Context: an optimization exercise on an open-source flow, tuned for small area. The choices shown serve that exercise and are no tape-out recipe.
Function was checked by simulation only, so behaviour that the tests miss may differ from the original.
The series may have gaps, and a smaller design here may also do less where the tests do not look.

[design/flow/design.v]
module oneD_DCT(input [79:0] x, output [79:0] y);
function [9:0] ad; input [9:0] a, b; input ci; integer i; reg c; begin
  c = ci; for (i=0;i<10;i=i+1) begin ad[i] = a[i]^b[i]^c; c = (a[i]&b[i])|(a[i]&c)|(b[i]&c); end end endfunction
function [9:0] sb; input [9:0] a, b; begin sb = ad(a, ~b, 1'b1); end endfunction
function [19:0] ad20; input [19:0] a, b; input ci; integer i; reg c; begin
  c = ci; for (i=0;i<20;i=i+1) begin ad20[i] = a[i]^b[i]^c; c = (a[i]&b[i])|(a[i]&c)|(b[i]&c); end end endfunction
function [9:0] fin; input [19:0] p; input neg; reg [19:0] q; begin q = ad20(p, {12'd0,{8{neg}}}, 1'b0); fin = q[17:8]; end endfunction
wire [9:0] a0=x[9:0],a1=x[19:10],a2=x[29:20],a3=x[39:30],a4=x[49:40],a5=x[59:50],a6=x[69:60],a7=x[79:70];
wire [9:0] b0,b1,b2,b3,b4,b5,b6,b7,c0,c1,c2,c3,c4,c5,c6,c7,d0,d1,d2,d3,d4,d5,d6,d7,d8,e2,e3,e4,e6,e7,f2,f3,f4,f5,f6,f7;
assign b0 = ad(a0,a7,0); assign b1 = ad(a1,a6,0); assign b2 = sb(a2,a4); assign b3 = sb(a1,a6);
assign b4 = ad(a2,a5,0); assign b5 = ad(a3,a4,0); assign b6 = sb(a2,a5); assign b7 = sb(a0,a7);
assign c0 = ad(b0,b5,0); assign c1 = sb(b1,b4); assign c2 = ad(b2,b6,0); assign c3 = ad(b1,b4,0);
assign c4 = sb(b0,b5); assign c5 = ad(b3,b7,0); assign c6 = ad(b3,b6,0); assign c7 = b7;
assign d0 = ad(c0,c3,0); assign d1 = sb(c0,c3); assign d2 = c2; assign d3 = ad(c1,c4,0); assign d4 = sb(c2,c5);
assign d5 = c4; assign d6 = c5; assign d7 = c6; assign d8 = c7;
wire [19:0] x2={{10{d2[9]}},d2}, x7={{10{d7[9]}},d7}, x6={{10{d6[9]}},d6}, x3={{10{d3[9]}},d3}, x4={{10{d4[9]}},d4};
wire [19:0] p2 = ad20(ad20(x2<<7, x2<<3, 0), x2<<1, 0);
wire [19:0] p3 = ad20(ad20(ad20(x7<<7, x7<<5,0), ad20(x7<<4, x7<<2,0),0), x7, 0);
wire [19:0] p6 = ad20(ad20(ad20(x3<<7, x3<<5,0), ad20(x3<<4, x3<<2,0),0), x3, 0);
wire [19:0] p4 = ad20(ad20(x6<<8, x6<<6,0), ad20(x6<<4, ~(x6<<1),1), 0);
wire [19:0] p7 = ad20(ad20(x4<<6, x4<<5, 0), x4, 0);
assign e2 = fin(p2, d2[9]); assign e3 = fin(p3, d7[9]); assign e4 = fin(p4, d6[9]); assign e6 = fin(p6, d3[9]); assign e7 = fin(p7, d4[9]);
assign f2 = ad(d5,e6,0); assign f3 = sb(d5,e6); assign f4 = ad(e3,d8,0); assign f5 = sb(d8,e3); assign f6 = ad(e2,e7,0); assign f7 = ad(e4,e7,0);
assign y = {sb(f4,f7), f3, ad(f5,f6,0), d1, sb(f5,f6), f2, ad(f4,f7,0), d0};
endmodule
module quant(input [9:0] x, input [5:0] idx, output [9:0] q);
reg [6:0] d;
always @* case (idx)
    6'o00: d = 16;  6'o01: d = 11;  6'o02: d = 10;  6'o03: d = 16;  6'o04: d = 24;  6'o05: d = 40;  6'o06: d = 51;  6'o07: d = 61;
    6'o10: d = 12;  6'o11: d = 12;  6'o12: d = 14;  6'o13: d = 19;  6'o14: d = 26;  6'o15: d = 58;  6'o16: d = 60;  6'o17: d = 55;
    6'o20: d = 14;  6'o21: d = 13;  6'o22: d = 16;  6'o23: d = 24;  6'o24: d = 40;  6'o25: d = 57;  6'o26: d = 69;  6'o27: d = 56;
    6'o30: d = 14;  6'o31: d = 17;  6'o32: d = 22;  6'o33: d = 29;  6'o34: d = 51;  6'o35: d = 87;  6'o36: d = 80;  6'o37: d = 62;
    6'o40: d = 18;  6'o41: d = 22;  6'o42: d = 37;  6'o43: d = 56;  6'o44: d = 68;  6'o45: d = 109; 6'o46: d = 103; 6'o47: d = 77;
    6'o50: d = 24;  6'o51: d = 35;  6'o52: d = 55;  6'o53: d = 64;  6'o54: d = 81;  6'o55: d = 104; 6'o56: d = 113; 6'o57: d = 92;
    6'o60: d = 49;  6'o61: d = 64;  6'o62: d = 78;  6'o63: d = 87;  6'o64: d = 103; 6'o65: d = 121; 6'o66: d = 120; 6'o67: d = 101;
    6'o70: d = 72;  6'o71: d = 92;  6'o72: d = 95;  6'o73: d = 98;  6'o74: d = 112; 6'o75: d = 100; 6'o76: d = 103; 6'o77: d = 99;
endcase
wire s = x[9];
wire [9:0] ax = s ? (~x + 10'd1) : x;    
reg [10:0] r;
reg [5:0] qq;
reg [12:0] t;
integer j;
always @* begin
    r = {1'b0, ax};
    for (j = 5; j >= 0; j = j - 1) begin
        t = {2'b0, r} - ({6'd0, d} << j);
        qq[j] = ~t[12];
        if (~t[12]) r = t[10:0];
    end
end
assign q = s ? -{4'd0, qq} : {4'd0, qq};
endmodule
module top (input clk, rst, enin, enout,
            input signed [9:0] datain,
            output reg signed [9:0] dataout);
reg [9:0] W [0:63];
reg [9:0] IN;           
reg       iv;           
reg       rowend;       
reg [6:0] pc;           
reg [3:0] cs;           
reg [6:0] rc;           
wire colrun = ~cs[3] & colgo;
reg colgo;
wire [79:0] ein, eout;
assign ein = colrun ? {W[56],W[48],W[40],W[32],W[24],W[16],W[8],W[0]}
                    : {IN,W[63],W[62],W[61],W[60],W[59],W[58],W[57]};
oneD_DCT eng(.x(ein), .y(eout));
wire [9:0] y0=eout[9:0], y1=eout[19:10], y2=eout[29:20], y3=eout[39:30],
           y4=eout[49:40], y5=eout[59:50], y6=eout[69:60], y7=eout[79:70];
wire rd = enout & colgo & cs[3] & ~rc[6];
wire [9:0] q;
quant qu(.x(W[56]), .idx(rc[5:0]), .q(q));
integer i;
always @(posedge clk) begin
    if (rst) begin
        iv <= 1'b0; rowend <= 1'b0; pc <= 7'd0; cs <= 4'd0; colgo <= 1'b0; rc <= 7'd0;
        dataout <= 10'd0;
    end else begin
        iv <= enin & ~pc[6];
        if (enin & ~pc[6]) begin
            IN <= datain;
            rowend <= (pc[2:0] == 3'd7);
            pc <= pc + 7'd1;
        end
        if (iv & rowend & pc[6] & ~colgo) colgo <= 1'b1;
        if (colrun) cs <= cs + 4'd1;
        if (rd) begin
            dataout <= q;
            rc <= rc + 7'd1;
        end
    end
end
wire shift = iv | colrun | rd;
always @(posedge clk) begin
    if (shift) begin
        for (i = 0; i < 63; i = i + 1) W[i] <= W[i+1];
        W[63] <= colrun ? y0 : (iv ? IN : W[0]);
        if (iv & rowend) begin
            W[56] <= y0; W[57] <= y1; W[58] <= y2; W[59] <= y3;
            W[60] <= y4; W[61] <= y5; W[62] <= y6; W[63] <= y7;
        end
        if (colrun) begin
            W[7] <= y1; W[15] <= y2; W[23] <= y3; W[31] <= y4;
            W[39] <= y5; W[47] <= y6; W[55] <= y7;
        end
    end
end
endmodule
[design/flow/constraint.sdc]
create_clock -name core_clock -period 20.0 [get_ports {clk}]
set_input_delay 4.0000 -clock core_clock [delete_from_list [all_inputs] [get_ports {clk}]]
set_output_delay 4.0000 -clock core_clock [all_outputs]
set_load 0.01 [all_outputs]
[design/flow/run.sh]
#!/bin/bash
# synth_recipe.tcl (not shown) runs the flow's synth.tcl, then flattens the netlist and writes it again
# the make line also repeats each setting of config.mk as NAME=value (left out here)
make -C /OpenROAD-flow-scripts/flow DESIGN_CONFIG=/design/flow/config.mk WORK_HOME=/design/flow/orfs CLKGATE_MAP_FILE= SYNTH_SCRIPT=/design/flow/synth_recipe.tcl finish
[design/flow/config.mk]
export PLATFORM = sky130hd
export DESIGN_NAME = top
export DESIGN_NICKNAME = top
export VERILOG_FILES = /design/flow/design.v
export SDC_FILE = /design/flow/constraint.sdc
export NUM_CORES = 4
export LEC_CHECK = 0
export CAP_MARGIN = 20
export CORE_MARGIN = 2
export CORE_UTILIZATION = 40
export PLACE_DENSITY = 0.6
export SLEW_MARGIN = 20
Fig. 1: run 1, path with the least slack
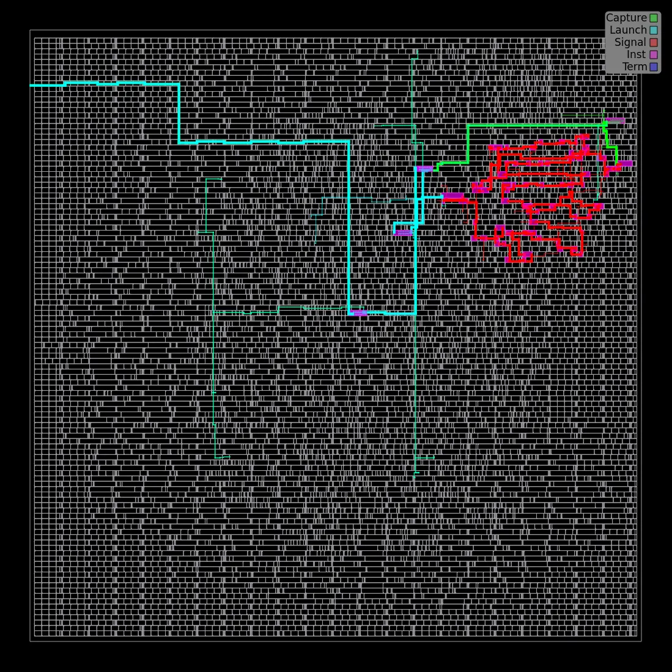
final core utilization: 0.448
setup TNS: 0 ns
fin cells: 4279

Fig. 2: run 1, pin placement
(1.5 px per um) Pins as bars across the die edge, other pins in grey.
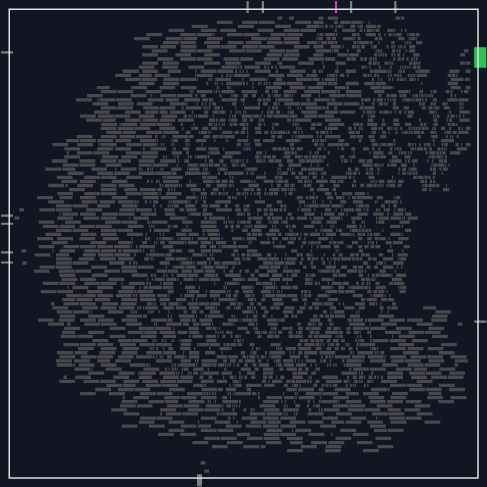
port	colour	pins	direction	edge
enin	magenta	1	input	north
dataout	green	10	output	east

Fig. 3: run 1, selected gate families
(2 px per um)
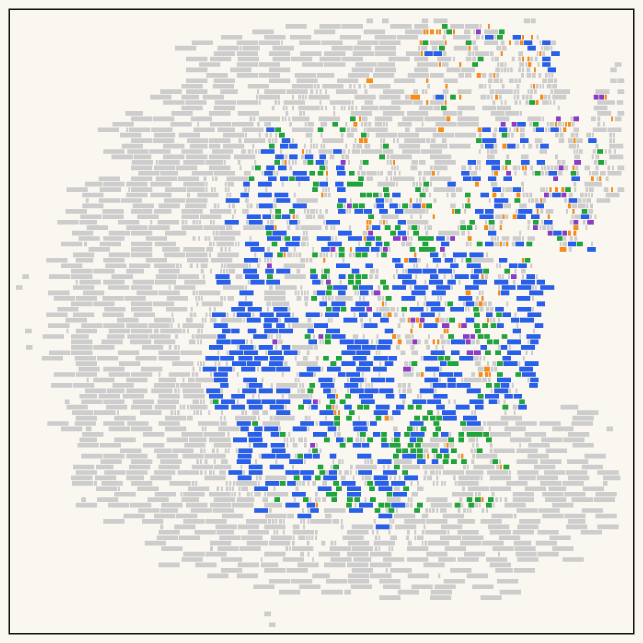
family	colour	cells
NOR gates	orange	142
adder and majority cells	blue	469
XOR/XNOR gates	green	257
AND-OR and OR-AND gates	purple	47

==> out/metrics.yaml, run 1 <==
cells_and_area:
  seq_cells: 688
  fin_area_sq_um: 41900
  buffers: 46
route:
  met2_length_mm: 35.3
  ant_nets: 0
synth:
  synth-xor-area-share: 0.0614
  synth_common_cells: "edfxtp_1, nand2_1, inv_1, fa_1, o21ai_0"
  yosys.area.top_type: "edfxtp_1"
  synth_top_area_share: 0.516
  synth_area_sq_um: 37800
  seq_area_frac_synth: 0.536
status:
  status: "no timing/DRC/antenna violations"
die:
  chipHeight_um: 311
  die_w_um: 311
sta:
  grt_setup_unrepaired: "no"
  fin_hold_ws_ns: 0.390
clocking:
  cts_tree: "built"
  cts_setup_buffers: 0
  post_cts_resized: 0
run:
  drv_cap: 0
grt:
  grt_max_degree: 180
worst_setup_path:
  path_buf_inv: 4
  r2r_setup_slack_ns: 4.69
==> run 2, diff against run 1 <==
--- a/design/flow/config.mk
+++ b/design/flow/config.mk
@@ -8,5 +8,6 @@
 export CAP_MARGIN = 20
 export CORE_MARGIN = 2
 export CORE_UTILIZATION = 40
+export CTS_BUF_LIST = sky130_fd_sc_hd__clkbuf_4
 export PLACE_DENSITY = 0.6
 export SLEW_MARGIN = 20
==> run 2 against run 1 <==
  * Sequential share of layout area rose by 0.064 points
  * Final area fell by 0.13%
  * Non-clock buffer count did not move
  * Clock skew rose by 0.059 ns
  * Worst setup slack got worse by 0.018 ns
  * Via count rose by 3.0%
  * Largest cell class unchanged
  * Synthesized area did not move
==> out/metrics.yaml, run 2 <==
status:
  status: "no timing/DRC/antenna violations"
cells_and_area:
  seq_cells: 688  # unchanged
  antenna_cells: 5
  clk_share: 0.0546
  fin_area_sq_um: 41800  # -0.13%
  buf_share: 0.0102
  num-clock-buffers: 243
  buffers: 46  # unchanged
  nMultiInputCombCells: 1829
clocking:
  cts_tree: "built"
  clock_sinks: 688
  cts_setup_buffers: 0  # unchanged
  post_cts_resized: 0  # unchanged
  clock_path_buffers: 3
  cts-root-buf: "clkbuf_4"
worst_setup_path:
  path_buf_inv: 4  # unchanged
  critPathTopFamily: "compound AO/OA/AOI/OAI gates"
  r2r_setup_slack_ns: 4.68  # -0.02 ns
  crit_start: "W[56][0]"
  crit_slowest_cell: "a211oi_2"
  path_class: "reg2reg"
route:
  ant_nets: 0  # unchanged
  wl_met1_mm: 38.0
  via_count: 21726
  viasPerCell: 4.87
  met2_length_mm: 35.6  # +0.87%
  firstDrtPassIters: 5
die:
  chipHeight_um: 311  # unchanged
  pin_count: 24
  initial_core_util: 0.405
  die_w_um: 311  # unchanged
sta:
  slew_headroom: 0.217
  tns_ns: 0  # unchanged
  tightest_slew_ns: 1.17
  grt_setup_unrepaired: "no"
  fin_hold_ws_ns: 0.358  # -0.0320 ns
  slew_viol_final: 0
synth:
  avgSynthCellArea_sq_um: 12.9
  seq_area_frac_synth: 0.536  # unchanged
  synth-xor-area-share: 0.0614  # unchanged
  synthTopCellsByArea: "edfxtp_1, fa_1, ha_1"
  yosys.area.top_type: "edfxtp_1"
  synth_top_area_share: 0.516  # unchanged
  synth_area_sq_um: 37800  # unchanged
  synth_compound_area_frac: 0.0660
  synth_common_cells: "edfxtp_1, nand2_1, inv_1, fa_1, o21ai_0"
grt:
  grt_pass1_wl_mm: 124
  antenna_found_initial: 4
  grt_max_degree: 180  # unchanged
placement:
  gp_congestion: 0.878
  dp_hpwl_mm: 58.4
  place_area_sq_um: 39500
worst_hold_path:
  min-delay-start: "W[52][8]"
run:
  drv_cap: 0  # unchanged
Fig. 4: run 2, selected gate families
(2 px per um)
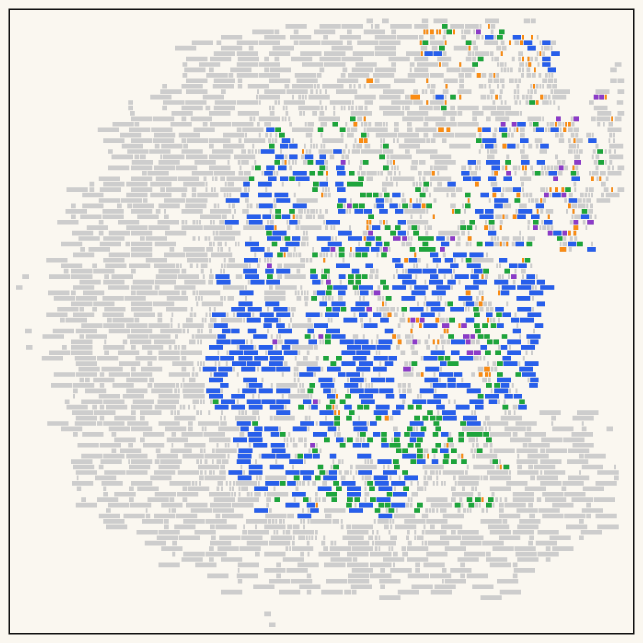
family	colour	cells
adder and majority cells	blue	469
NOR gates	orange	142
AND-OR and OR-AND gates	purple	47
XOR/XNOR gates	green	257

Fig. 5: run 2, path with the least slack
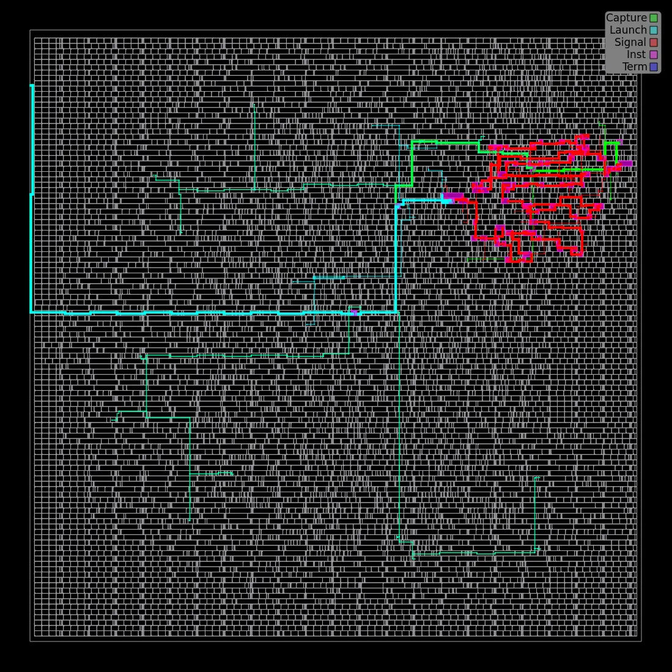
fin cells: 4460
minimum clock period: 15.32 ns
final core utilization: 0.448
PnR worst setup slack: 4.68 ns

==> run 3, diff against run 2 <==
--- a/design/flow/config.mk
+++ b/design/flow/config.mk
@@ -7,7 +7,8 @@
 export LEC_CHECK = 0
 export CAP_MARGIN = 20
 export CORE_MARGIN = 2
-export CORE_UTILIZATION = 40
-export CTS_BUF_LIST = sky130_fd_sc_hd__clkbuf_4
-export PLACE_DENSITY = 0.6
+export CORE_UTILIZATION = 65
+export CTS_BUF_LIST = sky130_fd_sc_hd__clkbuf_2
+export CTS_CLUSTER_SIZE = 20
+export PLACE_DENSITY = 0.75
 export SLEW_MARGIN = 20
Fig. 6: run 3, path with the least slack
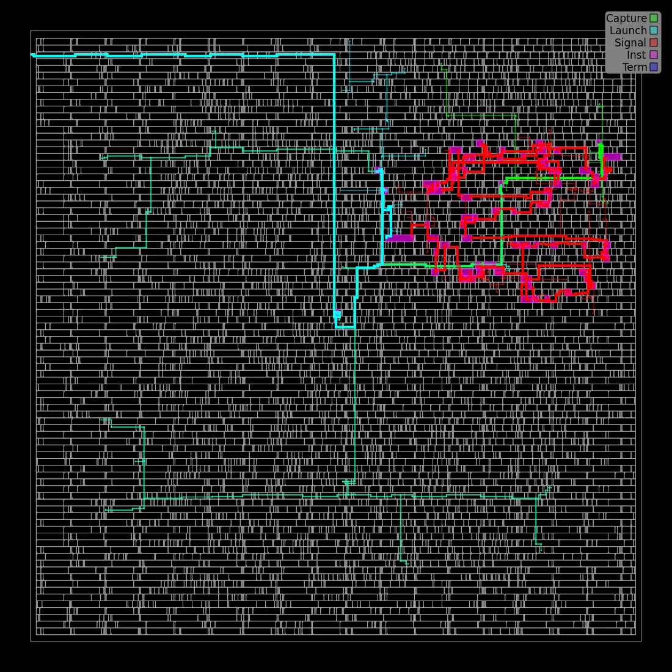
minimum clock period: 15.16 ns
PnR worst setup slack: 4.84 ns
final core utilization: 0.703
fin cells: 3959

==> run 3 against run 2 <==
  * Still clean
  * Clock skew up 0.0056 ns
  * Critical path depth unchanged
  * Wire length up 3.8%
  * Critical path type unchanged
  * Largest cell class unchanged
  * Highest routed layer unchanged
==> out/metrics.yaml, run 3 <==
cells_and_area:
  num-clock-buffers: 232  # -4.5%
  seq_cells: 688  # unchanged
  buffers: 49  # +6.5%
  antenna_cells: 6  # +1
  buf_share: 0.0111  # +0.000893
  nMultiInputCombCells: 1829  # unchanged
synth:
  avgSynthCellArea_sq_um: 12.9  # unchanged
  synth_compound_area_frac: 0.0660  # unchanged
  yosys.area.top_type: "edfxtp_1"
  synth_area_sq_um: 37800  # unchanged
  synth_common_cells: "edfxtp_1, nand2_1, inv_1, fa_1, o21ai_0"
  synthTopCellsByArea: "edfxtp_1, fa_1, ha_1"
  synth-xor-area-share: 0.0614  # unchanged
route:
  ant_nets: 0  # unchanged
  firstDrtPassIters: 5  # unchanged
  viasPerCell: 5.69  # +17%
  wl_met1_mm: 37.0  # -2.7%
worst_setup_path:
  crit_start: "W[56][0]"
  crit_slowest_cell: "a211oi_2"
  critPathTopFamily: "compound AO/OA/AOI/OAI gates"
  path_buf_inv: 4  # unchanged
  path_class: "reg2reg"
clocking:
  cts-root-buf: "clkbuf_2"
  cts_tree: "built"
  clock_path_buffers: 3  # unchanged
  clock_sinks: 688  # unchanged
sta:
  tightest_slew_ns: 1.17  # -0.00746 ns
  tns_ns: 0  # unchanged
  slew_viol_final: 0  # unchanged
  slew_headroom: 0.222  # +0.00497
run:
  drv_cap: 0  # unchanged
grt:
  grt_max_degree: 199  # +11%
die:
  pin_count: 24  # unchanged
  die_w_um: 245  # -21%
placement:
  place_area_sq_um: 38900  # -1.5%
status:
  status: "no timing/DRC/antenna violations"
worst_hold_path:
  min-delay-start: "W[10][8]"
Fig. 7: run 3, selected gate families
(2 px per um)
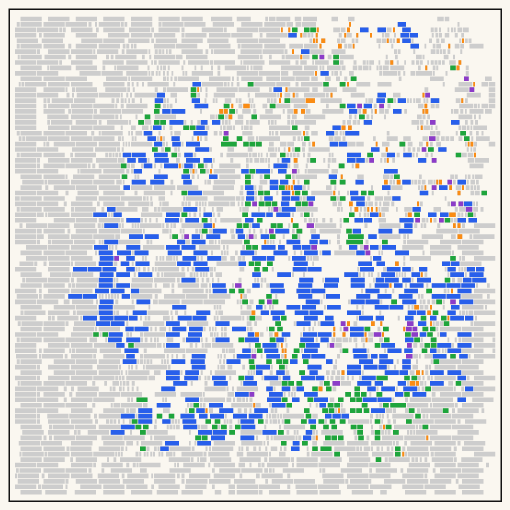
family	colour	cells
adder and majority cells	blue	469
NOR gates	orange	142
AND-OR and OR-AND gates	purple	47
XOR/XNOR gates	green	257

--- run 4 (changed files replaced; the others as in run 3) ---
==> design/flow/design.v <==
module oneD_DCT(input [79:0] x, output [79:0] y);
function [9:0] ad; input [9:0] a, b; input ci; integer i; reg c; begin
  c = ci; for (i = 0; i < 10; i = i + 1) {c, ad[i]} = a[i] + b[i] + c; end endfunction
function [17:0] ad18; input [17:0] a, b; integer i; reg c; begin
  c = 1'b0; for (i = 0; i < 18; i = i + 1) {c, ad18[i]} = a[i] + b[i] + c; end endfunction
function [17:0] sx; input [9:0] d; sx = {{8{d[9]}}, d}; endfunction
function [9:0] m138; input [9:0] d; reg [17:0] v; begin v = sx(d);             
  v = ad18(ad18(v << 7, v << 3), v << 1); m138 = v[17:8]; end endfunction
function [9:0] m181; input [9:0] d; reg [17:0] v, t; begin v = sx(d);           
  t = ad18(v, v << 2); t = ad18(t << 5, t << 2); t = ad18(t, v); m181 = t[17:8]; end endfunction
function [9:0] m334; input [9:0] d; reg [17:0] v, t; begin v = sx(d);           
  t = ad18(v, v << 2); t = ad18(t, t << 5); t = ad18(t << 1, v << 2); m334 = t[17:8]; end endfunction
function [9:0] m97; input [9:0] d; reg [17:0] v, t; begin v = sx(d);            
  t = ad18(v, v << 1); t = ad18(t << 5, v); m97 = t[17:8]; end endfunction
wire [9:0] a0=x[9:0],a1=x[19:10],a2=x[29:20],a3=x[39:30],a4=x[49:40],a5=x[59:50],a6=x[69:60],a7=x[79:70];
wire [9:0] b0 = ad(a0, a7, 1'b0),  b7 = ad(a0, ~a7, 1'b1);
wire [9:0] b1 = ad(a1, a6, 1'b0),  b3 = ad(a1, ~a6, 1'b1);
wire [9:0] b4 = ad(a2, a5, 1'b0),  b6 = ad(a2, ~a5, 1'b1);
wire [9:0] b2 = ad(a2, ~a4, 1'b1);
wire [9:0] nb5 = ad(~a3, ~a4, 1'b1);                  
wire [9:0] c0 = ad(b0, ~nb5, 1'b0), c4 = ad(b0, nb5, 1'b1);
wire [9:0] c3 = ad(b1, b4, 1'b0),   c1 = ad(b1, ~b4, 1'b1);
wire [9:0] c2 = ad(b2, b6, 1'b0);
wire [9:0] c5 = ad(b3, b7, 1'b0);
wire [9:0] c6 = ad(b3, b6, 1'b0);
wire [9:0] c7 = b7;
wire [9:0] d0 = ad(c0, c3, 1'b0),   d1 = ad(c0, ~c3, 1'b1);
wire [9:0] d3 = ad(c1, c4, 1'b0);
wire [9:0] d4 = ad(c2, ~c5, 1'b1);
wire [9:0] h2 = m138(c2), h3 = m181(c6), h4 = m334(c5), h6 = m181(d3), h7 = m97(d4);
wire k2 = c2[9] & (|c2[6:0]);
wire k3 = c6[9] & (|c6[7:0]);
wire k4 = c5[9] & (|c5[6:0]);
wire k6 = d3[9] & (|d3[7:0]);
wire k7 = d4[9] & (|d4[7:0]);
wire [9:0] f2 = ad(c4, h6, k6),  f3 = ad(c4, ~h6, ~k6);
wire [9:0] f4 = ad(c7, h3, k3),  f5 = ad(c7, ~h3, ~k3);
wire [9:0] g6 = ad(h2, h7, k2),  g7 = ad(h4, h7, k4);    
wire [9:0] s1 = ad(f4, g7, k7),  s7 = ad(f4, ~g7, ~k7);
wire [9:0] s5 = ad(f5, g6, k7),  s3 = ad(f5, ~g6, ~k7);
assign y = {s7, f3, s5, d1, s3, f2, s1, d0};
endmodule
module quant(input [9:0] x, input [5:0] idx, output [9:0] q);
reg [6:0] d;
always @* case (idx)
    6'o00: d = 16;  6'o01: d = 11;  6'o02: d = 10;  6'o03: d = 16;  6'o04: d = 24;  6'o05: d = 40;  6'o06: d = 51;  6'o07: d = 61;
    6'o10: d = 12;  6'o11: d = 12;  6'o12: d = 14;  6'o13: d = 19;  6'o14: d = 26;  6'o15: d = 58;  6'o16: d = 60;  6'o17: d = 55;
    6'o20: d = 14;  6'o21: d = 13;  6'o22: d = 16;  6'o23: d = 24;  6'o24: d = 40;  6'o25: d = 57;  6'o26: d = 69;  6'o27: d = 56;
    6'o30: d = 14;  6'o31: d = 17;  6'o32: d = 22;  6'o33: d = 29;  6'o34: d = 51;  6'o35: d = 87;  6'o36: d = 80;  6'o37: d = 62;
    6'o40: d = 18;  6'o41: d = 22;  6'o42: d = 37;  6'o43: d = 56;  6'o44: d = 68;  6'o45: d = 109; 6'o46: d = 103; 6'o47: d = 77;
    6'o50: d = 24;  6'o51: d = 35;  6'o52: d = 55;  6'o53: d = 64;  6'o54: d = 81;  6'o55: d = 104; 6'o56: d = 113; 6'o57: d = 92;
    6'o60: d = 49;  6'o61: d = 64;  6'o62: d = 78;  6'o63: d = 87;  6'o64: d = 103; 6'o65: d = 121; 6'o66: d = 120; 6'o67: d = 101;
    6'o70: d = 72;  6'o71: d = 92;  6'o72: d = 95;  6'o73: d = 98;  6'o74: d = 112; 6'o75: d = 100; 6'o76: d = 103; 6'o77: d = 99;
endcase
function [8:0] ad8; input [7:0] a, b; input ci; integer i; reg c; begin
  c = ci; for (i = 0; i < 8; i = i + 1) {c, ad8[i]} = a[i] + b[i] + c; ad8[8] = c; end endfunction
function [9:0] inc; input [9:0] a; input ci; integer i; reg c; begin
  c = ci; for (i = 0; i < 10; i = i + 1) begin inc[i] = a[i] ^ c; c = a[i] & c; end end endfunction
wire s = x[9];
wire [9:0] ax = inc(x ^ {10{s}}, s);    
reg [12:0] r;
reg [5:0] qq;
reg [8:0] t;
integer j;
always @* begin
    r = {3'd0, ax};
    for (j = 5; j >= 0; j = j - 1) begin
        t = ad8(r[j +: 8], {1'b1, ~d}, 1'b1);    
        qq[j] = t[8];
        if (t[8]) r[j +: 8] = t[7:0];
    end
end
assign q = inc({4'd0, qq} ^ {10{s}}, s);
endmodule
module top (input clk, rst, enin, enout,
            input signed [9:0] datain,
            output reg signed [9:0] dataout);
reg [9:0] W [0:63];
reg [9:0] IN;           
reg       iv;           
reg [6:0] pc;           
reg       colgo;        
reg [3:0] cs;           
reg [6:0] rc;           
wire rowend = iv & (pc[2:0] == 3'd0);    
wire colrun = colgo & ~cs[3];
wire rd = enout & cs[3] & ~rc[6];
wire [79:0] ein, eout;
assign ein = colgo ? {W[56],W[48],W[40],W[32],W[24],W[16],W[8],W[0]}
                   : {IN,W[63],W[62],W[61],W[60],W[59],W[58],W[57]};
oneD_DCT eng(.x(ein), .y(eout));
wire [9:0] y0=eout[9:0], y1=eout[19:10], y2=eout[29:20], y3=eout[39:30],
           y4=eout[49:40], y5=eout[59:50], y6=eout[69:60], y7=eout[79:70];
wire [9:0] q;
quant qu(.x(W[56]), .idx(rc[5:0]), .q(q));
always @(posedge clk) IN <= datain;
always @(posedge clk) begin
    if (rst) begin
        iv <= 1'b0; pc <= 7'd0; cs <= 4'd0; colgo <= 1'b0; rc <= 7'd0;
        dataout <= 10'd0;
    end else begin
        iv <= enin & ~pc[6];
        if (enin & ~pc[6]) pc <= pc + 7'd1;
        if (rowend & pc[6]) colgo <= 1'b1;
        if (colrun) cs <= cs + 4'd1;
        if (rd) begin
            dataout <= q;
            rc <= rc + 7'd1;
        end
    end
end
integer i;
wire shift = iv | colrun | rd;
always @(posedge clk) begin
    if (shift) begin
        for (i = 0; i < 63; i = i + 1) W[i] <= W[i+1];
        W[63] <= colrun ? y0 : (iv ? IN : W[0]);
        if (rowend) begin
            W[56] <= y0; W[57] <= y1; W[58] <= y2; W[59] <= y3;
            W[60] <= y4; W[61] <= y5; W[62] <= y6; W[63] <= y7;
        end
        if (colrun) begin
            W[7] <= y1; W[15] <= y2; W[23] <= y3; W[31] <= y4;
            W[39] <= y5; W[47] <= y6; W[55] <= y7;
        end
    end
end
endmodule
==> design/flow/config.mk <==
export PLATFORM = sky130hd
export DESIGN_NAME = top
export DESIGN_NICKNAME = top
export VERILOG_FILES = /design/flow/design.v
export SDC_FILE = /design/flow/constraint.sdc
export NUM_CORES = 4
export LEC_CHECK = 0
export CAP_MARGIN = 20
export CORE_MARGIN = 2
export CORE_UTILIZATION = 65
export CTS_BUF_LIST = sky130_fd_sc_hd__clkbuf_8
export CTS_CLUSTER_DIAMETER = 40
export CTS_CLUSTER_SIZE = 15
export PLACE_DENSITY = 0.75
export SLEW_MARGIN = 20
Fig. 8: run 4, pin placement
(2 px per um) Pins as bars across the die edge, other pins in grey.
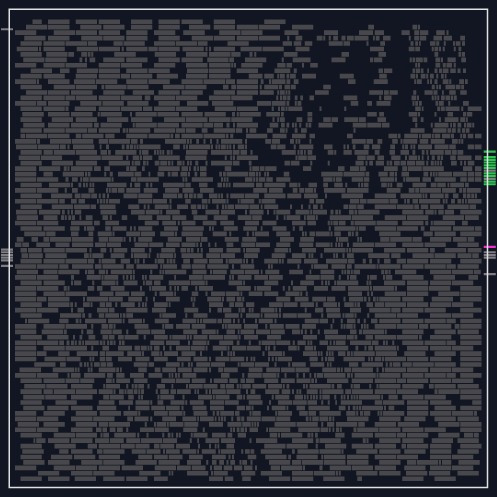
port	colour	pins	direction	edge
dataout	green	10	output	east
enin	magenta	1	input	east

Fig. 9: run 4, path with the least slack
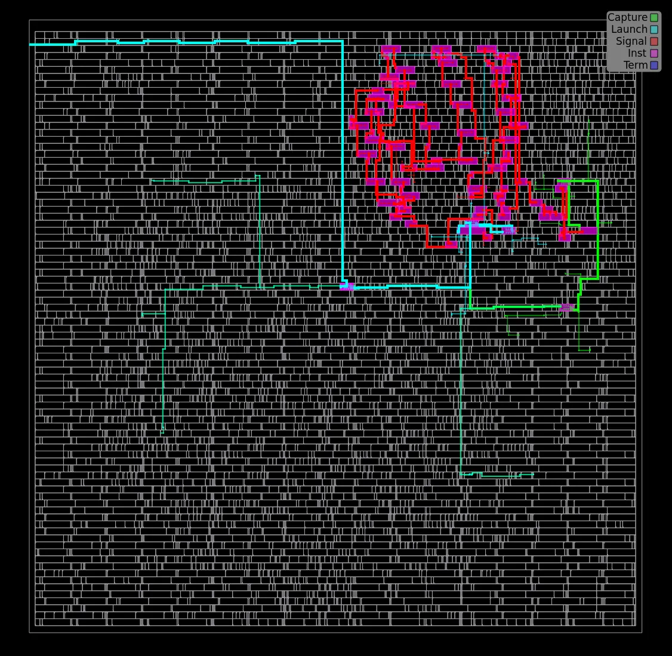
PnR worst setup slack: 1.20 ns
fin cells: 3260
minimum clock period: 18.80 ns
final core utilization: 0.715

==> run 4 against run 3 <==
  * Synthesized area fell by 5.5%
  * Clock-buffer cell count shrank 149
  * Final cell count is 18% lower
  * First-iteration DRC count shrank 31%
  * Non-clock buffer count is 1 higher
  * Sequential cell count fell by 3
  * Sequential share of layout area grew 2.0 points
  * Utilization grew 1.2 points
  * Die area down 5.4%
  * Final area is 4.6% lower
  * Largest cell class unchanged
  * Highest routed layer is now met4
==> out/metrics.yaml, run 4 <==
status:
  status: "no timing/DRC/antenna violations"
synth:
  synth_compound_area_frac: 0.0406  # -0.0254
  synthTopCellsByArea: "edfxtp_1, fa_1, inv_1"
  synth_common_cells: "edfxtp_1, fa_1, inv_1, nand2_1, o21ai_0"
  avgSynthCellArea_sq_um: 14.7  # +13%
  yosys.area.top_type: "edfxtp_1"
  synth_area_sq_um: 35700  # -5.5%
  synth-xor-area-share: 0.0275  # -0.0339
clocking:
  cts-root-buf: "clkbuf_8"
  cts_tree: "built"
worst_setup_path:
  crit_start: "W[56][9]"
  path_class: "reg2reg"
  path_buf_inv: 16  # +12
  critPathTopFamily: "adder cells"
  crit_slowest_cell: "edfxtp_1"
cells_and_area:
  num-clock-buffers: 83  # -64%
  nMultiInputCombCells: 1342  # -27%
sta:
  slew_headroom: 0.282  # +0.0601
  tightest_slew_ns: 1.08  # -0.0901 ns
die:
  die_w_um: 238  # -2.8%
  pin_count: 24  # unchanged
route:
  wl_met1_mm: 29.7  # -20%
  firstDrtPassIters: 7  # +2
  viasPerCell: 5.61  # -1.4%
  drt-initial-drc-count: 1217
  ant_nets: 0  # unchanged
placement:
  place_area_sq_um: 36700  # -5.8%
worst_hold_path:
  min-delay-start: "W[55][2]"
Fig. 10: run 4, local utilization
(1.5 px per um) 24 x 24 tiles, from dark purple (low) to yellow (high), 0 to 100% covered.
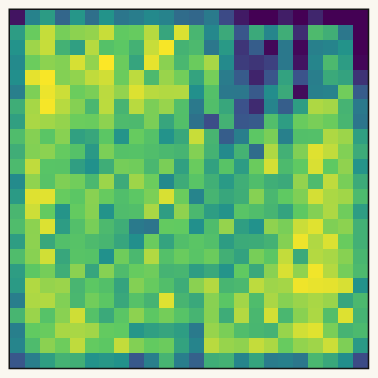

==> run 5, diff against run 4 <==
--- a/design/flow/config.mk
+++ b/design/flow/config.mk
@@ -8,8 +8,8 @@
 export CAP_MARGIN = 20
 export CORE_MARGIN = 2
 export CORE_UTILIZATION = 65
-export CTS_BUF_LIST = sky130_fd_sc_hd__clkbuf_8
-export CTS_CLUSTER_DIAMETER = 40
-export CTS_CLUSTER_SIZE = 15
+export CTS_BUF_LIST = sky130_fd_sc_hd__clkbuf_16
+export CTS_CLUSTER_DIAMETER = 60
+export CTS_CLUSTER_SIZE = 25
 export PLACE_DENSITY = 0.75
 export SLEW_MARGIN = 20
Fig. 11: run 5, local utilization
(1.5 px per um) 24 x 24 tiles, from dark purple (low) to yellow (high), 0 to 100% covered.
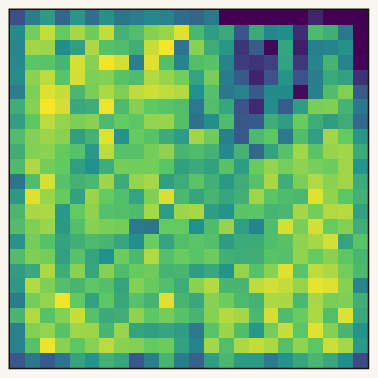
nearly empty tiles	2.1%
mean over tiles	66%
emptiest ninth of the die	north-east
tiles over 75% full	38%
fullest tile	99%

==> run 5 against run 4 <==
  * Final cell count decreased by 2.5%
  * Utilization decreased by 0.76 points
  * Non-clock buffer count increased by 1
  * Still clean on timing, DRC and antenna
  * Clock-buffer cell count decreased by 40
  * Synthesized cell count unchanged
==> out/metrics.yaml, run 5 <==
cells_and_area:
  num-clock-buffers: 43  # -48%
  seq_area_sq_um: 20100
  seq_cells: 685
  nMultiInputCombCells: 1342  # unchanged
  layoutNonFillerInstCount: 3180  # -2.5%
clocking:
  cts_tree: "built"
  htreeDepth: 2
  cts-root-buf: "clkbuf_16"
  cts_buffers: 42
  cts_setup_buffers: 0
route:
  via_count: 17929
  drt-initial-drc-count: 1327  # +9.0%
  wl_met1_mm: 29.5  # -0.66%
  viasPerCell: 5.64  # +0.55%
  firstDrtPassIters: 5  # -2
  ant_nets: 0  # unchanged
synth:
  synth_common_cells: "edfxtp_1, fa_1, inv_1, nand2_1, o21ai_0"
  synth_compound_area_frac: 0.0406  # unchanged
  synth-xor-area-share: 0.0275  # unchanged
  synth_area_sq_um: 35700  # unchanged
  yosys.area.top_type: "edfxtp_1"
  avgSynthCellArea_sq_um: 14.7  # unchanged
worst_setup_path:
  r2r_setup_slack_ns: 1.23
  cp-endpoint: "dataout[6]"
  end_kind: "register"
  crit_start: "W[56][9]"
  path_buf_inv: 16  # unchanged
  crit_slowest_cell: "edfxtp_1"
  path_class: "reg2reg"
sta:
  tightest_slew_ns: 1.07  # -0.00621 ns
  slew_headroom: 0.284  # +0.00190
  layout_min_cycle_time_ns: 18.77  # -0.0335 ns
  setup_ws_ns: 1.23  # +0.0335 ns
status:
  status: "no timing/DRC/antenna violations"
grt:
  grt.met1_usage: 0.372
placement:
  dp_hpwl_mm: 52.5
  place_area_sq_um: 36700  # unchanged
worst_hold_path:
  min-delay-start: "W[15][3]"
  min_path_type: "reg2reg"
die:
  die_w_um: 238  # unchanged
  pin_count: 24  # unchanged
Fig. 12: run 5, clock distribution
(2 px per um)
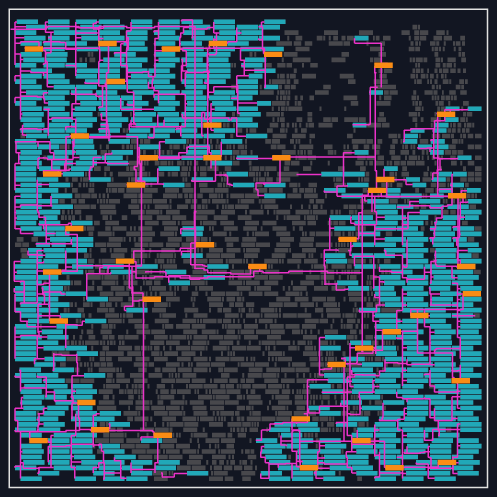
[flip-flops] cyan | count: 685
[cells driving clock nets] orange | count: 42
[clock wires] magenta | length: 6540 um
routed clock nets	43
flops lie	all over the die

==> run 6, diff against run 5 <==
==> design/flow/config.mk (replaced) <==
export PLATFORM = sky130hd
export DESIGN_NAME = top
export DESIGN_NICKNAME = top
export VERILOG_FILES = /design/flow/design.v
export SDC_FILE = /design/flow/constraint.sdc
export NUM_CORES = 4
export LEC_CHECK = 0
export CAP_MARGIN = 0
export CORE_MARGIN = 2
export CORE_UTILIZATION = 80
export CTS_BUF_LIST = sky130_fd_sc_hd__clkbuf_16
export CTS_CLUSTER_DIAMETER = 60
export CTS_CLUSTER_SIZE = 28
export PLACE_DENSITY = 0.9
export SLEW_MARGIN = 0
Fig. 13: run 6, local utilization
(1.5 px per um) 22 x 22 tiles, from dark purple (low) to yellow (high), 0 to 100% covered.
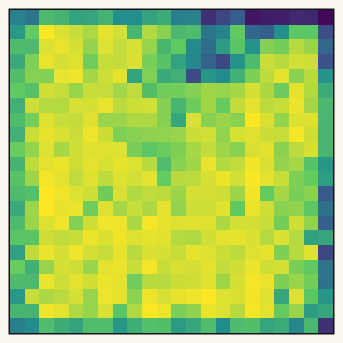
tiles over 75% full	73%
fullest tile	100%
mean over tiles	81%

==> run 6 against run 5 <==
  * Still clean
  * Fmax shrank 0.89%
  * Critical path depth down 1
  * Synthesized cell count did not move
  * Global-route usage increased by 20 points
  * Die area fell by 18%
  * Wire length is 46% higher
  * Clock-buffer cell count stayed put
==> out/metrics.yaml, run 6 <==
worst_setup_path:
  cp-endpoint: "dataout[6]"
  path_buf_inv: 14  # -2
  end_kind: "register"
  crit_start: "W[56][9]"
  path_class: "reg2reg"
placement:
  place_area_sq_um: 36600  # -0.33%
  dp_hpwl_mm: 63.0  # +20%
cells_and_area:
  seq_area_sq_um: 20100  # unchanged
  nMultiInputCombCells: 1342  # unchanged
  num-clock-buffers: 43  # unchanged
clocking:
  htreeDepth: 2  # unchanged
  cts-root-buf: "clkbuf_16"
  cts_buffers: 41  # -2.4%
  cts_setup_buffers: 0  # unchanged
worst_hold_path:
  min-delay-start: "W[31][4]"
  min_path_type: "reg2reg"
route:
  wl_met1_mm: 30.3  # +2.5%
  viasPerCell: 7.13  # +26%
  ant_nets: 0  # unchanged
  drt-initial-drc-count: 4590  # +250%
  firstDrtPassIters: 7  # +2
  via_count: 21902  # +22%
sta:
  setup_ws_ns: 1.06  # -0.169 ns
  tightest_slew_ns: 1.24  # +0.165 ns
  slew_headroom: 0.175  # -0.109
  layout_min_cycle_time_ns: 18.94  # +0.169 ns
status:
  status: "no timing/DRC/antenna violations"
synth:
  synth_compound_area_frac: 0.0406  # unchanged
  yosys.area.top_type: "edfxtp_1"
  avgSynthCellArea_sq_um: 14.7  # unchanged
  synth_area_sq_um: 35700  # unchanged
  synth-xor-area-share: 0.0275  # unchanged
grt:
  grt.met1_usage: 0.560  # +0.188
die:
  die_w_um: 215  # -9.7%
Fig. 14: run 6, pin placement
(2 px per um) Pins as bars across the die edge, other pins in grey.
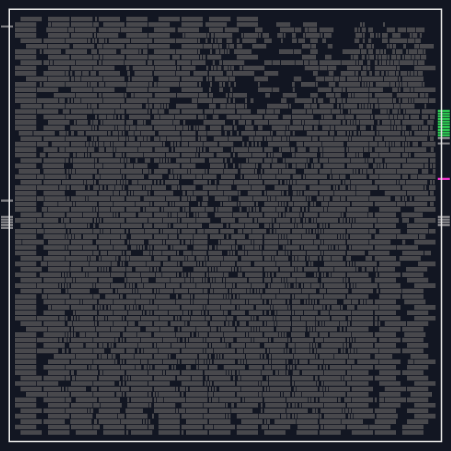
port	colour	pins	direction	edge
dataout	green	10	output	east
enin	magenta	1	input	east

==> run 7, diff against run 6 <==
--- a/design/flow/design.v
+++ b/design/flow/design.v
@@ -78,13 +78,13 @@
 reg [9:0] W [0:63];
 reg [9:0] IN;           
 reg       iv;           
-reg [6:0] pc;           
+reg [7:0] pc;           
 reg       colgo;        
 reg [3:0] cs;           
-reg [6:0] rc;           
+wire take = enin & ~pc[6] & ~pc[7];
 wire rowend = iv & (pc[2:0] == 3'd0);    
 wire colrun = colgo & ~cs[3];
-wire rd = enout & cs[3] & ~rc[6];
+wire rd = enout & cs[3] & pc[6];
 wire [79:0] ein, eout;
 assign ein = colgo ? {W[56],W[48],W[40],W[32],W[24],W[16],W[8],W[0]}
                    : {IN,W[63],W[62],W[61],W[60],W[59],W[58],W[57]};
@@ -92,23 +92,19 @@
 wire [9:0] y0=eout[9:0], y1=eout[19:10], y2=eout[29:20], y3=eout[39:30],
            y4=eout[49:40], y5=eout[59:50], y6=eout[69:60], y7=eout[79:70];
 wire [9:0] q;
-quant qu(.x(W[56]), .idx(rc[5:0]), .q(q));
+quant qu(.x(W[56]), .idx(pc[5:0]), .q(q));
 always @(posedge clk) IN <= datain;
 always @(posedge clk) begin
     if (rst) begin
-        iv <= 1'b0; pc <= 7'd0; cs <= 4'd0; colgo <= 1'b0; rc <= 7'd0;
-        dataout <= 10'd0;
+        iv <= 1'b0; pc <= 8'd0; cs <= 4'd0; colgo <= 1'b0;
     end else begin
-        iv <= enin & ~pc[6];
-        if (enin & ~pc[6]) pc <= pc + 7'd1;
+        iv <= take;
+        if (take | rd) pc <= pc + 8'd1;
         if (rowend & pc[6]) colgo <= 1'b1;
         if (colrun) cs <= cs + 4'd1;
-        if (rd) begin
-            dataout <= q;
-            rc <= rc + 7'd1;
-        end
     end
 end
+always @(posedge clk) if (~rst & rd) dataout <= q;
 integer i;
 wire shift = iv | colrun | rd;
 always @(posedge clk) begin
==> design/flow/config.mk (replaced) <==
export PLATFORM = sky130hd
export DESIGN_NAME = top
export DESIGN_NICKNAME = top
export VERILOG_FILES = /design/flow/design.v
export SDC_FILE = /design/flow/constraint.sdc
export NUM_CORES = 4
export LEC_CHECK = 0
export CAP_MARGIN = 20
export CORE_MARGIN = 2
export CORE_UTILIZATION = 65
export CTS_BUF_LIST = sky130_fd_sc_hd__clkbuf_16
export CTS_CLUSTER_DIAMETER = 60
export CTS_CLUSTER_SIZE = 25
export PLACE_DENSITY = 0.75
export SLEW_MARGIN = 20
==> run 7 against run 6 <==
  * Sequential share of layout area hardly changed
  * Critical path depth fell by 4
  * Wire length shrank 30%
  * Synthesized cell count fell by 1.5%
  * Clock-buffer cell count did not move
  * Final cell count up 2.1%
  * Critical endpoint is now dataout[6]
  * Die area is 22% higher
  * Fmax up 0.18%
==> out/metrics.yaml, run 7 <==
synth:
  synth_compound_area_frac: 0.0393  # -0.00129
  synth_top_area_share: 0.547
  synth_area_sq_um: 35600  # -0.47%
  synth_top_family_by_area: "adder cells"
  yosys.area.top_type: "edfxtp_1"
  synth-xor-area-share: 0.0277  # +0.000201
cells_and_area:
  area_growth_syn_to_layout_pct: 6.83
  num-clock-buffers: 43  # unchanged
  seq_area_sq_um: 20100  # -0.20%
  nMultiInputCombCells: 1312  # -2.2%
placement:
  place_area_sq_um: 36600  # about the same
  pre_cts_slack_ns: 0.578
  dp_hpwl_mm: 52.9  # -16%
sta:
  layout_min_cycle_time_ns: 18.90  # -0.0342 ns
  tightest_slew_ns: 1.01  # -0.224 ns
  setup_ws_ns: 1.10  # +0.0342 ns
  grt_setup_unrepaired: "no"
  slew_headroom: 0.325  # +0.150
route:
  drt-initial-drc-count: 1232  # -73%
  wl_mm: 71.2
  via_count: 17875  # -18%
  viasPerCell: 5.70  # -20%
  firstDrtPassIters: 5  # -2
  wl_met1_mm: 31.5  # +3.9%
  ant_nets: 0  # unchanged
clocking:
  cts_setup_buffers: 0  # unchanged
  htreeDepth: 2  # unchanged
  cts_buffers: 41  # unchanged
  cts-root-buf: "clkbuf_16"
worst_setup_path:
  cp-endpoint: "dataout[6]"
  cp_max_fo: 9
  path_class: "reg2reg"
  end_kind: "register"
  crit_start: "W[56][9]"
  path_buf_inv: 14  # unchanged
die:
  nWellTaps: 696
  row_count: 85
  die_w_um: 238  # +10%
  pin_count: 24
worst_hold_path:
  min_path_type: "reg2reg"
  min-delay-start: "W[28][3]"
status:
  status: "no timing/DRC/antenna violations"
grt:
  grt.met1_usage: 0.395  # -0.165
Fig. 15: run 7, local utilization
(1.5 px per um) 24 x 24 tiles, from dark purple (low) to yellow (high), 0 to 100% covered.
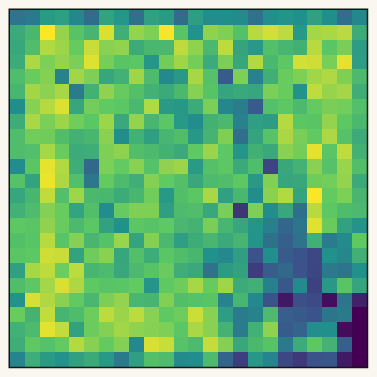
emptiest ninth of the die	south-east
tiles over 75% full	35%
mean over tiles	66%

Fig. 16: run 7, pin placement
(2 px per um) Pins as bars across the die edge, other pins in grey.
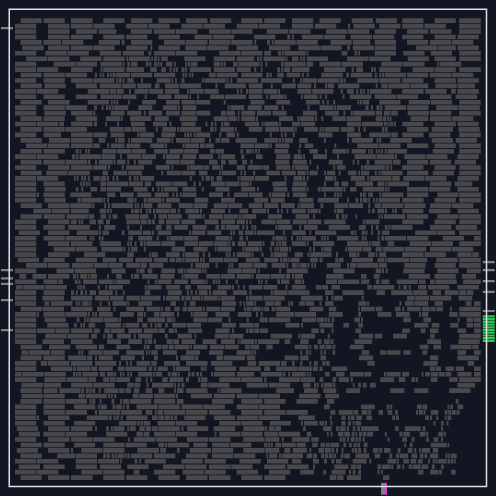
port	colour	pins	direction	edge
dataout	green	10	output	east
enin	magenta	1	input	south

==> run 8, diff against run 7 <==
==> design/flow/flow/run.sh (new file) <==
#!/bin/bash
# Standard layout, with one netlist pass between synthesis and floorplan: flow/fapol.py
# re-polarises the full adders of the synthesised netlist so that fewer inverters are needed.
# Registers and every other cell are left as synthesis made them.
set -euo pipefail
R=orfs/results/$FLOW_PLATFORM/top/base
bash standard.sh synth > standard_synth.log 2>&1
cp $R/1_2_yosys.v $R/1_2_yosys.std.v
python3 flow/fapol.py $R/1_2_yosys.std.v $R/1_2_yosys.pol.v > fapol.log 2>&1
mv $R/1_2_yosys.pol.v $R/1_2_yosys.v
rm -f $R/1_synth.odb $R/1_synth.sdc
bash standard.sh > standard_finish.log 2>&1
==> design/flow/flow/fapol.py (new file) <==
#!/usr/bin/env python3
"""Re-polarise full adders in a mapped sky130 netlist to need fewer inverters.
A full adder is self-dual: fa(~a,~b,~c) = ~fa(a,b,c) on both outputs. Each fa_1 may be
flipped (inputs and outputs taken complemented); inverters are then re-inserted only where a
consumer needs the other polarity of a signal. The function of every output and register input
is unchanged. usage: fapol.py IN.v OUT.v"""
import re, sys, random, math
from collections import defaultdict

src = open(sys.argv[1]).read()
pat = re.compile(r'^(\s*)(sky130_fd_sc_hd__\w+)\s+(\S+)\s*\((.*?)\);\s*$', re.S | re.M)
cells = []
spans = []
for m in pat.finditer(src):
    ind, t, n, b = m.groups()
    pins = [(a, x.strip()) for a, x in re.findall(r'\.(\w+)\(([^()]*)\)', b)]
    cells.append([t, n, pins])
    spans.append(m.span())
mod_m = re.search(r'module\s+(\S+)\s*\((.*?)\);', src, re.S)
ports = set()
for m in re.finditer(r'^\s*(input|output)\s+(\[[^\]]*\]\s*)?(\S+)\s*;', src, re.M):
    ports.add(m.group(3))
def netbase(net):  # name of the port/wire a net bit belongs to
    net = net.strip()
    if net.startswith('\\'):
        return net.split(' ')[0]
    return net.split('[')[0]
OUTPINS = {'X', 'Y', 'SUM', 'COUT', 'Q', 'Q_N', 'HI', 'LO'}
def esc(v): return v + ' ' if v.startswith('\\') else v
def isinv(t): return re.fullmatch(r'sky130_fd_sc_hd__inv_\d+', t) is not None
isfa = [c[0] == 'sky130_fd_sc_hd__fa_1' for c in cells]
# inverters that drive a port net are kept as ordinary cells
keep = [False] * len(cells)
invmap = {}
for i, (t, n, p) in enumerate(cells):
    if isinv(t):
        d = dict(p)
        if netbase(d['Y']) in ports: keep[i] = True
        else: invmap[d['Y']] = d['A']
def base(net):
    pol = 0
    while net in invmap:
        net = invmap[net]; pol ^= 1
    return net, pol
drv = {}
for i, (t, n, p) in enumerate(cells):
    if isinv(t) and not keep[i]: continue
    for k, v in p:
        if k in OUTPINS: drv[v] = i
cons = defaultdict(list)   # base net -> [(cell, pin index, pol)]
for i, (t, n, p) in enumerate(cells):
    if isinv(t) and not keep[i]: continue
    for j, (k, v) in enumerate(p):
        if k in OUTPINS: continue
        b, pol = base(v)
        cons[b].append((i, j, pol))
# nets read by nothing but that an assign or port uses: refuse to touch designs with assigns
if re.search(r'^\s*assign\s', src, re.M):
    sys.exit('netlist has assign statements; not handled')
mode = [0] * len(cells)
def cost(b):
    d = drv.get(b); dm = mode[d] if d is not None else 0
    for (i, j, pol) in cons[b]:
        if pol ^ mode[i] ^ dm: return 1
    return 0
nets = list(cons)
cellnets = defaultdict(set)
for b in nets:
    d = drv.get(b)
    if d is not None: cellnets[d].add(b)
    for (i, j, pol) in cons[b]: cellnets[i].add(b)
fas = [i for i in range(len(cells)) if isfa[i]]
random.seed(1)
start = sum(cost(b) for b in nets)
best = start; bestmode = mode[:]
T0 = 1.0; N = 300000
for step in range(N):
    i = random.choice(fas)
    ns = cellnets[i]
    before = sum(cost(b) for b in ns)
    mode[i] ^= 1
    d = sum(cost(b) for b in ns) - before
    T = max(0.02, T0 * (1 - step / N))
    if not (d <= 0 or random.random() < math.exp(-d / T)):
        mode[i] ^= 1
    if step % 5000 == 0 or step == N - 1:
        c = sum(cost(b) for b in nets)
        if c < best: best = c; bestmode = mode[:]
mode = bestmode
print(f'fapol: inverted nets {start} -> {best}, fa flipped {sum(mode)}', file=sys.stderr)
# rebuild: every consumer pin connects to its base net or to one new inverter of it
newinv = {}
newcells = []
for b in nets:
    d = drv.get(b); dm = mode[d] if d is not None else 0
    for (i, j, pol) in cons[b]:
        need = pol ^ mode[i] ^ dm
        k, v = cells[i][2][j]
        if need:
            if b not in newinv:
                nm = f'_fapol_{len(newinv)}_'
                newinv[b] = nm
                newcells.append(f'  sky130_fd_sc_hd__inv_1 _fapolinv_{len(newinv)}_ (\n    .A({esc(b)}),\n    .Y({nm})\n  );\n')
            cells[i][2][j] = (k, newinv[b])
        else:
            cells[i][2][j] = (k, b)
out = []
pos = 0
for i, (s, e) in enumerate(spans):
    out.append(src[pos:s]); pos = e
    t, n, p = cells[i]
    if isinv(t) and not keep[i]: continue
    body = ',\n'.join(f'    .{k}({esc(v)})' for k, v in p)
    out.append(f'  {t} {n} (\n{body}\n  );')
out.append(src[pos:])
res = ''.join(out)
decl = ''.join(f'  wire {nm};\n' for nm in newinv.values())
i = res.index(';', mod_m.end() - 1) + 1 if False else mod_m.end()
res = res[:i] + '\n' + decl + res[i:]
res = res.replace('endmodule', ''.join(newcells) + 'endmodule', 1)
open(sys.argv[2], 'w').write(res)
==> design/flow/standard.sh (new file) <==
#!/bin/bash
# synth_recipe.tcl (not shown) runs the flow's synth.tcl, then flattens the netlist and writes it again
# the make line also repeats each setting of config.mk as NAME=value (left out here)
make -C /OpenROAD-flow-scripts/flow DESIGN_CONFIG=/design/flow/config.mk WORK_HOME=/design/flow/orfs CLKGATE_MAP_FILE= SYNTH_SCRIPT=/design/flow/synth_recipe.tcl "${@:-finish}"
removed: design/flow/run.sh
==> run 8 against run 7 <==
  * Global-route usage rose by 0.64 points
  * Via count is 2.2% lower
  * Clock skew up 0.0092 ns
  * Register-to-register slack about the same
  * Critical path type unchanged
==> out/metrics.yaml, run 8 <==
status:
  status: "no timing/DRC/antenna violations"
die:
  nWellTaps: 696  # unchanged
  pin_count: 24  # unchanged
cells_and_area:
  nMultiInputCombCells: 1312  # unchanged
  area_growth_syn_to_layout_pct: 7.33
route:
  ant_nets: 0  # unchanged
  firstDrtPassIters: 5  # unchanged
  wl_met1_mm: 29.5  # -6.3%
  drt-initial-drc-count: 1600  # +30%
synth:
  synth_area_sq_um: 35000  # -1.5%
clocking:
  cts_setup_buffers: 0  # unchanged
  htreeDepth: 2  # unchanged
worst_setup_path:
  cp-endpoint: "dataout[6]"
  path_buf_inv: 13  # -1
  crit_start: "W[56][1]"
  cp_max_fo: 16  # +7
sta:
  slew_headroom: 0.285  # -0.0401
  tightest_slew_ns: 1.07  # +0.0601 ns
  grt_setup_unrepaired: "no"
  setup_ws_ns: 1.09  # -0.00806 ns
placement:
  pre_cts_slack_ns: 0.583  # +0.00521 ns
  dp_hpwl_mm: 53.3  # +0.87%
grt:
  grt.met1_usage: 0.388  # -0.00706
Fig. 17: run 8, pin placement
(2 px per um) Pins as bars across the die edge, other pins in grey.
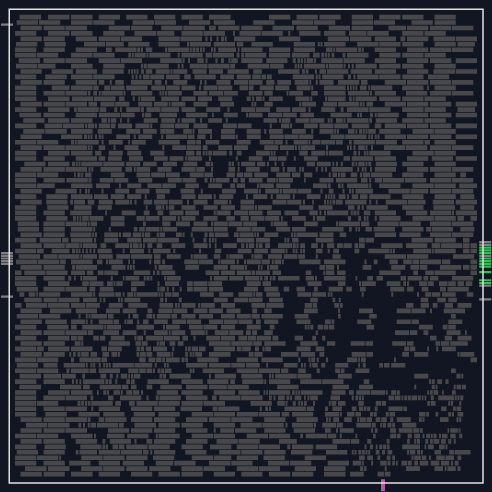
port	colour	pins	direction	edge
dataout	green	10	output	east
enin	magenta	1	input	south
all pins by edge	15 east, 7 west, 2 south

Fig. 18: run 8, clock distribution
(2 px per um)
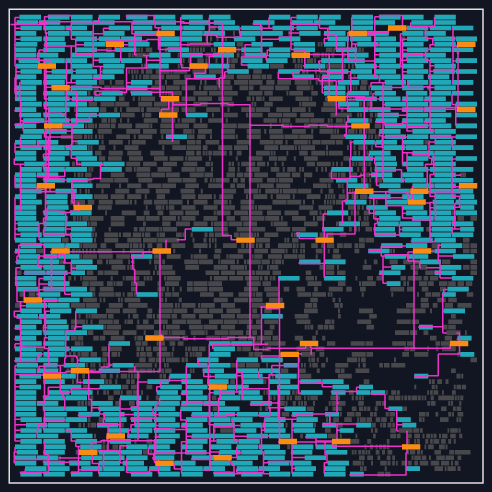
[clock wires] magenta | length: 6990 um
[cells driving clock nets] orange | count: 43
[flip-flops] cyan | count: 679
flops lie	all over the die

==> run 9, diff against run 8 <==
--- a/design/flow/design.v
+++ b/design/flow/design.v
@@ -42,15 +42,15 @@
 endmodule
 module quant(input [9:0] x, input [5:0] idx, output [9:0] q);
 reg [6:0] d;
-always @* case (idx)
-    6'o00: d = 16;  6'o01: d = 11;  6'o02: d = 10;  6'o03: d = 16;  6'o04: d = 24;  6'o05: d = 40;  6'o06: d = 51;  6'o07: d = 61;
-    6'o10: d = 12;  6'o11: d = 12;  6'o12: d = 14;  6'o13: d = 19;  6'o14: d = 26;  6'o15: d = 58;  6'o16: d = 60;  6'o17: d = 55;
-    6'o20: d = 14;  6'o21: d = 13;  6'o22: d = 16;  6'o23: d = 24;  6'o24: d = 40;  6'o25: d = 57;  6'o26: d = 69;  6'o27: d = 56;
-    6'o30: d = 14;  6'o31: d = 17;  6'o32: d = 22;  6'o33: d = 29;  6'o34: d = 51;  6'o35: d = 87;  6'o36: d = 80;  6'o37: d = 62;
-    6'o40: d = 18;  6'o41: d = 22;  6'o42: d = 37;  6'o43: d = 56;  6'o44: d = 68;  6'o45: d = 109; 6'o46: d = 103; 6'o47: d = 77;
-    6'o50: d = 24;  6'o51: d = 35;  6'o52: d = 55;  6'o53: d = 64;  6'o54: d = 81;  6'o55: d = 104; 6'o56: d = 113; 6'o57: d = 92;
-    6'o60: d = 49;  6'o61: d = 64;  6'o62: d = 78;  6'o63: d = 87;  6'o64: d = 103; 6'o65: d = 121; 6'o66: d = 120; 6'o67: d = 101;
-    6'o70: d = 72;  6'o71: d = 92;  6'o72: d = 95;  6'o73: d = 98;  6'o74: d = 112; 6'o75: d = 100; 6'o76: d = 103; 6'o77: d = 99;
+always @* case (idx)    
+    6'o00: d = 72;   6'o01: d = 92;   6'o02: d = 95;   6'o03: d = 98;   6'o04: d = 112;  6'o05: d = 100;  6'o06: d = 103;  6'o07: d = 99;
+    6'o10: d = 16;   6'o11: d = 11;   6'o12: d = 10;   6'o13: d = 16;   6'o14: d = 24;   6'o15: d = 40;   6'o16: d = 51;   6'o17: d = 61;
+    6'o20: d = 12;   6'o21: d = 12;   6'o22: d = 14;   6'o23: d = 19;   6'o24: d = 26;   6'o25: d = 58;   6'o26: d = 60;   6'o27: d = 55;
+    6'o30: d = 14;   6'o31: d = 13;   6'o32: d = 16;   6'o33: d = 24;   6'o34: d = 40;   6'o35: d = 57;   6'o36: d = 69;   6'o37: d = 56;
+    6'o40: d = 14;   6'o41: d = 17;   6'o42: d = 22;   6'o43: d = 29;   6'o44: d = 51;   6'o45: d = 87;   6'o46: d = 80;   6'o47: d = 62;
+    6'o50: d = 18;   6'o51: d = 22;   6'o52: d = 37;   6'o53: d = 56;   6'o54: d = 68;   6'o55: d = 109;  6'o56: d = 103;  6'o57: d = 77;
+    6'o60: d = 24;   6'o61: d = 35;   6'o62: d = 55;   6'o63: d = 64;   6'o64: d = 81;   6'o65: d = 104;  6'o66: d = 113;  6'o67: d = 92;
+    6'o70: d = 49;   6'o71: d = 64;   6'o72: d = 78;   6'o73: d = 87;   6'o74: d = 103;  6'o75: d = 121;  6'o76: d = 120;  6'o77: d = 101;
 endcase
 function [8:0] ad8; input [7:0] a, b; input ci; integer i; reg c; begin
   c = ci; for (i = 0; i < 8; i = i + 1) {c, ad8[i]} = a[i] + b[i] + c; ad8[8] = c; end endfunction
@@ -78,16 +78,15 @@
 reg [9:0] W [0:63];
 reg [9:0] IN;           
 reg       iv;           
-reg [7:0] pc;           
-reg       colgo;        
-reg [3:0] cs;           
-wire take = enin & ~pc[6] & ~pc[7];
-wire rowend = iv & (pc[2:0] == 3'd0);    
-wire colrun = colgo & ~cs[3];
-wire rd = enout & cs[3] & pc[6];
+reg [7:0] pc;
+wire loading = ~pc[6] & ~pc[7];
+wire take    = enin & loading;
+wire rowend  = iv & (pc[2:0] == 3'd0);              
+wire colrun  = ~iv & (pc[7:3] == 5'b01000);         
+wire rd      = enout & ((pc[6] & (pc[5:3] != 3'd0)) | (pc[7] & ~pc[3]));   
 wire [79:0] ein, eout;
-assign ein = colgo ? {W[56],W[48],W[40],W[32],W[24],W[16],W[8],W[0]}
-                   : {IN,W[63],W[62],W[61],W[60],W[59],W[58],W[57]};
+assign ein = (loading | iv) ? {IN,W[63],W[62],W[61],W[60],W[59],W[58],W[57]}
+                            : {W[56],W[48],W[40],W[32],W[24],W[16],W[8],W[0]};
 oneD_DCT eng(.x(ein), .y(eout));
 wire [9:0] y0=eout[9:0], y1=eout[19:10], y2=eout[29:20], y3=eout[39:30],
            y4=eout[49:40], y5=eout[59:50], y6=eout[69:60], y7=eout[79:70];
@@ -96,12 +95,10 @@
 always @(posedge clk) IN <= datain;
 always @(posedge clk) begin
     if (rst) begin
-        iv <= 1'b0; pc <= 8'd0; cs <= 4'd0; colgo <= 1'b0;
+        iv <= 1'b0; pc <= 8'd0;
     end else begin
         iv <= take;
-        if (take | rd) pc <= pc + 8'd1;
-        if (rowend & pc[6]) colgo <= 1'b1;
-        if (colrun) cs <= cs + 4'd1;
+        if (take | colrun | rd) pc <= pc + 8'd1;
     end
 end
 always @(posedge clk) if (~rst & rd) dataout <= q;
Fig. 19: run 9, local utilization
(1.5 px per um) 24 x 24 tiles, from dark purple (low) to yellow (high), 0 to 100% covered.
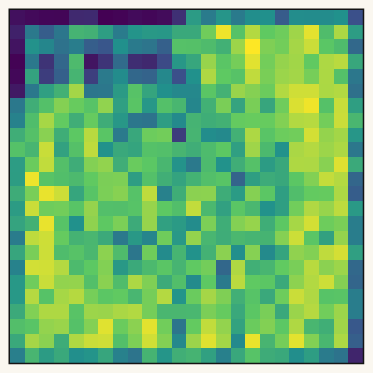
tiles over 75% full	39%
nearly empty tiles	1.0%
fullest tile	100%
mean over tiles	66%
emptiest ninth of the die	north-west

==> run 9 against run 8 <==
  * Still clean on timing, DRC and antenna
  * Synthesized area decreased by 0.85%
  * First-iteration DRC count fell by 8.7%
  * Global-route usage fell by 1.4 points
  * Utilization increased by 0.47 points
  * Highest routed layer unchanged
==> out/metrics.yaml, run 9 <==
status:
  status: "no timing/DRC/antenna violations"
synth:
  ys_warn_count: 5
  synth_area_sq_um: 34700  # -0.85%
sta:
  setup_ws_ns: 1.26  # +0.175 ns
  tightest_slew_ns: 1.08  # +0.00294 ns
  setup_violations: 0
  slew_headroom: 0.283  # -0.00196
  slew_viol_final: 0
run:
  drv_cap: 0
die:
  nWellTaps: 688  # -1.1%
  core_area_sq_um: 52700
  pin_count: 24  # unchanged
route:
  wl_met1_mm: 28.6  # -3.2%
  topRoutingLayerUsed: "met5"
  drt-initial-drc-count: 1461  # -8.7%
  firstDrtPassIters: 5  # unchanged
  ant_nets: 0  # unchanged
clocking:
  cts_tree: "built"
  cts_setup_buffers: 0  # unchanged
  clock_path_buffers: 3
  htreeDepth: 2  # unchanged
  clk_pin_slew_ns: 0.09
grt:
  met3_usage: 0.0383
  grt.met1_usage: 0.368  # -0.0199
worst_setup_path:
  crit_start: "W[56][9]"
  cp-endpoint: "dataout[6]"
  end_kind: "register"
  path_buf_inv: 14  # +1
  required_ns: 20.38
  cp_max_fo: 11  # -5
  cp.depth: 79
cells_and_area:
  nMultiInputCombCells: 1263  # -3.7%
  area_growth_syn_to_layout_pct: 7.26  # about the same
  fillers: 3353
  sh_seq_area: 0.536
placement:
  pre_cts_slack_ns: 0.116  # -0.467 ns
  dp_hpwl_mm: 51.0  # -4.5%
  gp_congestion: 0.885
worst_hold_path:
  hold_depth: 0
Fig. 20: run 9, clock distribution
(2 px per um)
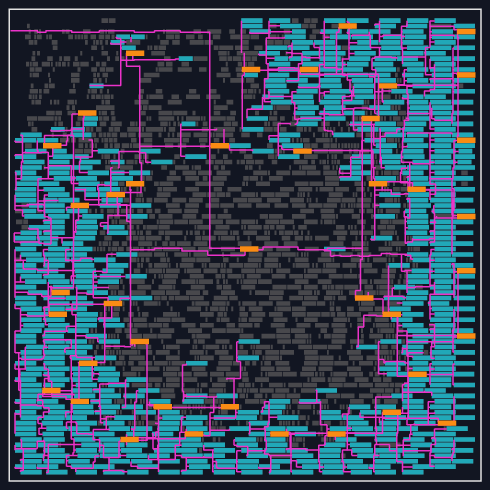
[clock wires] magenta | length: 6600 um
[flip-flops] cyan | count: 674
[cells driving clock nets] orange | count: 40
routed clock nets	41

==> run 10, diff against run 9 <==
--- a/design/flow/flow/fapol.py
+++ b/design/flow/flow/fapol.py
@@ -29,6 +29,13 @@
 def esc(v): return v + ' ' if v.startswith('\\') else v
 def isinv(t): return re.fullmatch(r'sky130_fd_sc_hd__inv_\d+', t) is not None
 isfa = [c[0] == 'sky130_fd_sc_hd__fa_1' for c in cells]
+P = 'sky130_fd_sc_hd__'
+SWAP = {'xor2_1': ('xnor2_1', 'X', 'Y', 0.0), 'xnor2_1': ('xor2_1', 'Y', 'X', 0.0),
+        'mux2i_1': ('mux2_1', 'Y', 'X', 1.2512), 'mux2_1': ('mux2i_1', 'X', 'Y', -1.2512),
+        'nand2_1': ('and2_1', 'Y', 'X', 2.5024), 'nor2_1': ('or2_1', 'Y', 'X', 2.5024),
+        'a21oi_1': ('a21o_1', 'Y', 'X', 2.5024), 'o21ai_0': ('o21a_1', 'Y', 'X', 2.5024),
+        'and2_1': ('nand2_1', 'X', 'Y', -2.5024), 'or2_1': ('nor2_1', 'X', 'Y', -2.5024)}
+isswap = [c[0][len(P):] in SWAP for c in cells]
 # inverters that drive a port net are kept as ordinary cells
 keep = [False] * len(cells)
 invmap = {}
@@ -58,18 +65,20 @@
 if re.search(r'^\s*assign\s', src, re.M):
     sys.exit('netlist has assign statements; not handled')
 mode = [0] * len(cells)
+INV = 3.7536
+def flipcost(i): return SWAP[cells[i][0][len(P):]][3] if (isswap[i] and mode[i]) else 0.0
 def cost(b):
     d = drv.get(b); dm = mode[d] if d is not None else 0
     for (i, j, pol) in cons[b]:
-        if pol ^ mode[i] ^ dm: return 1
-    return 0
+        if pol ^ (mode[i] if isfa[i] else 0) ^ dm: return INV
+    return 0.0
 nets = list(cons)
 cellnets = defaultdict(set)
 for b in nets:
     d = drv.get(b)
     if d is not None: cellnets[d].add(b)
     for (i, j, pol) in cons[b]: cellnets[i].add(b)
-fas = [i for i in range(len(cells)) if isfa[i]]
+fas = [i for i in range(len(cells)) if isfa[i] or isswap[i]]
 random.seed(1)
 start = sum(cost(b) for b in nets)
 best = start; bestmode = mode[:]
@@ -77,24 +86,24 @@
 for step in range(N):
     i = random.choice(fas)
     ns = cellnets[i]
-    before = sum(cost(b) for b in ns)
+    before = sum(cost(b) for b in ns) + flipcost(i)
     mode[i] ^= 1
-    d = sum(cost(b) for b in ns) - before
+    d = sum(cost(b) for b in ns) + flipcost(i) - before
     T = max(0.02, T0 * (1 - step / N))
     if not (d <= 0 or random.random() < math.exp(-d / T)):
         mode[i] ^= 1
     if step % 5000 == 0 or step == N - 1:
-        c = sum(cost(b) for b in nets)
+        c = sum(cost(b) for b in nets) + sum(flipcost(k) for k in fas)
         if c < best: best = c; bestmode = mode[:]
 mode = bestmode
-print(f'fapol: inverted nets {start} -> {best}, fa flipped {sum(mode)}', file=sys.stderr)
+print(f'fapol: inverter+swap area {start:.1f} -> {best:.1f}, fa flipped {sum(mode[i] for i in fas if isfa[i])}, gates swapped {sum(mode[i] for i in fas if isswap[i])}', file=sys.stderr)
 # rebuild: every consumer pin connects to its base net or to one new inverter of it
 newinv = {}
 newcells = []
 for b in nets:
     d = drv.get(b); dm = mode[d] if d is not None else 0
     for (i, j, pol) in cons[b]:
-        need = pol ^ mode[i] ^ dm
+        need = pol ^ (mode[i] if isfa[i] else 0) ^ dm
         k, v = cells[i][2][j]
         if need:
             if b not in newinv:
@@ -110,6 +119,10 @@
     out.append(src[pos:s]); pos = e
     t, n, p = cells[i]
     if isinv(t) and not keep[i]: continue
+    if isswap[i] and mode[i]:
+        nt, po, pn, _ = SWAP[t[len(P):]]
+        t = P + nt
+        p = [(pn if k == po else k, v) for k, v in p]
     body = ',\n'.join(f'    .{k}({esc(v)})' for k, v in p)
     out.append(f'  {t} {n} (\n{body}\n  );')
 out.append(src[pos:])
--- a/design/flow/config.mk
+++ b/design/flow/config.mk
@@ -9,7 +9,7 @@
 export CORE_MARGIN = 2
 export CORE_UTILIZATION = 65
 export CTS_BUF_LIST = sky130_fd_sc_hd__clkbuf_16
-export CTS_CLUSTER_DIAMETER = 60
-export CTS_CLUSTER_SIZE = 25
+export CTS_CLUSTER_DIAMETER = 80
+export CTS_CLUSTER_SIZE = 30
 export PLACE_DENSITY = 0.75
 export SLEW_MARGIN = 20
Fig. 21: run 10, path with the least slack
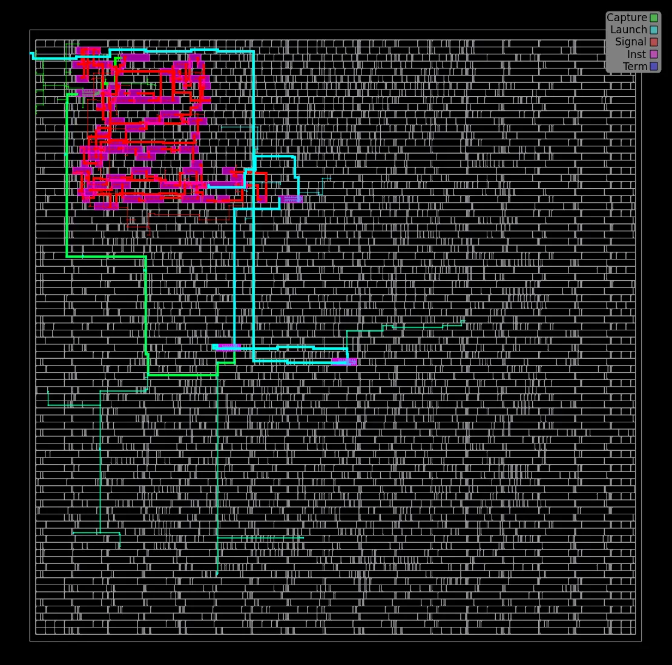
PnR worst setup slack: 1.17 ns
final core utilization: 0.697
fin cells: 2914
minimum clock period: 18.83 ns

==> run 10 against run 9 <==
  * Sequential cell count unchanged
  * Synthesized area about the same
  * Fmax decreased by 0.51%
  * Clock-buffer cell count decreased by 11
  * Hold slack got worse by 0.021 ns
  * Die area about the same
  * Sequential share of layout area increased by 0.77 points
==> out/metrics.yaml, run 10 <==
status:
  status: "no timing/DRC/antenna violations"
sta:
  tightest_slew_ns: 1.10  # +0.0292 ns
  setup_violations: 0  # unchanged
grt:
  met3_usage: 0.0295  # -0.00886
  grt.met1_usage: 0.379  # +0.0116
cells_and_area:
  sh_seq_area: 0.544  # +0.00768
  fillers: 3436  # +2.5%
synth:
  synth_area_sq_um: 34700  # about the same
die:
  core_area_sq_um: 52700  # unchanged
  nWellTaps: 688  # unchanged
clocking:
  clock_path_buffers: 3  # unchanged
  htreeDepth: 1  # -1
  cts_tree: "built"
worst_setup_path:
  path_buf_inv: 16  # +2
  cp-endpoint: "dataout[6]"
  crit_start: "W[56][9]"
  cp.depth: 80  # +1.3%
route:
  ant_nets: 0  # unchanged
  wl_met1_mm: 29.2  # +2.2%
  drt-initial-drc-count: 1547  # +5.9%
placement:
  dp_hpwl_mm: 51.2  # +0.45%
  pre_cts_slack_ns: 0.318  # +0.202 ns
worst_hold_path:
  hold_depth: 0  # unchanged
Fig. 22: run 10, clock distribution
(2 px per um)
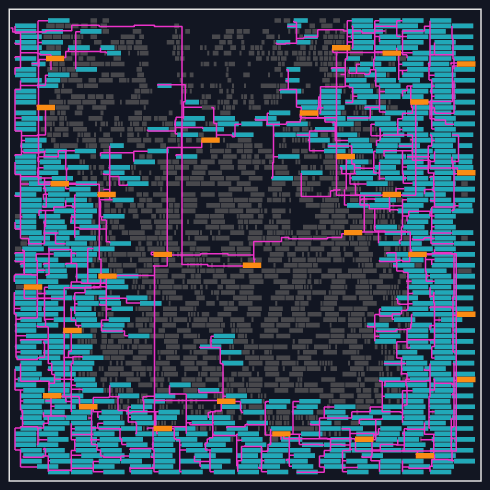
[clock wires] magenta | length: 6190 um
[flip-flops] cyan | count: 674
[cells driving clock nets] orange | count: 29
flops lie	all over the die
routed clock nets	30

==> run 11, diff against run 10 <==
--- a/design/flow/design.v
+++ b/design/flow/design.v
@@ -76,41 +76,34 @@
             input signed [9:0] datain,
             output reg signed [9:0] dataout);
 reg [9:0] W [0:63];
-reg [9:0] IN;           
-reg       iv;           
 reg [7:0] pc;
-wire loading = ~pc[6] & ~pc[7];
-wire take    = enin & loading;
-wire rowend  = iv & (pc[2:0] == 3'd0);              
-wire colrun  = ~iv & (pc[7:3] == 5'b01000);         
-wire rd      = enout & ((pc[6] & (pc[5:3] != 3'd0)) | (pc[7] & ~pc[3]));   
+wire take   = enin & ~pc[6] & ~pc[7];                   
+wire rowrun = pc[6] & ~pc[7];                           
+wire rowend = rowrun & (pc[2:0] == 3'd0);
+wire colrun = pc[7] & (pc[6:3] == 4'd0);                
+wire rd     = enout & pc[7] & (pc[6:3] != 4'd0) & ~(pc[6] & (pc[5:3] == 3'b001));   
 wire [79:0] ein, eout;
-assign ein = (loading | iv) ? {IN,W[63],W[62],W[61],W[60],W[59],W[58],W[57]}
-                            : {W[56],W[48],W[40],W[32],W[24],W[16],W[8],W[0]};
+assign ein = rowrun ? {W[7],W[6],W[5],W[4],W[3],W[2],W[1],W[0]}
+                    : {W[56],W[48],W[40],W[32],W[24],W[16],W[8],W[0]};
 oneD_DCT eng(.x(ein), .y(eout));
 wire [9:0] y0=eout[9:0], y1=eout[19:10], y2=eout[29:20], y3=eout[39:30],
            y4=eout[49:40], y5=eout[59:50], y6=eout[69:60], y7=eout[79:70];
 wire [9:0] q;
 quant qu(.x(W[56]), .idx(pc[5:0]), .q(q));
-always @(posedge clk) IN <= datain;
 always @(posedge clk) begin
-    if (rst) begin
-        iv <= 1'b0; pc <= 8'd0;
-    end else begin
-        iv <= take;
-        if (take | colrun | rd) pc <= pc + 8'd1;
-    end
+    if (rst) pc <= 8'd0;
+    else if (take | rowrun | colrun | rd) pc <= pc + 8'd1;
 end
 always @(posedge clk) if (~rst & rd) dataout <= q;
 integer i;
-wire shift = iv | colrun | rd;
+wire shift = take | rowrun | colrun | rd;
 always @(posedge clk) begin
     if (shift) begin
         for (i = 0; i < 63; i = i + 1) W[i] <= W[i+1];
-        W[63] <= colrun ? y0 : (iv ? IN : W[0]);
+        W[63] <= (colrun | rowend) ? y0 : (take ? datain : W[0]);
         if (rowend) begin
-            W[56] <= y0; W[57] <= y1; W[58] <= y2; W[59] <= y3;
-            W[60] <= y4; W[61] <= y5; W[62] <= y6; W[63] <= y7;
+            W[0] <= y1; W[1] <= y2; W[2] <= y3; W[3] <= y4;
+            W[4] <= y5; W[5] <= y6; W[6] <= y7;
         end
         if (colrun) begin
             W[7] <= y1; W[15] <= y2; W[23] <= y3; W[31] <= y4;
==> design/flow/config.mk (replaced) <==
export PLATFORM = sky130hd
export DESIGN_NAME = top
export DESIGN_NICKNAME = top
export VERILOG_FILES = /design/flow/design.v
export SDC_FILE = /design/flow/constraint.sdc
export NUM_CORES = 4
export LEC_CHECK = 0
export CAP_MARGIN = 0
export CORE_MARGIN = 2
export CORE_UTILIZATION = 65
export CTS_BUF_LIST = sky130_fd_sc_hd__clkbuf_16
export CTS_CLUSTER_DIAMETER = 80
export CTS_CLUSTER_SIZE = 30
export PLACE_DENSITY = 0.75
export SLEW_MARGIN = 0
Fig. 23: run 11, pin placement
(2 px per um) Pins as bars across the die edge, other pins in grey.
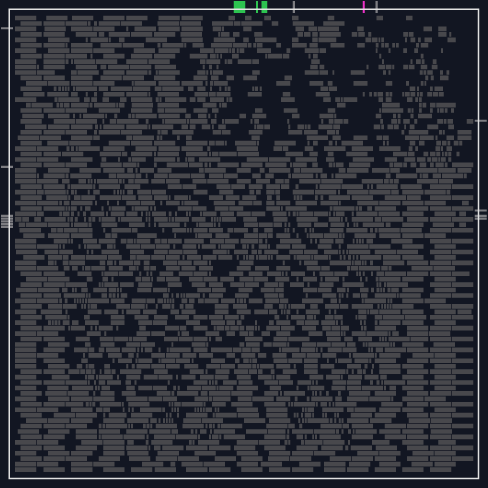
port	colour	pins	direction	edge
enin	magenta	1	input	north
dataout	green	10	output	north
all pins by edge	13 north, 7 west, 4 east

==> run 11 against run 10 <==
  * Non-clock buffer count down 7
  * Sequential cell count down 11
  * Critical path depth down 1
  * Worst setup slack better by 0.056 ns
  * Final area down 0.89%
  * Synthesized cell count down 1.2%
  * Clock skew up 0.0016 ns
  * Utilization down 0.35 points
  * Critical endpoint unchanged
  * Largest cell class unchanged
==> out/metrics.yaml, run 11 <==
synth:
  synth_area_sq_um: 34300  # -1.0%
  avgSynthCellArea_sq_um: 15.9
worst_hold_path:
  min_to: "W[14][3]"
  hold_depth: 0  # unchanged
  min-delay-start: "W[15][3]"
grt:
  grt.met1_usage: 0.385  # +0.00590
  grt_pass1_wl_mm: 105
  met3_usage: 0.0260  # -0.00347
  grt_pass1_vias: 17496
placement:
  dp_hpwl_mm: 49.5  # -3.3%
  pre_cts_slack_ns: 0.240  # -0.0780 ns
sta:
  layout_min_cycle_time_ns: 18.78  # -0.0562 ns
  tns_ns: 0
  tightest_slew_ns: 1.16  # +0.0572 ns
  setup_violations: 0  # unchanged
  hold_viol: 0
  setup_ws_ns: 1.22  # +0.0562 ns
worst_setup_path:
  crit_start: "W[56][9]"
  path_class: "reg2reg"
  r2r_setup_slack_ns: 1.22
  path_buf_inv: 13  # -3
  cp.depth: 79  # -1.3%
  cp-endpoint: "dataout[6]"
  path_common_cell: "fa_1"
  crit_slowest_cell: "edfxtp_1"
  ff2ff_path_depth: 79
  critPathArrivalTime_ns: 19.14
cells_and_area:
  fillers: 3356  # -2.3%
  final_util: 0.694  # -0.00346
  layout_common_cells: "edfxtp_1, fa_1, nand2_1"
  layoutNonFillerInstCount: 2876  # -1.3%
  fin_area_sq_um: 36400
  largest_reg_flops: 640
  area_growth_syn_to_layout_pct: 5.96
  sh_seq_area: 0.543  # -0.00115
  regMostFlops: "W"
  seq_area_sq_um: 19800
clocking:
  cts_buffers: 31
  clock_path_buffers: 3  # unchanged
  cts_tree: "built"
  htreeDepth: 1  # unchanged
  cts-root-buf: "clkbuf_16"
status:
  status: "no timing/DRC/antenna violations"
route:
  ant_nets: 0  # unchanged
  drt-initial-drc-count: 1432  # -7.4%
  wl_met1_mm: 28.9  # -0.84%
die:
  core_area_sq_um: 52400  # -0.40%
  nWellTaps: 688  # unchanged
  pin_count: 24
Fig. 24: run 11, selected gate families
(2 px per um)
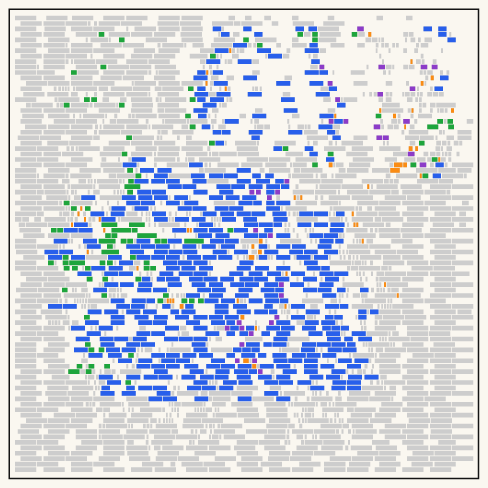
family	colour	cells
AND-OR and OR-AND gates	purple	36
XOR/XNOR gates	green	94
adder and majority cells	blue	464
NOR gates	orange	56

==> run 12, diff against run 11 <==
==> design/flow/config.mk (replaced) <==
export PLATFORM = sky130hd
export DESIGN_NAME = top
export DESIGN_NICKNAME = top
export VERILOG_FILES = /design/flow/design.v
export SDC_FILE = /design/flow/constraint.sdc
export NUM_CORES = 4
export LEC_CHECK = 0
export CAP_MARGIN = 20
export CORE_MARGIN = 2
export CORE_UTILIZATION = 65
export CTS_BUF_LIST = sky130_fd_sc_hd__clkbuf_16
export CTS_CLUSTER_DIAMETER = 80
export CTS_CLUSTER_SIZE = 30
export PLACE_DENSITY = 0.75
export SLEW_MARGIN = 20
Fig. 25: run 12, path with the least slack
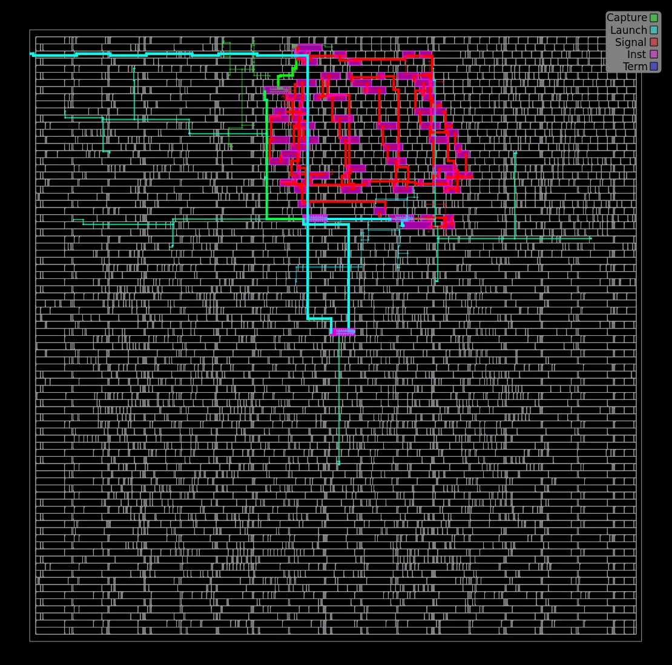
minimum clock period: 18.78 ns
fin cells: 2876

Fig. 26: run 12, local utilization
(1.5 px per um) 23 x 23 tiles, from dark purple (low) to yellow (high), 0 to 100% covered.
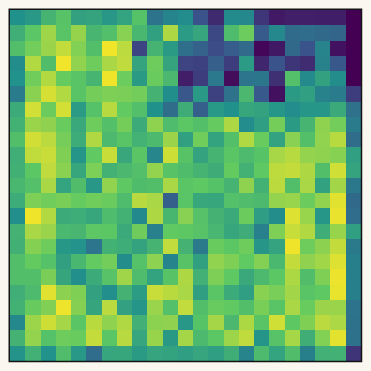
tiles over 75% full	37%
fullest tile	98%
nearly empty tiles	1.1%

==> run 12 against run 11 <==
  * Via count is essentially flat
  * Sequential share of layout area barely moved
  * Non-clock buffer count unchanged
  * Critical endpoint unchanged
  * Largest cell class unchanged
  * Highest routed layer unchanged
==> out/metrics.yaml, run 12 <==
placement:
  dp_hpwl_mm: 49.5  # unchanged
  pre_cts_slack_ns: 0.240  # unchanged
worst_setup_path:
  path_class: "reg2reg"
  path_buf_inv: 13  # unchanged
  path_common_cell: "fa_1"
  cp.depth: 79  # unchanged
  cp-endpoint: "dataout[6]"
grt:
  grt_pass1_vias: 17496  # unchanged
  met3_usage: 0.0260  # unchanged
  grt.met1_usage: 0.385  # unchanged
worst_hold_path:
  min_to: "W[14][3]"
  min-delay-start: "W[15][3]"
status:
  status: "no timing/DRC/antenna violations"
cells_and_area:
  sh_seq_area: 0.543  # about the same
  fin_area_sq_um: 36400  # about the same
  area_growth_syn_to_layout_pct: 5.97  # about the same
  seq_area_sq_um: 19800  # unchanged
  regMostFlops: "W"
  final_util: 0.694  # about the same
  largest_reg_flops: 640  # unchanged
die:
  nWellTaps: 688  # unchanged
  pin_count: 24  # unchanged
  core_area_sq_um: 52400  # unchanged
sta:
  tns_ns: 0  # unchanged
  setup_violations: 0  # unchanged
  setup_ws_ns: 1.22  # unchanged
  tightest_slew_ns: 1.05  # -0.115 ns
route:
  wl_met1_mm: 29.0  # about the same
  ant_nets: 0  # unchanged
synth:
  avgSynthCellArea_sq_um: 15.9  # unchanged
  synth_area_sq_um: 34300  # unchanged
clocking:
  cts-root-buf: "clkbuf_16"
  htreeDepth: 1  # unchanged
Fig. 27: run 12, selected gate families
(2 px per um)
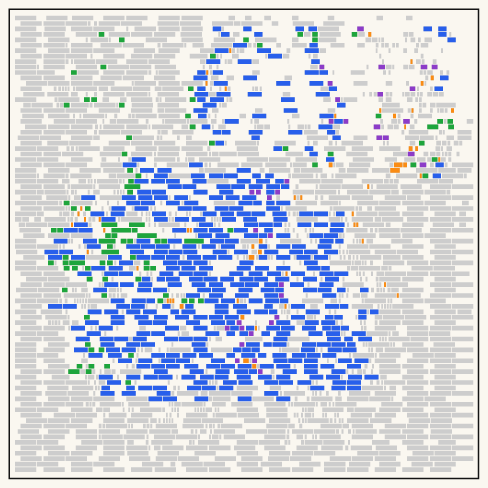

==> run 13, diff against run 12 <==
==> design/flow/flow/run.sh (replaced) <==
#!/bin/bash
# Standard layout, with two changes: the port buffers that placement inserts are the
# smallest buffer cell (BUFFER_PORTS_ARGS), and one netlist pass runs between synthesis and
# floorplan: flow/fapol.py re-polarises the full adders of the synthesised netlist so that
# fewer inverters are needed. Registers and every other cell are left as synthesis made them.
set -euo pipefail
R=orfs/results/$FLOW_PLATFORM/top/base
export BUFFER_PORTS_ARGS="-buffer_cell sky130_fd_sc_hd__buf_1"
bash standard.sh synth > standard_synth.log 2>&1
cp $R/1_2_yosys.v $R/1_2_yosys.std.v
python3 flow/fapol.py $R/1_2_yosys.std.v $R/1_2_yosys.pol.v > fapol.log 2>&1
mv $R/1_2_yosys.pol.v $R/1_2_yosys.v
rm -f $R/1_synth.odb $R/1_synth.sdc
bash standard.sh > standard_finish.log 2>&1
Fig. 28: run 13, selected gate families
(2 px per um)
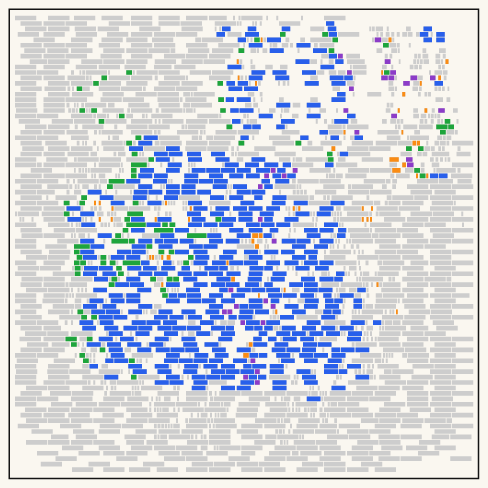
family	colour	cells
XOR/XNOR gates	green	94
NOR gates	orange	56
AND-OR and OR-AND gates	purple	36
adder and majority cells	blue	464

==> run 13 against run 12 <==
  * Still clean on timing, DRC and antenna
  * Worst setup slack got worse by 0.14 ns
  * Synthesized area did not move
  * Utilization is 0.18 points lower
  * Final cell count stayed put
  * Largest cell class unchanged
==> out/metrics.yaml, run 13 <==
worst_hold_path:
  min_to: "W[32][7]"
sta:
  tns_ns: 0  # unchanged
  layout_min_cycle_time_ns: 18.92  # +0.140 ns
  setup_violations: 0  # unchanged
  setup_ws_ns: 1.09  # -0.140 ns
synth:
  avgSynthCellArea_sq_um: 15.9  # unchanged
cells_and_area:
  regMostFlops: "W"
  largest_reg_flops: 640  # unchanged
  layoutNonFillerInstCount: 2876  # unchanged
  fin_area_sq_um: 36300  # -0.26%
  sh_seq_area: 0.544  # +0.00142
  seq_area_sq_um: 19800  # unchanged
  final_util: 0.692  # -0.00181
  area_growth_syn_to_layout_pct: 5.69
die:
  core_area_sq_um: 52400  # unchanged
  pin_count: 24  # unchanged
  nWellTaps: 688  # unchanged
grt:
  grt_pass1_vias: 17515  # +0.11%
  met3_usage: 0.0354  # +0.00936
  grt.met1_usage: 0.371  # -0.0147
clocking:
  cts-root-buf: "clkbuf_16"
  htreeDepth: 1  # unchanged
worst_setup_path:
  path_buf_inv: 13  # unchanged
  path_common_cell: "fa_1"
route:
  wl_met1_mm: 27.9  # -3.5%
status:
  status: "no timing/DRC/antenna violations"
placement:
  dp_hpwl_mm: 48.8  # -1.4%
Fig. 29: run 13, pin placement
(2 px per um) Pins as bars across the die edge, other pins in grey.
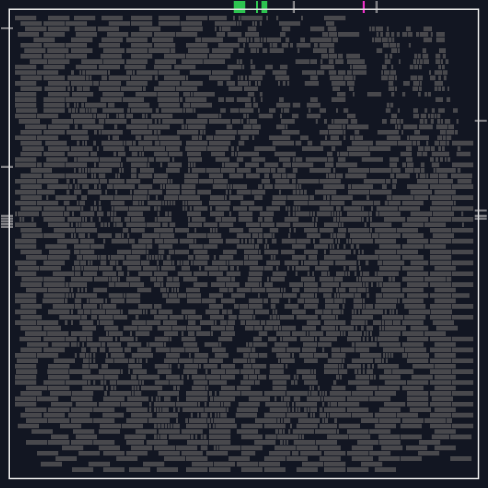
port	colour	pins	direction	edge
dataout	green	10	output	north
enin	magenta	1	input	north
all pins by edge	13 north, 7 west, 4 east

==> run 14, diff against run 13 <==
--- a/design/flow/config.mk
+++ b/design/flow/config.mk
@@ -7,9 +7,10 @@
 export LEC_CHECK = 0
 export CAP_MARGIN = 20
 export CORE_MARGIN = 2
-export CORE_UTILIZATION = 65
+export CORE_UTILIZATION = 75
 export CTS_BUF_LIST = sky130_fd_sc_hd__clkbuf_16
 export CTS_CLUSTER_DIAMETER = 80
 export CTS_CLUSTER_SIZE = 30
-export PLACE_DENSITY = 0.75
+export GPL_TIMING_DRIVEN = 0
+export PLACE_DENSITY = 0.85
 export SLEW_MARGIN = 20
Fig. 30: run 14, pin placement
(2 px per um) Pins as bars across the die edge, other pins in grey.
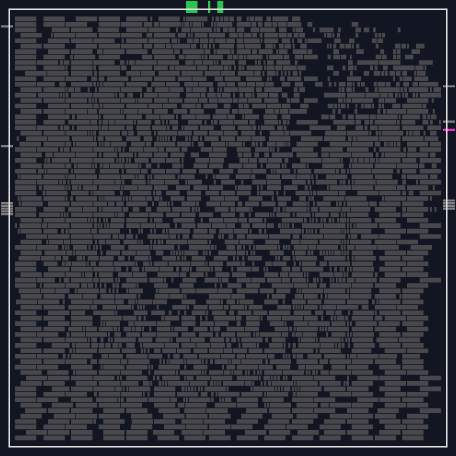
port	colour	pins	direction	edge
dataout	green	10	output	north
enin	magenta	1	input	east

Fig. 31: run 14, clock distribution
(2 px per um)
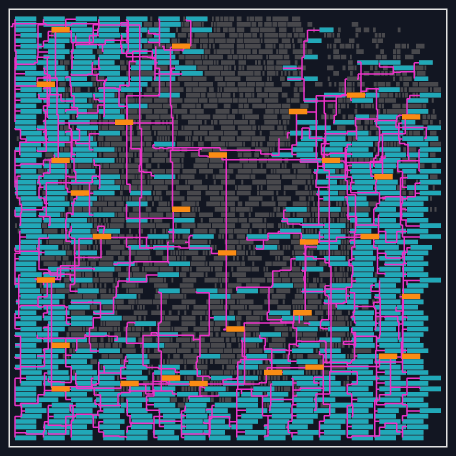
[clock wires] magenta | length: 6870 um
[flip-flops] cyan | count: 663
[cells driving clock nets] orange | count: 30
routed clock nets	31

==> run 14 against run 13 <==
  * Critical endpoint unchanged
  * First-iteration DRC count increased by 110%
  * Worst setup slack got worse by 0.46 ns
  * Via count increased by 16%
  * Synthesized cell count unchanged
  * Clock-buffer cell count decreased by 1
==> out/metrics.yaml, run 14 <==
status:
  status: "no timing/DRC/antenna violations"
cells_and_area:
  sh_seq_area: 0.539  # -0.00568
  fin_area_sq_um: 36700  # +1.1%
  seq_area_sq_um: 19800  # unchanged
  area_growth_syn_to_layout_pct: 6.81
  layoutNonFillerInstCount: 2863  # -0.45%
  final_util: 0.810  # +0.118
  largest_reg_flops: 640  # unchanged
  nMultiInputCombCells: 1247
  regMostFlops: "W"
placement:
  gp_congestion: 0.968
grt:
  grt_pass1_vias: 20469  # +17%
  global_route.usage.total: 0.387
  grt.met1_usage: 0.497  # +0.127
die:
  pin_count: 24  # unchanged
  nWellTaps: 600  # -13%
  core_area_sq_um: 45300  # -14%
sta:
  tns_ns: 0  # unchanged
  setup_ws_ns: 0.621  # -0.464 ns
  layout_min_cycle_time_ns: 19.38  # +0.464 ns
  setup_violations: 0  # unchanged
worst_hold_path:
  min_to: "W[32][4]"
clocking:
  htreeDepth: 1  # unchanged
  cts-root-buf: "clkbuf_16"
worst_setup_path:
  path_buf_inv: 17  # +4
  path_common_cell: "ha_1"
synth:
  avgSynthCellArea_sq_um: 15.9  # unchanged
route:
  wl_met1_mm: 28.7  # +2.5%
==> run 15, diff against run 14 <==
--- a/design/flow/design.v
+++ b/design/flow/design.v
@@ -42,15 +42,16 @@
 endmodule
 module quant(input [9:0] x, input [5:0] idx, output [9:0] q);
 reg [6:0] d;
-always @* case (idx)    
-    6'o00: d = 72;   6'o01: d = 92;   6'o02: d = 95;   6'o03: d = 98;   6'o04: d = 112;  6'o05: d = 100;  6'o06: d = 103;  6'o07: d = 99;
-    6'o10: d = 16;   6'o11: d = 11;   6'o12: d = 10;   6'o13: d = 16;   6'o14: d = 24;   6'o15: d = 40;   6'o16: d = 51;   6'o17: d = 61;
-    6'o20: d = 12;   6'o21: d = 12;   6'o22: d = 14;   6'o23: d = 19;   6'o24: d = 26;   6'o25: d = 58;   6'o26: d = 60;   6'o27: d = 55;
-    6'o30: d = 14;   6'o31: d = 13;   6'o32: d = 16;   6'o33: d = 24;   6'o34: d = 40;   6'o35: d = 57;   6'o36: d = 69;   6'o37: d = 56;
-    6'o40: d = 14;   6'o41: d = 17;   6'o42: d = 22;   6'o43: d = 29;   6'o44: d = 51;   6'o45: d = 87;   6'o46: d = 80;   6'o47: d = 62;
-    6'o50: d = 18;   6'o51: d = 22;   6'o52: d = 37;   6'o53: d = 56;   6'o54: d = 68;   6'o55: d = 109;  6'o56: d = 103;  6'o57: d = 77;
-    6'o60: d = 24;   6'o61: d = 35;   6'o62: d = 55;   6'o63: d = 64;   6'o64: d = 81;   6'o65: d = 104;  6'o66: d = 113;  6'o67: d = 92;
-    6'o70: d = 49;   6'o71: d = 64;   6'o72: d = 78;   6'o73: d = 87;   6'o74: d = 103;  6'o75: d = 121;  6'o76: d = 120;  6'o77: d = 101;
+wire [2:0] row = idx[5:3] - 3'd1;    
+always @* case ({row, idx[2:0]})
+    6'o00: d = 16;   6'o01: d = 11;   6'o02: d = 10;   6'o03: d = 16;   6'o04: d = 24;   6'o05: d = 40;   6'o06: d = 51;   6'o07: d = 61;
+    6'o10: d = 12;   6'o11: d = 12;   6'o12: d = 14;   6'o13: d = 19;   6'o14: d = 26;   6'o15: d = 58;   6'o16: d = 60;   6'o17: d = 55;
+    6'o20: d = 14;   6'o21: d = 13;   6'o22: d = 16;   6'o23: d = 24;   6'o24: d = 40;   6'o25: d = 57;   6'o26: d = 69;   6'o27: d = 56;
+    6'o30: d = 14;   6'o31: d = 17;   6'o32: d = 22;   6'o33: d = 29;   6'o34: d = 51;   6'o35: d = 87;   6'o36: d = 80;   6'o37: d = 62;
+    6'o40: d = 18;   6'o41: d = 22;   6'o42: d = 37;   6'o43: d = 56;   6'o44: d = 68;   6'o45: d = 109;  6'o46: d = 103;  6'o47: d = 77;
+    6'o50: d = 24;   6'o51: d = 35;   6'o52: d = 55;   6'o53: d = 64;   6'o54: d = 81;   6'o55: d = 104;  6'o56: d = 113;  6'o57: d = 92;
+    6'o60: d = 49;   6'o61: d = 64;   6'o62: d = 78;   6'o63: d = 87;   6'o64: d = 103;  6'o65: d = 121;  6'o66: d = 120;  6'o67: d = 101;
+    6'o70: d = 72;   6'o71: d = 92;   6'o72: d = 95;   6'o73: d = 98;   6'o74: d = 112;  6'o75: d = 100;  6'o76: d = 103;  6'o77: d = 99;
 endcase
 function [8:0] ad8; input [7:0] a, b; input ci; integer i; reg c; begin
   c = ci; for (i = 0; i < 8; i = i + 1) {c, ad8[i]} = a[i] + b[i] + c; ad8[8] = c; end endfunction
--- a/design/flow/config.mk
+++ b/design/flow/config.mk
@@ -7,10 +7,9 @@
 export LEC_CHECK = 0
 export CAP_MARGIN = 20
 export CORE_MARGIN = 2
-export CORE_UTILIZATION = 75
+export CORE_UTILIZATION = 60
 export CTS_BUF_LIST = sky130_fd_sc_hd__clkbuf_16
 export CTS_CLUSTER_DIAMETER = 80
 export CTS_CLUSTER_SIZE = 30
-export GPL_TIMING_DRIVEN = 0
-export PLACE_DENSITY = 0.85
+export PLACE_DENSITY = 0.7
 export SLEW_MARGIN = 20
Fig. 32: run 15, local utilization
(1.5 px per um) 24 x 24 tiles, from dark purple (low) to yellow (high), 0 to 100% covered.
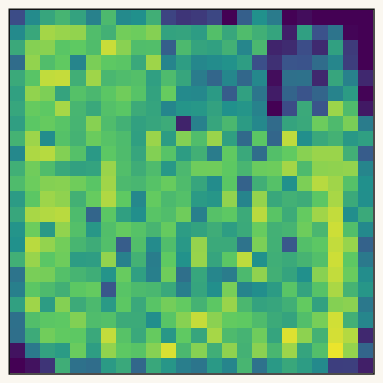
tiles over 75% full	26%
mean over tiles	61%
emptiest ninth of the die	north-east
fullest tile	97%
nearly empty tiles	2.3%

==> run 15 against run 14 <==
  * First-iteration DRC count fell by 50%
  * Worst setup slack improved by 0.29 ns
  * Critical endpoint unchanged
  * Final cell count rose by 2.9%
  * Die area rose by 23%
  * Largest cell class unchanged
  * Clock skew fell by 0.0011 ns
  * Sequential cell count fell by 7
==> out/metrics.yaml, run 15 <==
grt:
  grt_pass1_vias: 17336  # -15%
  global_route.usage.total: 0.234  # -0.153
  grt.met1_usage: 0.346  # -0.151
route:
  wl_met1_mm: 29.1  # +1.6%
cells_and_area:
  regMostFlops: "W"
  largest_reg_flops: 640  # unchanged
  sh_seq_area: 0.539  # about the same
  nMultiInputCombCells: 1240  # -0.56%
  fin_area_sq_um: 36400  # -0.76%
  area_growth_syn_to_layout_pct: 6.99
  seq_area_sq_um: 19600  # -0.71%
worst_setup_path:
  path_buf_inv: 4  # -13
  path_common_cell: "fa_2"
  cp_max_fo: 9
clocking:
  htreeDepth: 1  # unchanged
  cts-root-buf: "clkbuf_16"
  ctsHoldBuffers: 0
worst_hold_path:
  min_to: "W[50][0]"
die:
  core_area_sq_um: 56300  # +24%
  row_count: 87
  pin_count: 24  # unchanged
sta:
  finalCritPeriodShare: 0.954
  tightest_slew_ns: 1.10
  tns_ns: 0  # unchanged
status:
  status: "no timing/DRC/antenna violations"
placement:
  gp_congestion: 0.905  # -6.5%
synth:
  avgSynthCellArea_sq_um: 15.9  # +0.24%
Fig. 33: run 15, path with the least slack
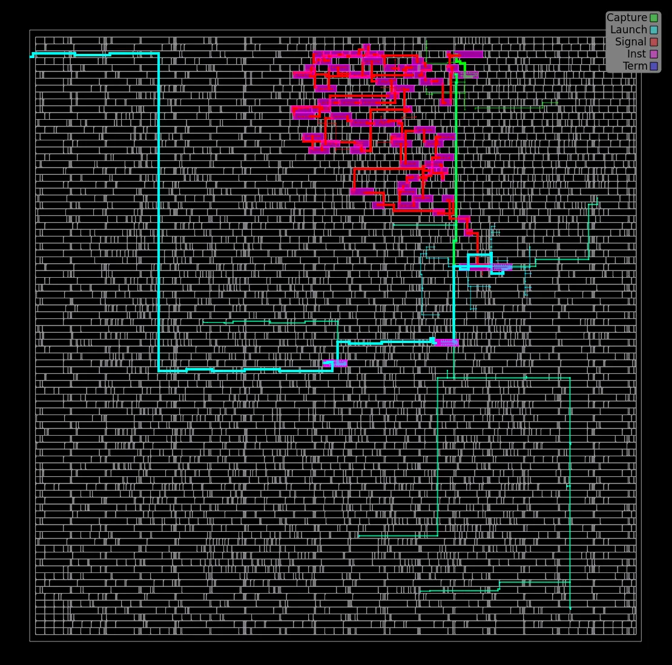
final core utilization: 0.647
fin cells: 2946
minimum clock period: 19.09 ns
PnR worst setup slack: 0.911 ns

==> run 16, diff against run 15 <==
--- a/design/flow/config.mk
+++ b/design/flow/config.mk
@@ -7,9 +7,9 @@
 export LEC_CHECK = 0
 export CAP_MARGIN = 20
 export CORE_MARGIN = 2
-export CORE_UTILIZATION = 60
+export CORE_UTILIZATION = 65
 export CTS_BUF_LIST = sky130_fd_sc_hd__clkbuf_16
 export CTS_CLUSTER_DIAMETER = 80
 export CTS_CLUSTER_SIZE = 30
-export PLACE_DENSITY = 0.7
+export PLACE_DENSITY = 0.75
 export SLEW_MARGIN = 20
Fig. 34: run 16, path with the least slack
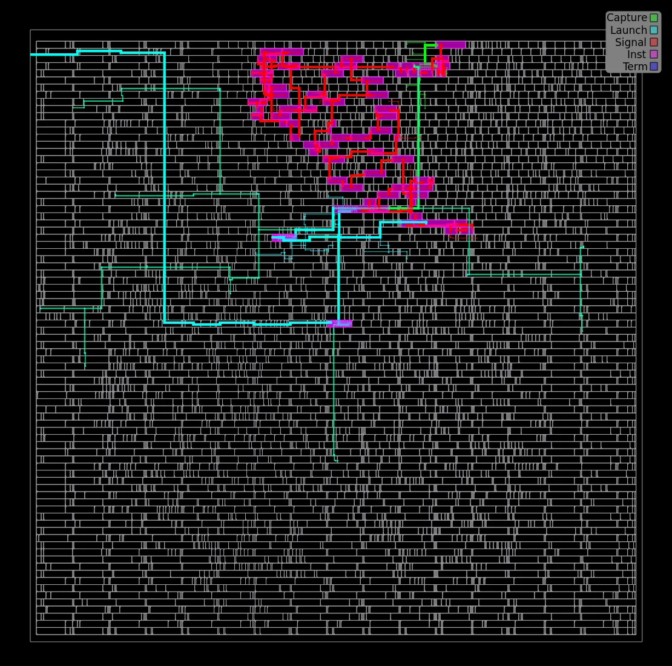
minimum clock period: 19.07 ns
fin cells: 2864
PnR worst setup slack: 0.934 ns

==> run 16 against run 15 <==
  * Largest cell class unchanged
  * Final cell count down 2.8%
  * Highest routed layer unchanged
  * Final area fell by 0.53%
  * Critical path type unchanged
  * Sequential cell count stayed put
  * Clock skew is 0.0058 ns higher
  * Die area fell by 7.6%
==> out/metrics.yaml, run 16 <==
status:
  status: "no timing/DRC/antenna violations"
cells_and_area:
  largest_reg_flops: 640  # unchanged
  regMostFlops: "W"
  seq_area_sq_um: 19600  # about the same
  sh_seq_area: 0.542  # +0.00288
  nMultiInputCombCells: 1240  # unchanged
  drive_gt1_frac: 0.0769
  fin_area_sq_um: 36200  # -0.53%
  final_util: 0.703  # +0.0562
  area_growth_syn_to_layout_pct: 6.42
worst_setup_path:
  path_class: "reg2reg"
  path_common_cell: "ha_1"
  cp_max_fo: 4  # -5
sta:
  tightest_slew_ns: 1.03  # -0.0685 ns
  finalCritPeriodShare: 0.953  # -0.00113
  tns_ns: 0  # unchanged
route:
  wl_met1_mm: 29.5  # +1.4%
  drt-initial-drc-count: 1654
clocking:
  htreeDepth: 1  # unchanged
  cts-root-buf: "clkbuf_16"
  ctsHoldBuffers: 0  # unchanged
grt:
  grt.met1_usage: 0.404  # +0.0577
  grt_pass1_wl_mm: 109
placement:
  gp_congestion: 0.908  # +0.35%
die:
  core_area_sq_um: 51500  # -8.5%
  row_count: 83  # -4.6%
  pin_count: 24  # unchanged
synth:
  avgSynthCellArea_sq_um: 15.9  # unchanged
Fig. 35: run 16, pin placement
(2 px per um) Pins as bars across the die edge, other pins in grey.
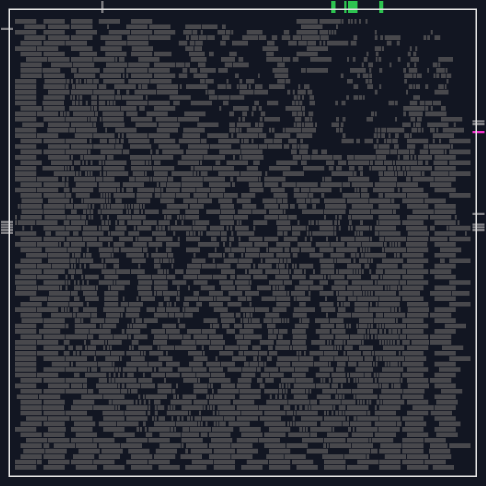
port	colour	pins	direction	edge
dataout	green	10	output	north
enin	magenta	1	input	east
all pins by edge	11 north, 7 east, 6 west

==> run 17, diff against run 16 <==
--- a/design/flow/config.mk
+++ b/design/flow/config.mk
@@ -8,7 +8,7 @@
 export CAP_MARGIN = 20
 export CORE_MARGIN = 2
 export CORE_UTILIZATION = 65
-export CTS_BUF_LIST = sky130_fd_sc_hd__clkbuf_16
+export CTS_BUF_LIST = sky130_fd_sc_hd__clkbuf_8 sky130_fd_sc_hd__clkbuf_16
 export CTS_CLUSTER_DIAMETER = 80
 export CTS_CLUSTER_SIZE = 30
 export PLACE_DENSITY = 0.75
Fig. 36: run 17, selected gate families
(2 px per um)
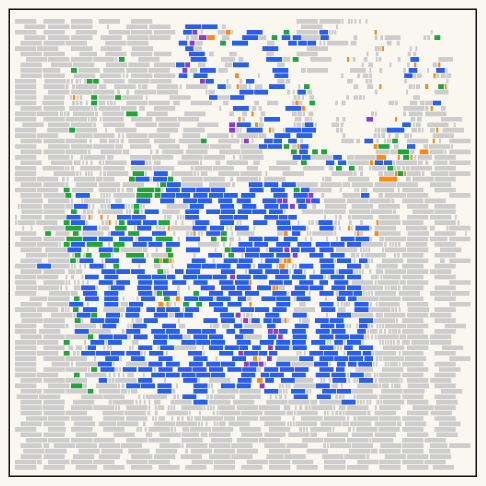
family	colour	cells
NOR gates	orange	59
adder and majority cells	blue	468
AND-OR and OR-AND gates	purple	29
XOR/XNOR gates	green	91

==> run 17 against run 16 <==
  * Via count stayed put
  * Final cell count unchanged
  * Clock-buffer cell count stayed put
  * Synthesized cell count is the same
  * Final area unchanged
  * Wire length unchanged
  * Critical path depth unchanged
  * Synthesized area did not move
==> out/metrics.yaml, run 17 <==
cells_and_area:
  largest_reg_flops: 640  # unchanged
  drive_gt1_frac: 0.0769  # unchanged
  sh_seq_area: 0.542  # unchanged
  area_growth_syn_to_layout_pct: 6.42  # unchanged
  final_util: 0.703  # unchanged
  fin_area_sq_um: 36200  # unchanged
  nMultiInputCombCells: 1240  # unchanged
  seq_area_sq_um: 19600  # unchanged
  layoutNonFillerInstCount: 2864  # unchanged
  regMostFlops: "W"
grt:
  antenna_found_initial: 0
  grt.met1_usage: 0.404  # unchanged
  grt_pass1_wl_mm: 109  # unchanged
sta:
  finalCritPeriodShare: 0.953  # unchanged
  setup_ws_ns: 0.934  # unchanged
  tightest_slew_ns: 1.03  # unchanged
  layout_min_cycle_time_ns: 19.07  # unchanged
  slew_viol_final: 0
worst_setup_path:
  cp_max_fo: 4  # unchanged
  path_common_cell: "ha_1"
  path_class: "reg2reg"
clocking:
  ctsHoldBuffers: 0  # unchanged
  cts-root-buf: "clkbuf_16"
die:
  row_count: 83  # unchanged
  core_area_sq_um: 51500  # unchanged
route:
  drt-initial-drc-count: 1654  # unchanged
synth:
  avgSynthCellArea_sq_um: 15.9  # unchanged
status:
  status: "no timing/DRC/antenna violations"
Fig. 37: run 17, local utilization
(1.5 px per um) 23 x 23 tiles, from dark purple (low) to yellow (high), 0 to 100% covered.
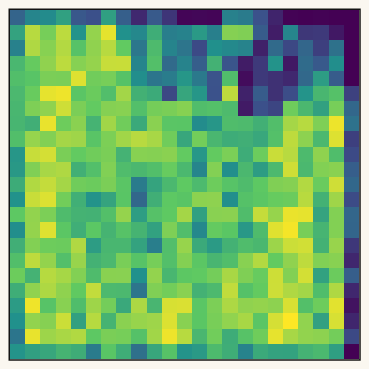
fullest tile	100%
nearly empty tiles	2.5%
tiles over 75% full	44%
emptiest ninth of the die	north-east
mean over tiles	65%

Fig. 38: run 17, clock distribution
(2 px per um)
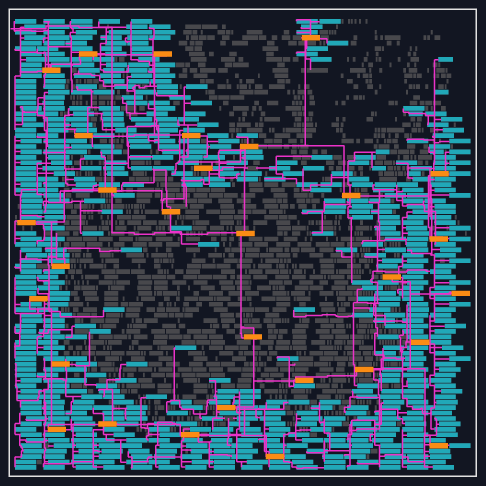

==> run 18, diff against run 17 <==
==> design/flow/config.mk (replaced) <==
export PLATFORM = sky130hd
export DESIGN_NAME = top
export DESIGN_NICKNAME = top
export VERILOG_FILES = /design/flow/design.v
export SDC_FILE = /design/flow/constraint.sdc
export NUM_CORES = 4
export LEC_CHECK = 0
export CAP_MARGIN = 20
export CORE_MARGIN = 2
export CORE_UTILIZATION = 65
export CTS_BUF_LIST = sky130_fd_sc_hd__clkbuf_16
export CTS_CLUSTER_DIAMETER = 60
export CTS_CLUSTER_SIZE = 25
export PLACE_DENSITY = 0.75
export SLEW_MARGIN = 20
Fig. 39: run 18, clock distribution
(2 px per um)
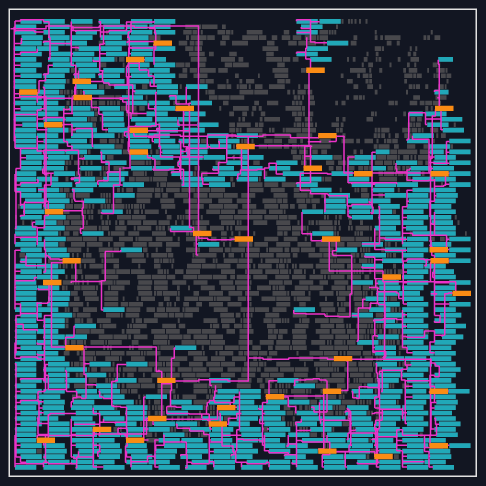
[cells driving clock nets] orange | count: 41
[clock wires] magenta | length: 6590 um
[flip-flops] cyan | count: 656
flops lie	all over the die

Fig. 40: run 18, path with the least slack
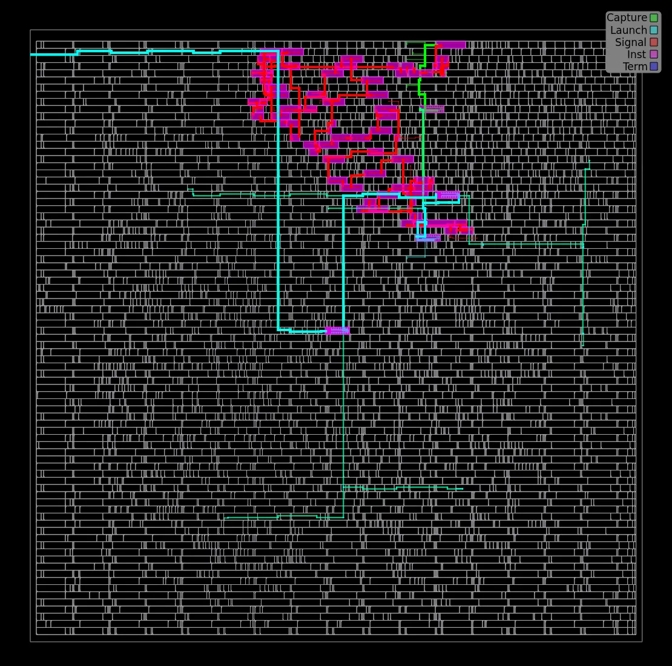
PnR worst setup slack: 0.935 ns
final core utilization: 0.711

==> run 18 against run 17 <==
  * Global-route usage increased by 0.46 points
  * Largest cell class unchanged
  * Critical path depth unchanged
  * Sequential cell count unchanged
  * Synthesized area stayed put
  * Hold slack hardly changed
  * Register-to-register slack barely moved
  * Critical endpoint unchanged
  * Die area unchanged
  * Final area increased by 1.1%
  * Highest routed layer unchanged
==> out/metrics.yaml, run 18 <==
worst_setup_path:
  cp_max_fo: 4  # unchanged
  crit_start: "W[56][9]"
  path_buf_inv: 4
  path_common_cell: "ha_1"
  path_class: "reg2reg"
cells_and_area:
  sh_seq_area: 0.536  # -0.00602
  area_growth_syn_to_layout_pct: 7.62
  buf_share: 0.0119
  layout_common_cells: "edfxtp_1, fa_1, nand2_1"
  nMultiInputCombCells: 1240  # unchanged
  layoutNonFillerInstCount: 2887  # +0.80%
  seq_area_sq_um: 19600  # unchanged
  largest_reg_flops: 640  # unchanged
  drive_gt1_frac: 0.0856  # +0.00871
  fin_area_sq_um: 36600  # +1.1%
  regMostFlops: "W"
die:
  core_area_sq_um: 51500  # unchanged
  chipHeight_um: 233
  pin_count: 24
  row_count: 83  # unchanged
  dieArea_sq_um: 54200
  nWellTaps: 680
sta:
  slew_viol_final: 0  # unchanged
  tightest_slew_ns: 1.03  # -0.000404 ns
  finalCritPeriodShare: 0.953  # about the same
  layout_min_cycle_time_ns: 19.06  # -0.00148 ns
  setup_violations: 0
  fin_hold_ws_ns: 0.402
  grt_setup_unrepaired: "no"
clocking:
  htreeDepth: 2
  clk_pin_slew_ns: 0.09
  cts_setup_buffers: 0
  cts-root-buf: "clkbuf_16"
  ctsHoldBuffers: 0  # unchanged
  post_cts_resized: 0
status:
  status: "no timing/DRC/antenna violations"
grt:
  antenna_found_initial: 0  # unchanged
  grt_pass1_wl_mm: 110  # +1.2%
  grt.met1_usage: 0.403  # -0.000642
synth:
  synthesis.nets: 2620
  avgSynthCellArea_sq_um: 15.9  # unchanged
  synth_area_sq_um: 34000
run:
  drv_cap: 0
route:
  wl_met1_mm: 28.8
  drt-initial-drc-count: 1425  # -14%
placement:
  dp_hpwl_mm: 50.7
worst_hold_path:
  min-delay-start: "W[18][3]"

## Gallery

Local utilization.
(a)
(1.5 px per um) 24 x 24 tiles, from dark purple (low) to yellow (high), 0 to 100% covered.
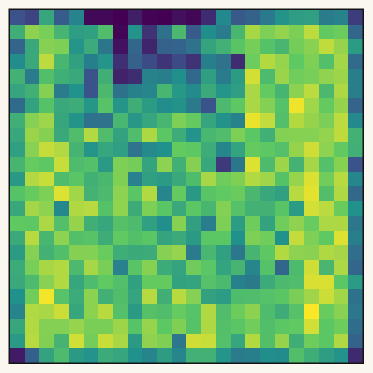
(b)
(1.5 px per um) 23 x 23 tiles, from dark purple (low) to yellow (high), 0 to 100% covered.
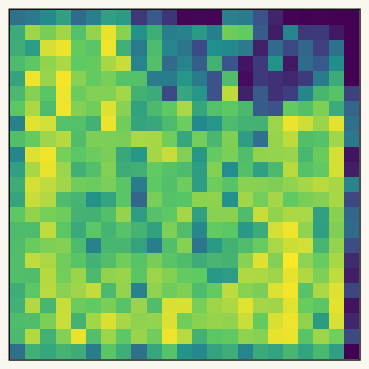
(c)
(1.5 px per um) 23 x 23 tiles, from dark purple (low) to yellow (high), 0 to 100% covered.
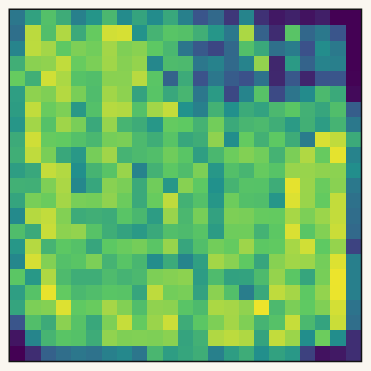
(d)
(1.5 px per um) 25 x 25 tiles, from dark purple (low) to yellow (high), 0 to 100% covered.
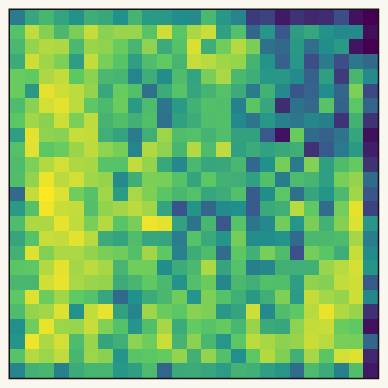
(e)
(1.5 px per um) 24 x 24 tiles, from dark purple (low) to yellow (high), 0 to 100% covered.
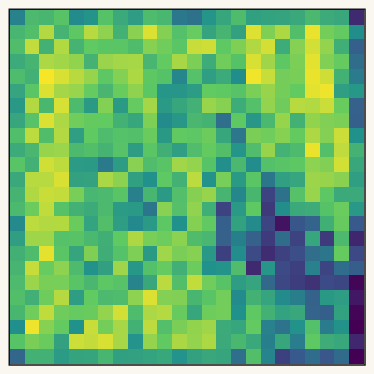
(f)
(1.5 px per um) 22 x 22 tiles, from dark purple (low) to yellow (high), 0 to 100% covered.
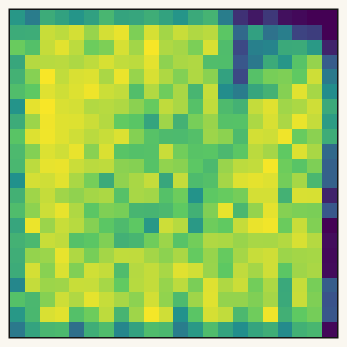
(d) -> run 3
(b) -> run 18
(e) -> run 8
(c) -> run 13
(a) -> run 10
(f) -> run 14


==> screenshots <==
Local utilization.
Plate I
(1.5 px per um) 23 x 23 tiles, from dark purple (low) to yellow (high), 0 to 100% covered.
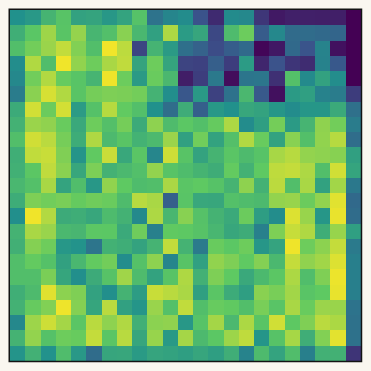
Plate II
(1 px per um) 31 x 31 tiles, from dark purple (low) to yellow (high), 0 to 100% covered.
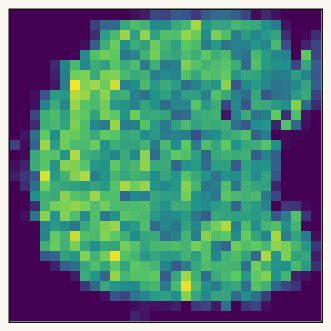
- highest utilization: Plate I
- largest die: Plate II
run 11: Plate I
run 1: Plate II

## what the ideal ports hide
The results above use ideal ports. As a check the final layouts listed here were re-extracted and re-timed, cells and wires unchanged. Step 1 sets driving cells, clkbuf_16 on the clock port and buf_2 on the other inputs (assumed; they add their load-dependent delay and slew). Step 2, shift: input delay + t, output delay - t, t = (earliest + latest rising clock arrival at the registers) / 2. This alone moves slack from input paths to output paths. Slacks: ideal / step 1 / step 2; pairs: ideal / step 1.
run | t (ns) | setup slack, ns | worst data-port slew with drivers (ns) | pins driven straight from the clock port
run 1 | 0.675 | 4.693 / 4.693 / 4.693 | 0.05 | 1
run 2 | 1.109 | 4.676 / 4.676 / 4.676 | 0.05 | 1
run 3 | 1.395 | 4.845 / 4.845 / 4.845 | 0.04 | 1
run 4 | 0.726 | 1.197 / 1.197 / 1.197 | 0.04 | 1
run 5 | 0.657 | 1.231 / 1.231 / 1.231 | 0.04 | 1
run 6 | 0.685 | 1.062 / 1.062 / 1.062 | 0.08 | 1
run 7 | 0.645 | 1.096 / 1.096 / 1.096 | 0.05 | 1
run 8 | 0.659 | 1.088 / 1.088 / 1.088 | 0.06 | 1
run 9 | 0.657 | 1.264 / 1.264 / 1.264 | 0.05 | 1
run 10 | 0.679 | 1.168 / 1.168 / 1.168 | 0.03 | 1
run 11 | 0.664 | 1.225 / 1.225 / 1.225 | 0.04 | 1
run 12 | 0.665 | 1.225 / 1.225 / 1.225 | 0.04 | 1
run 13 | 0.677 | 1.085 / 1.085 / 1.085 | 0.07 | 1
run 14 | 0.690 | 0.621 / 0.621 / 0.621 | 0.03 | 1
run 15 | 0.696 | 0.911 / 0.911 / 0.911 | 0.04 | 1
run 16 | 0.670 | 0.934 / 0.934 / 0.934 | 0.04 | 1
run 17 | 0.670 | 0.934 / 0.934 / 0.934 | 0.04 | 1
run 18 | 0.641 | 0.935 / 0.935 / 0.935 | 0.04 | 1
After both steps every run listed still meets setup and hold.
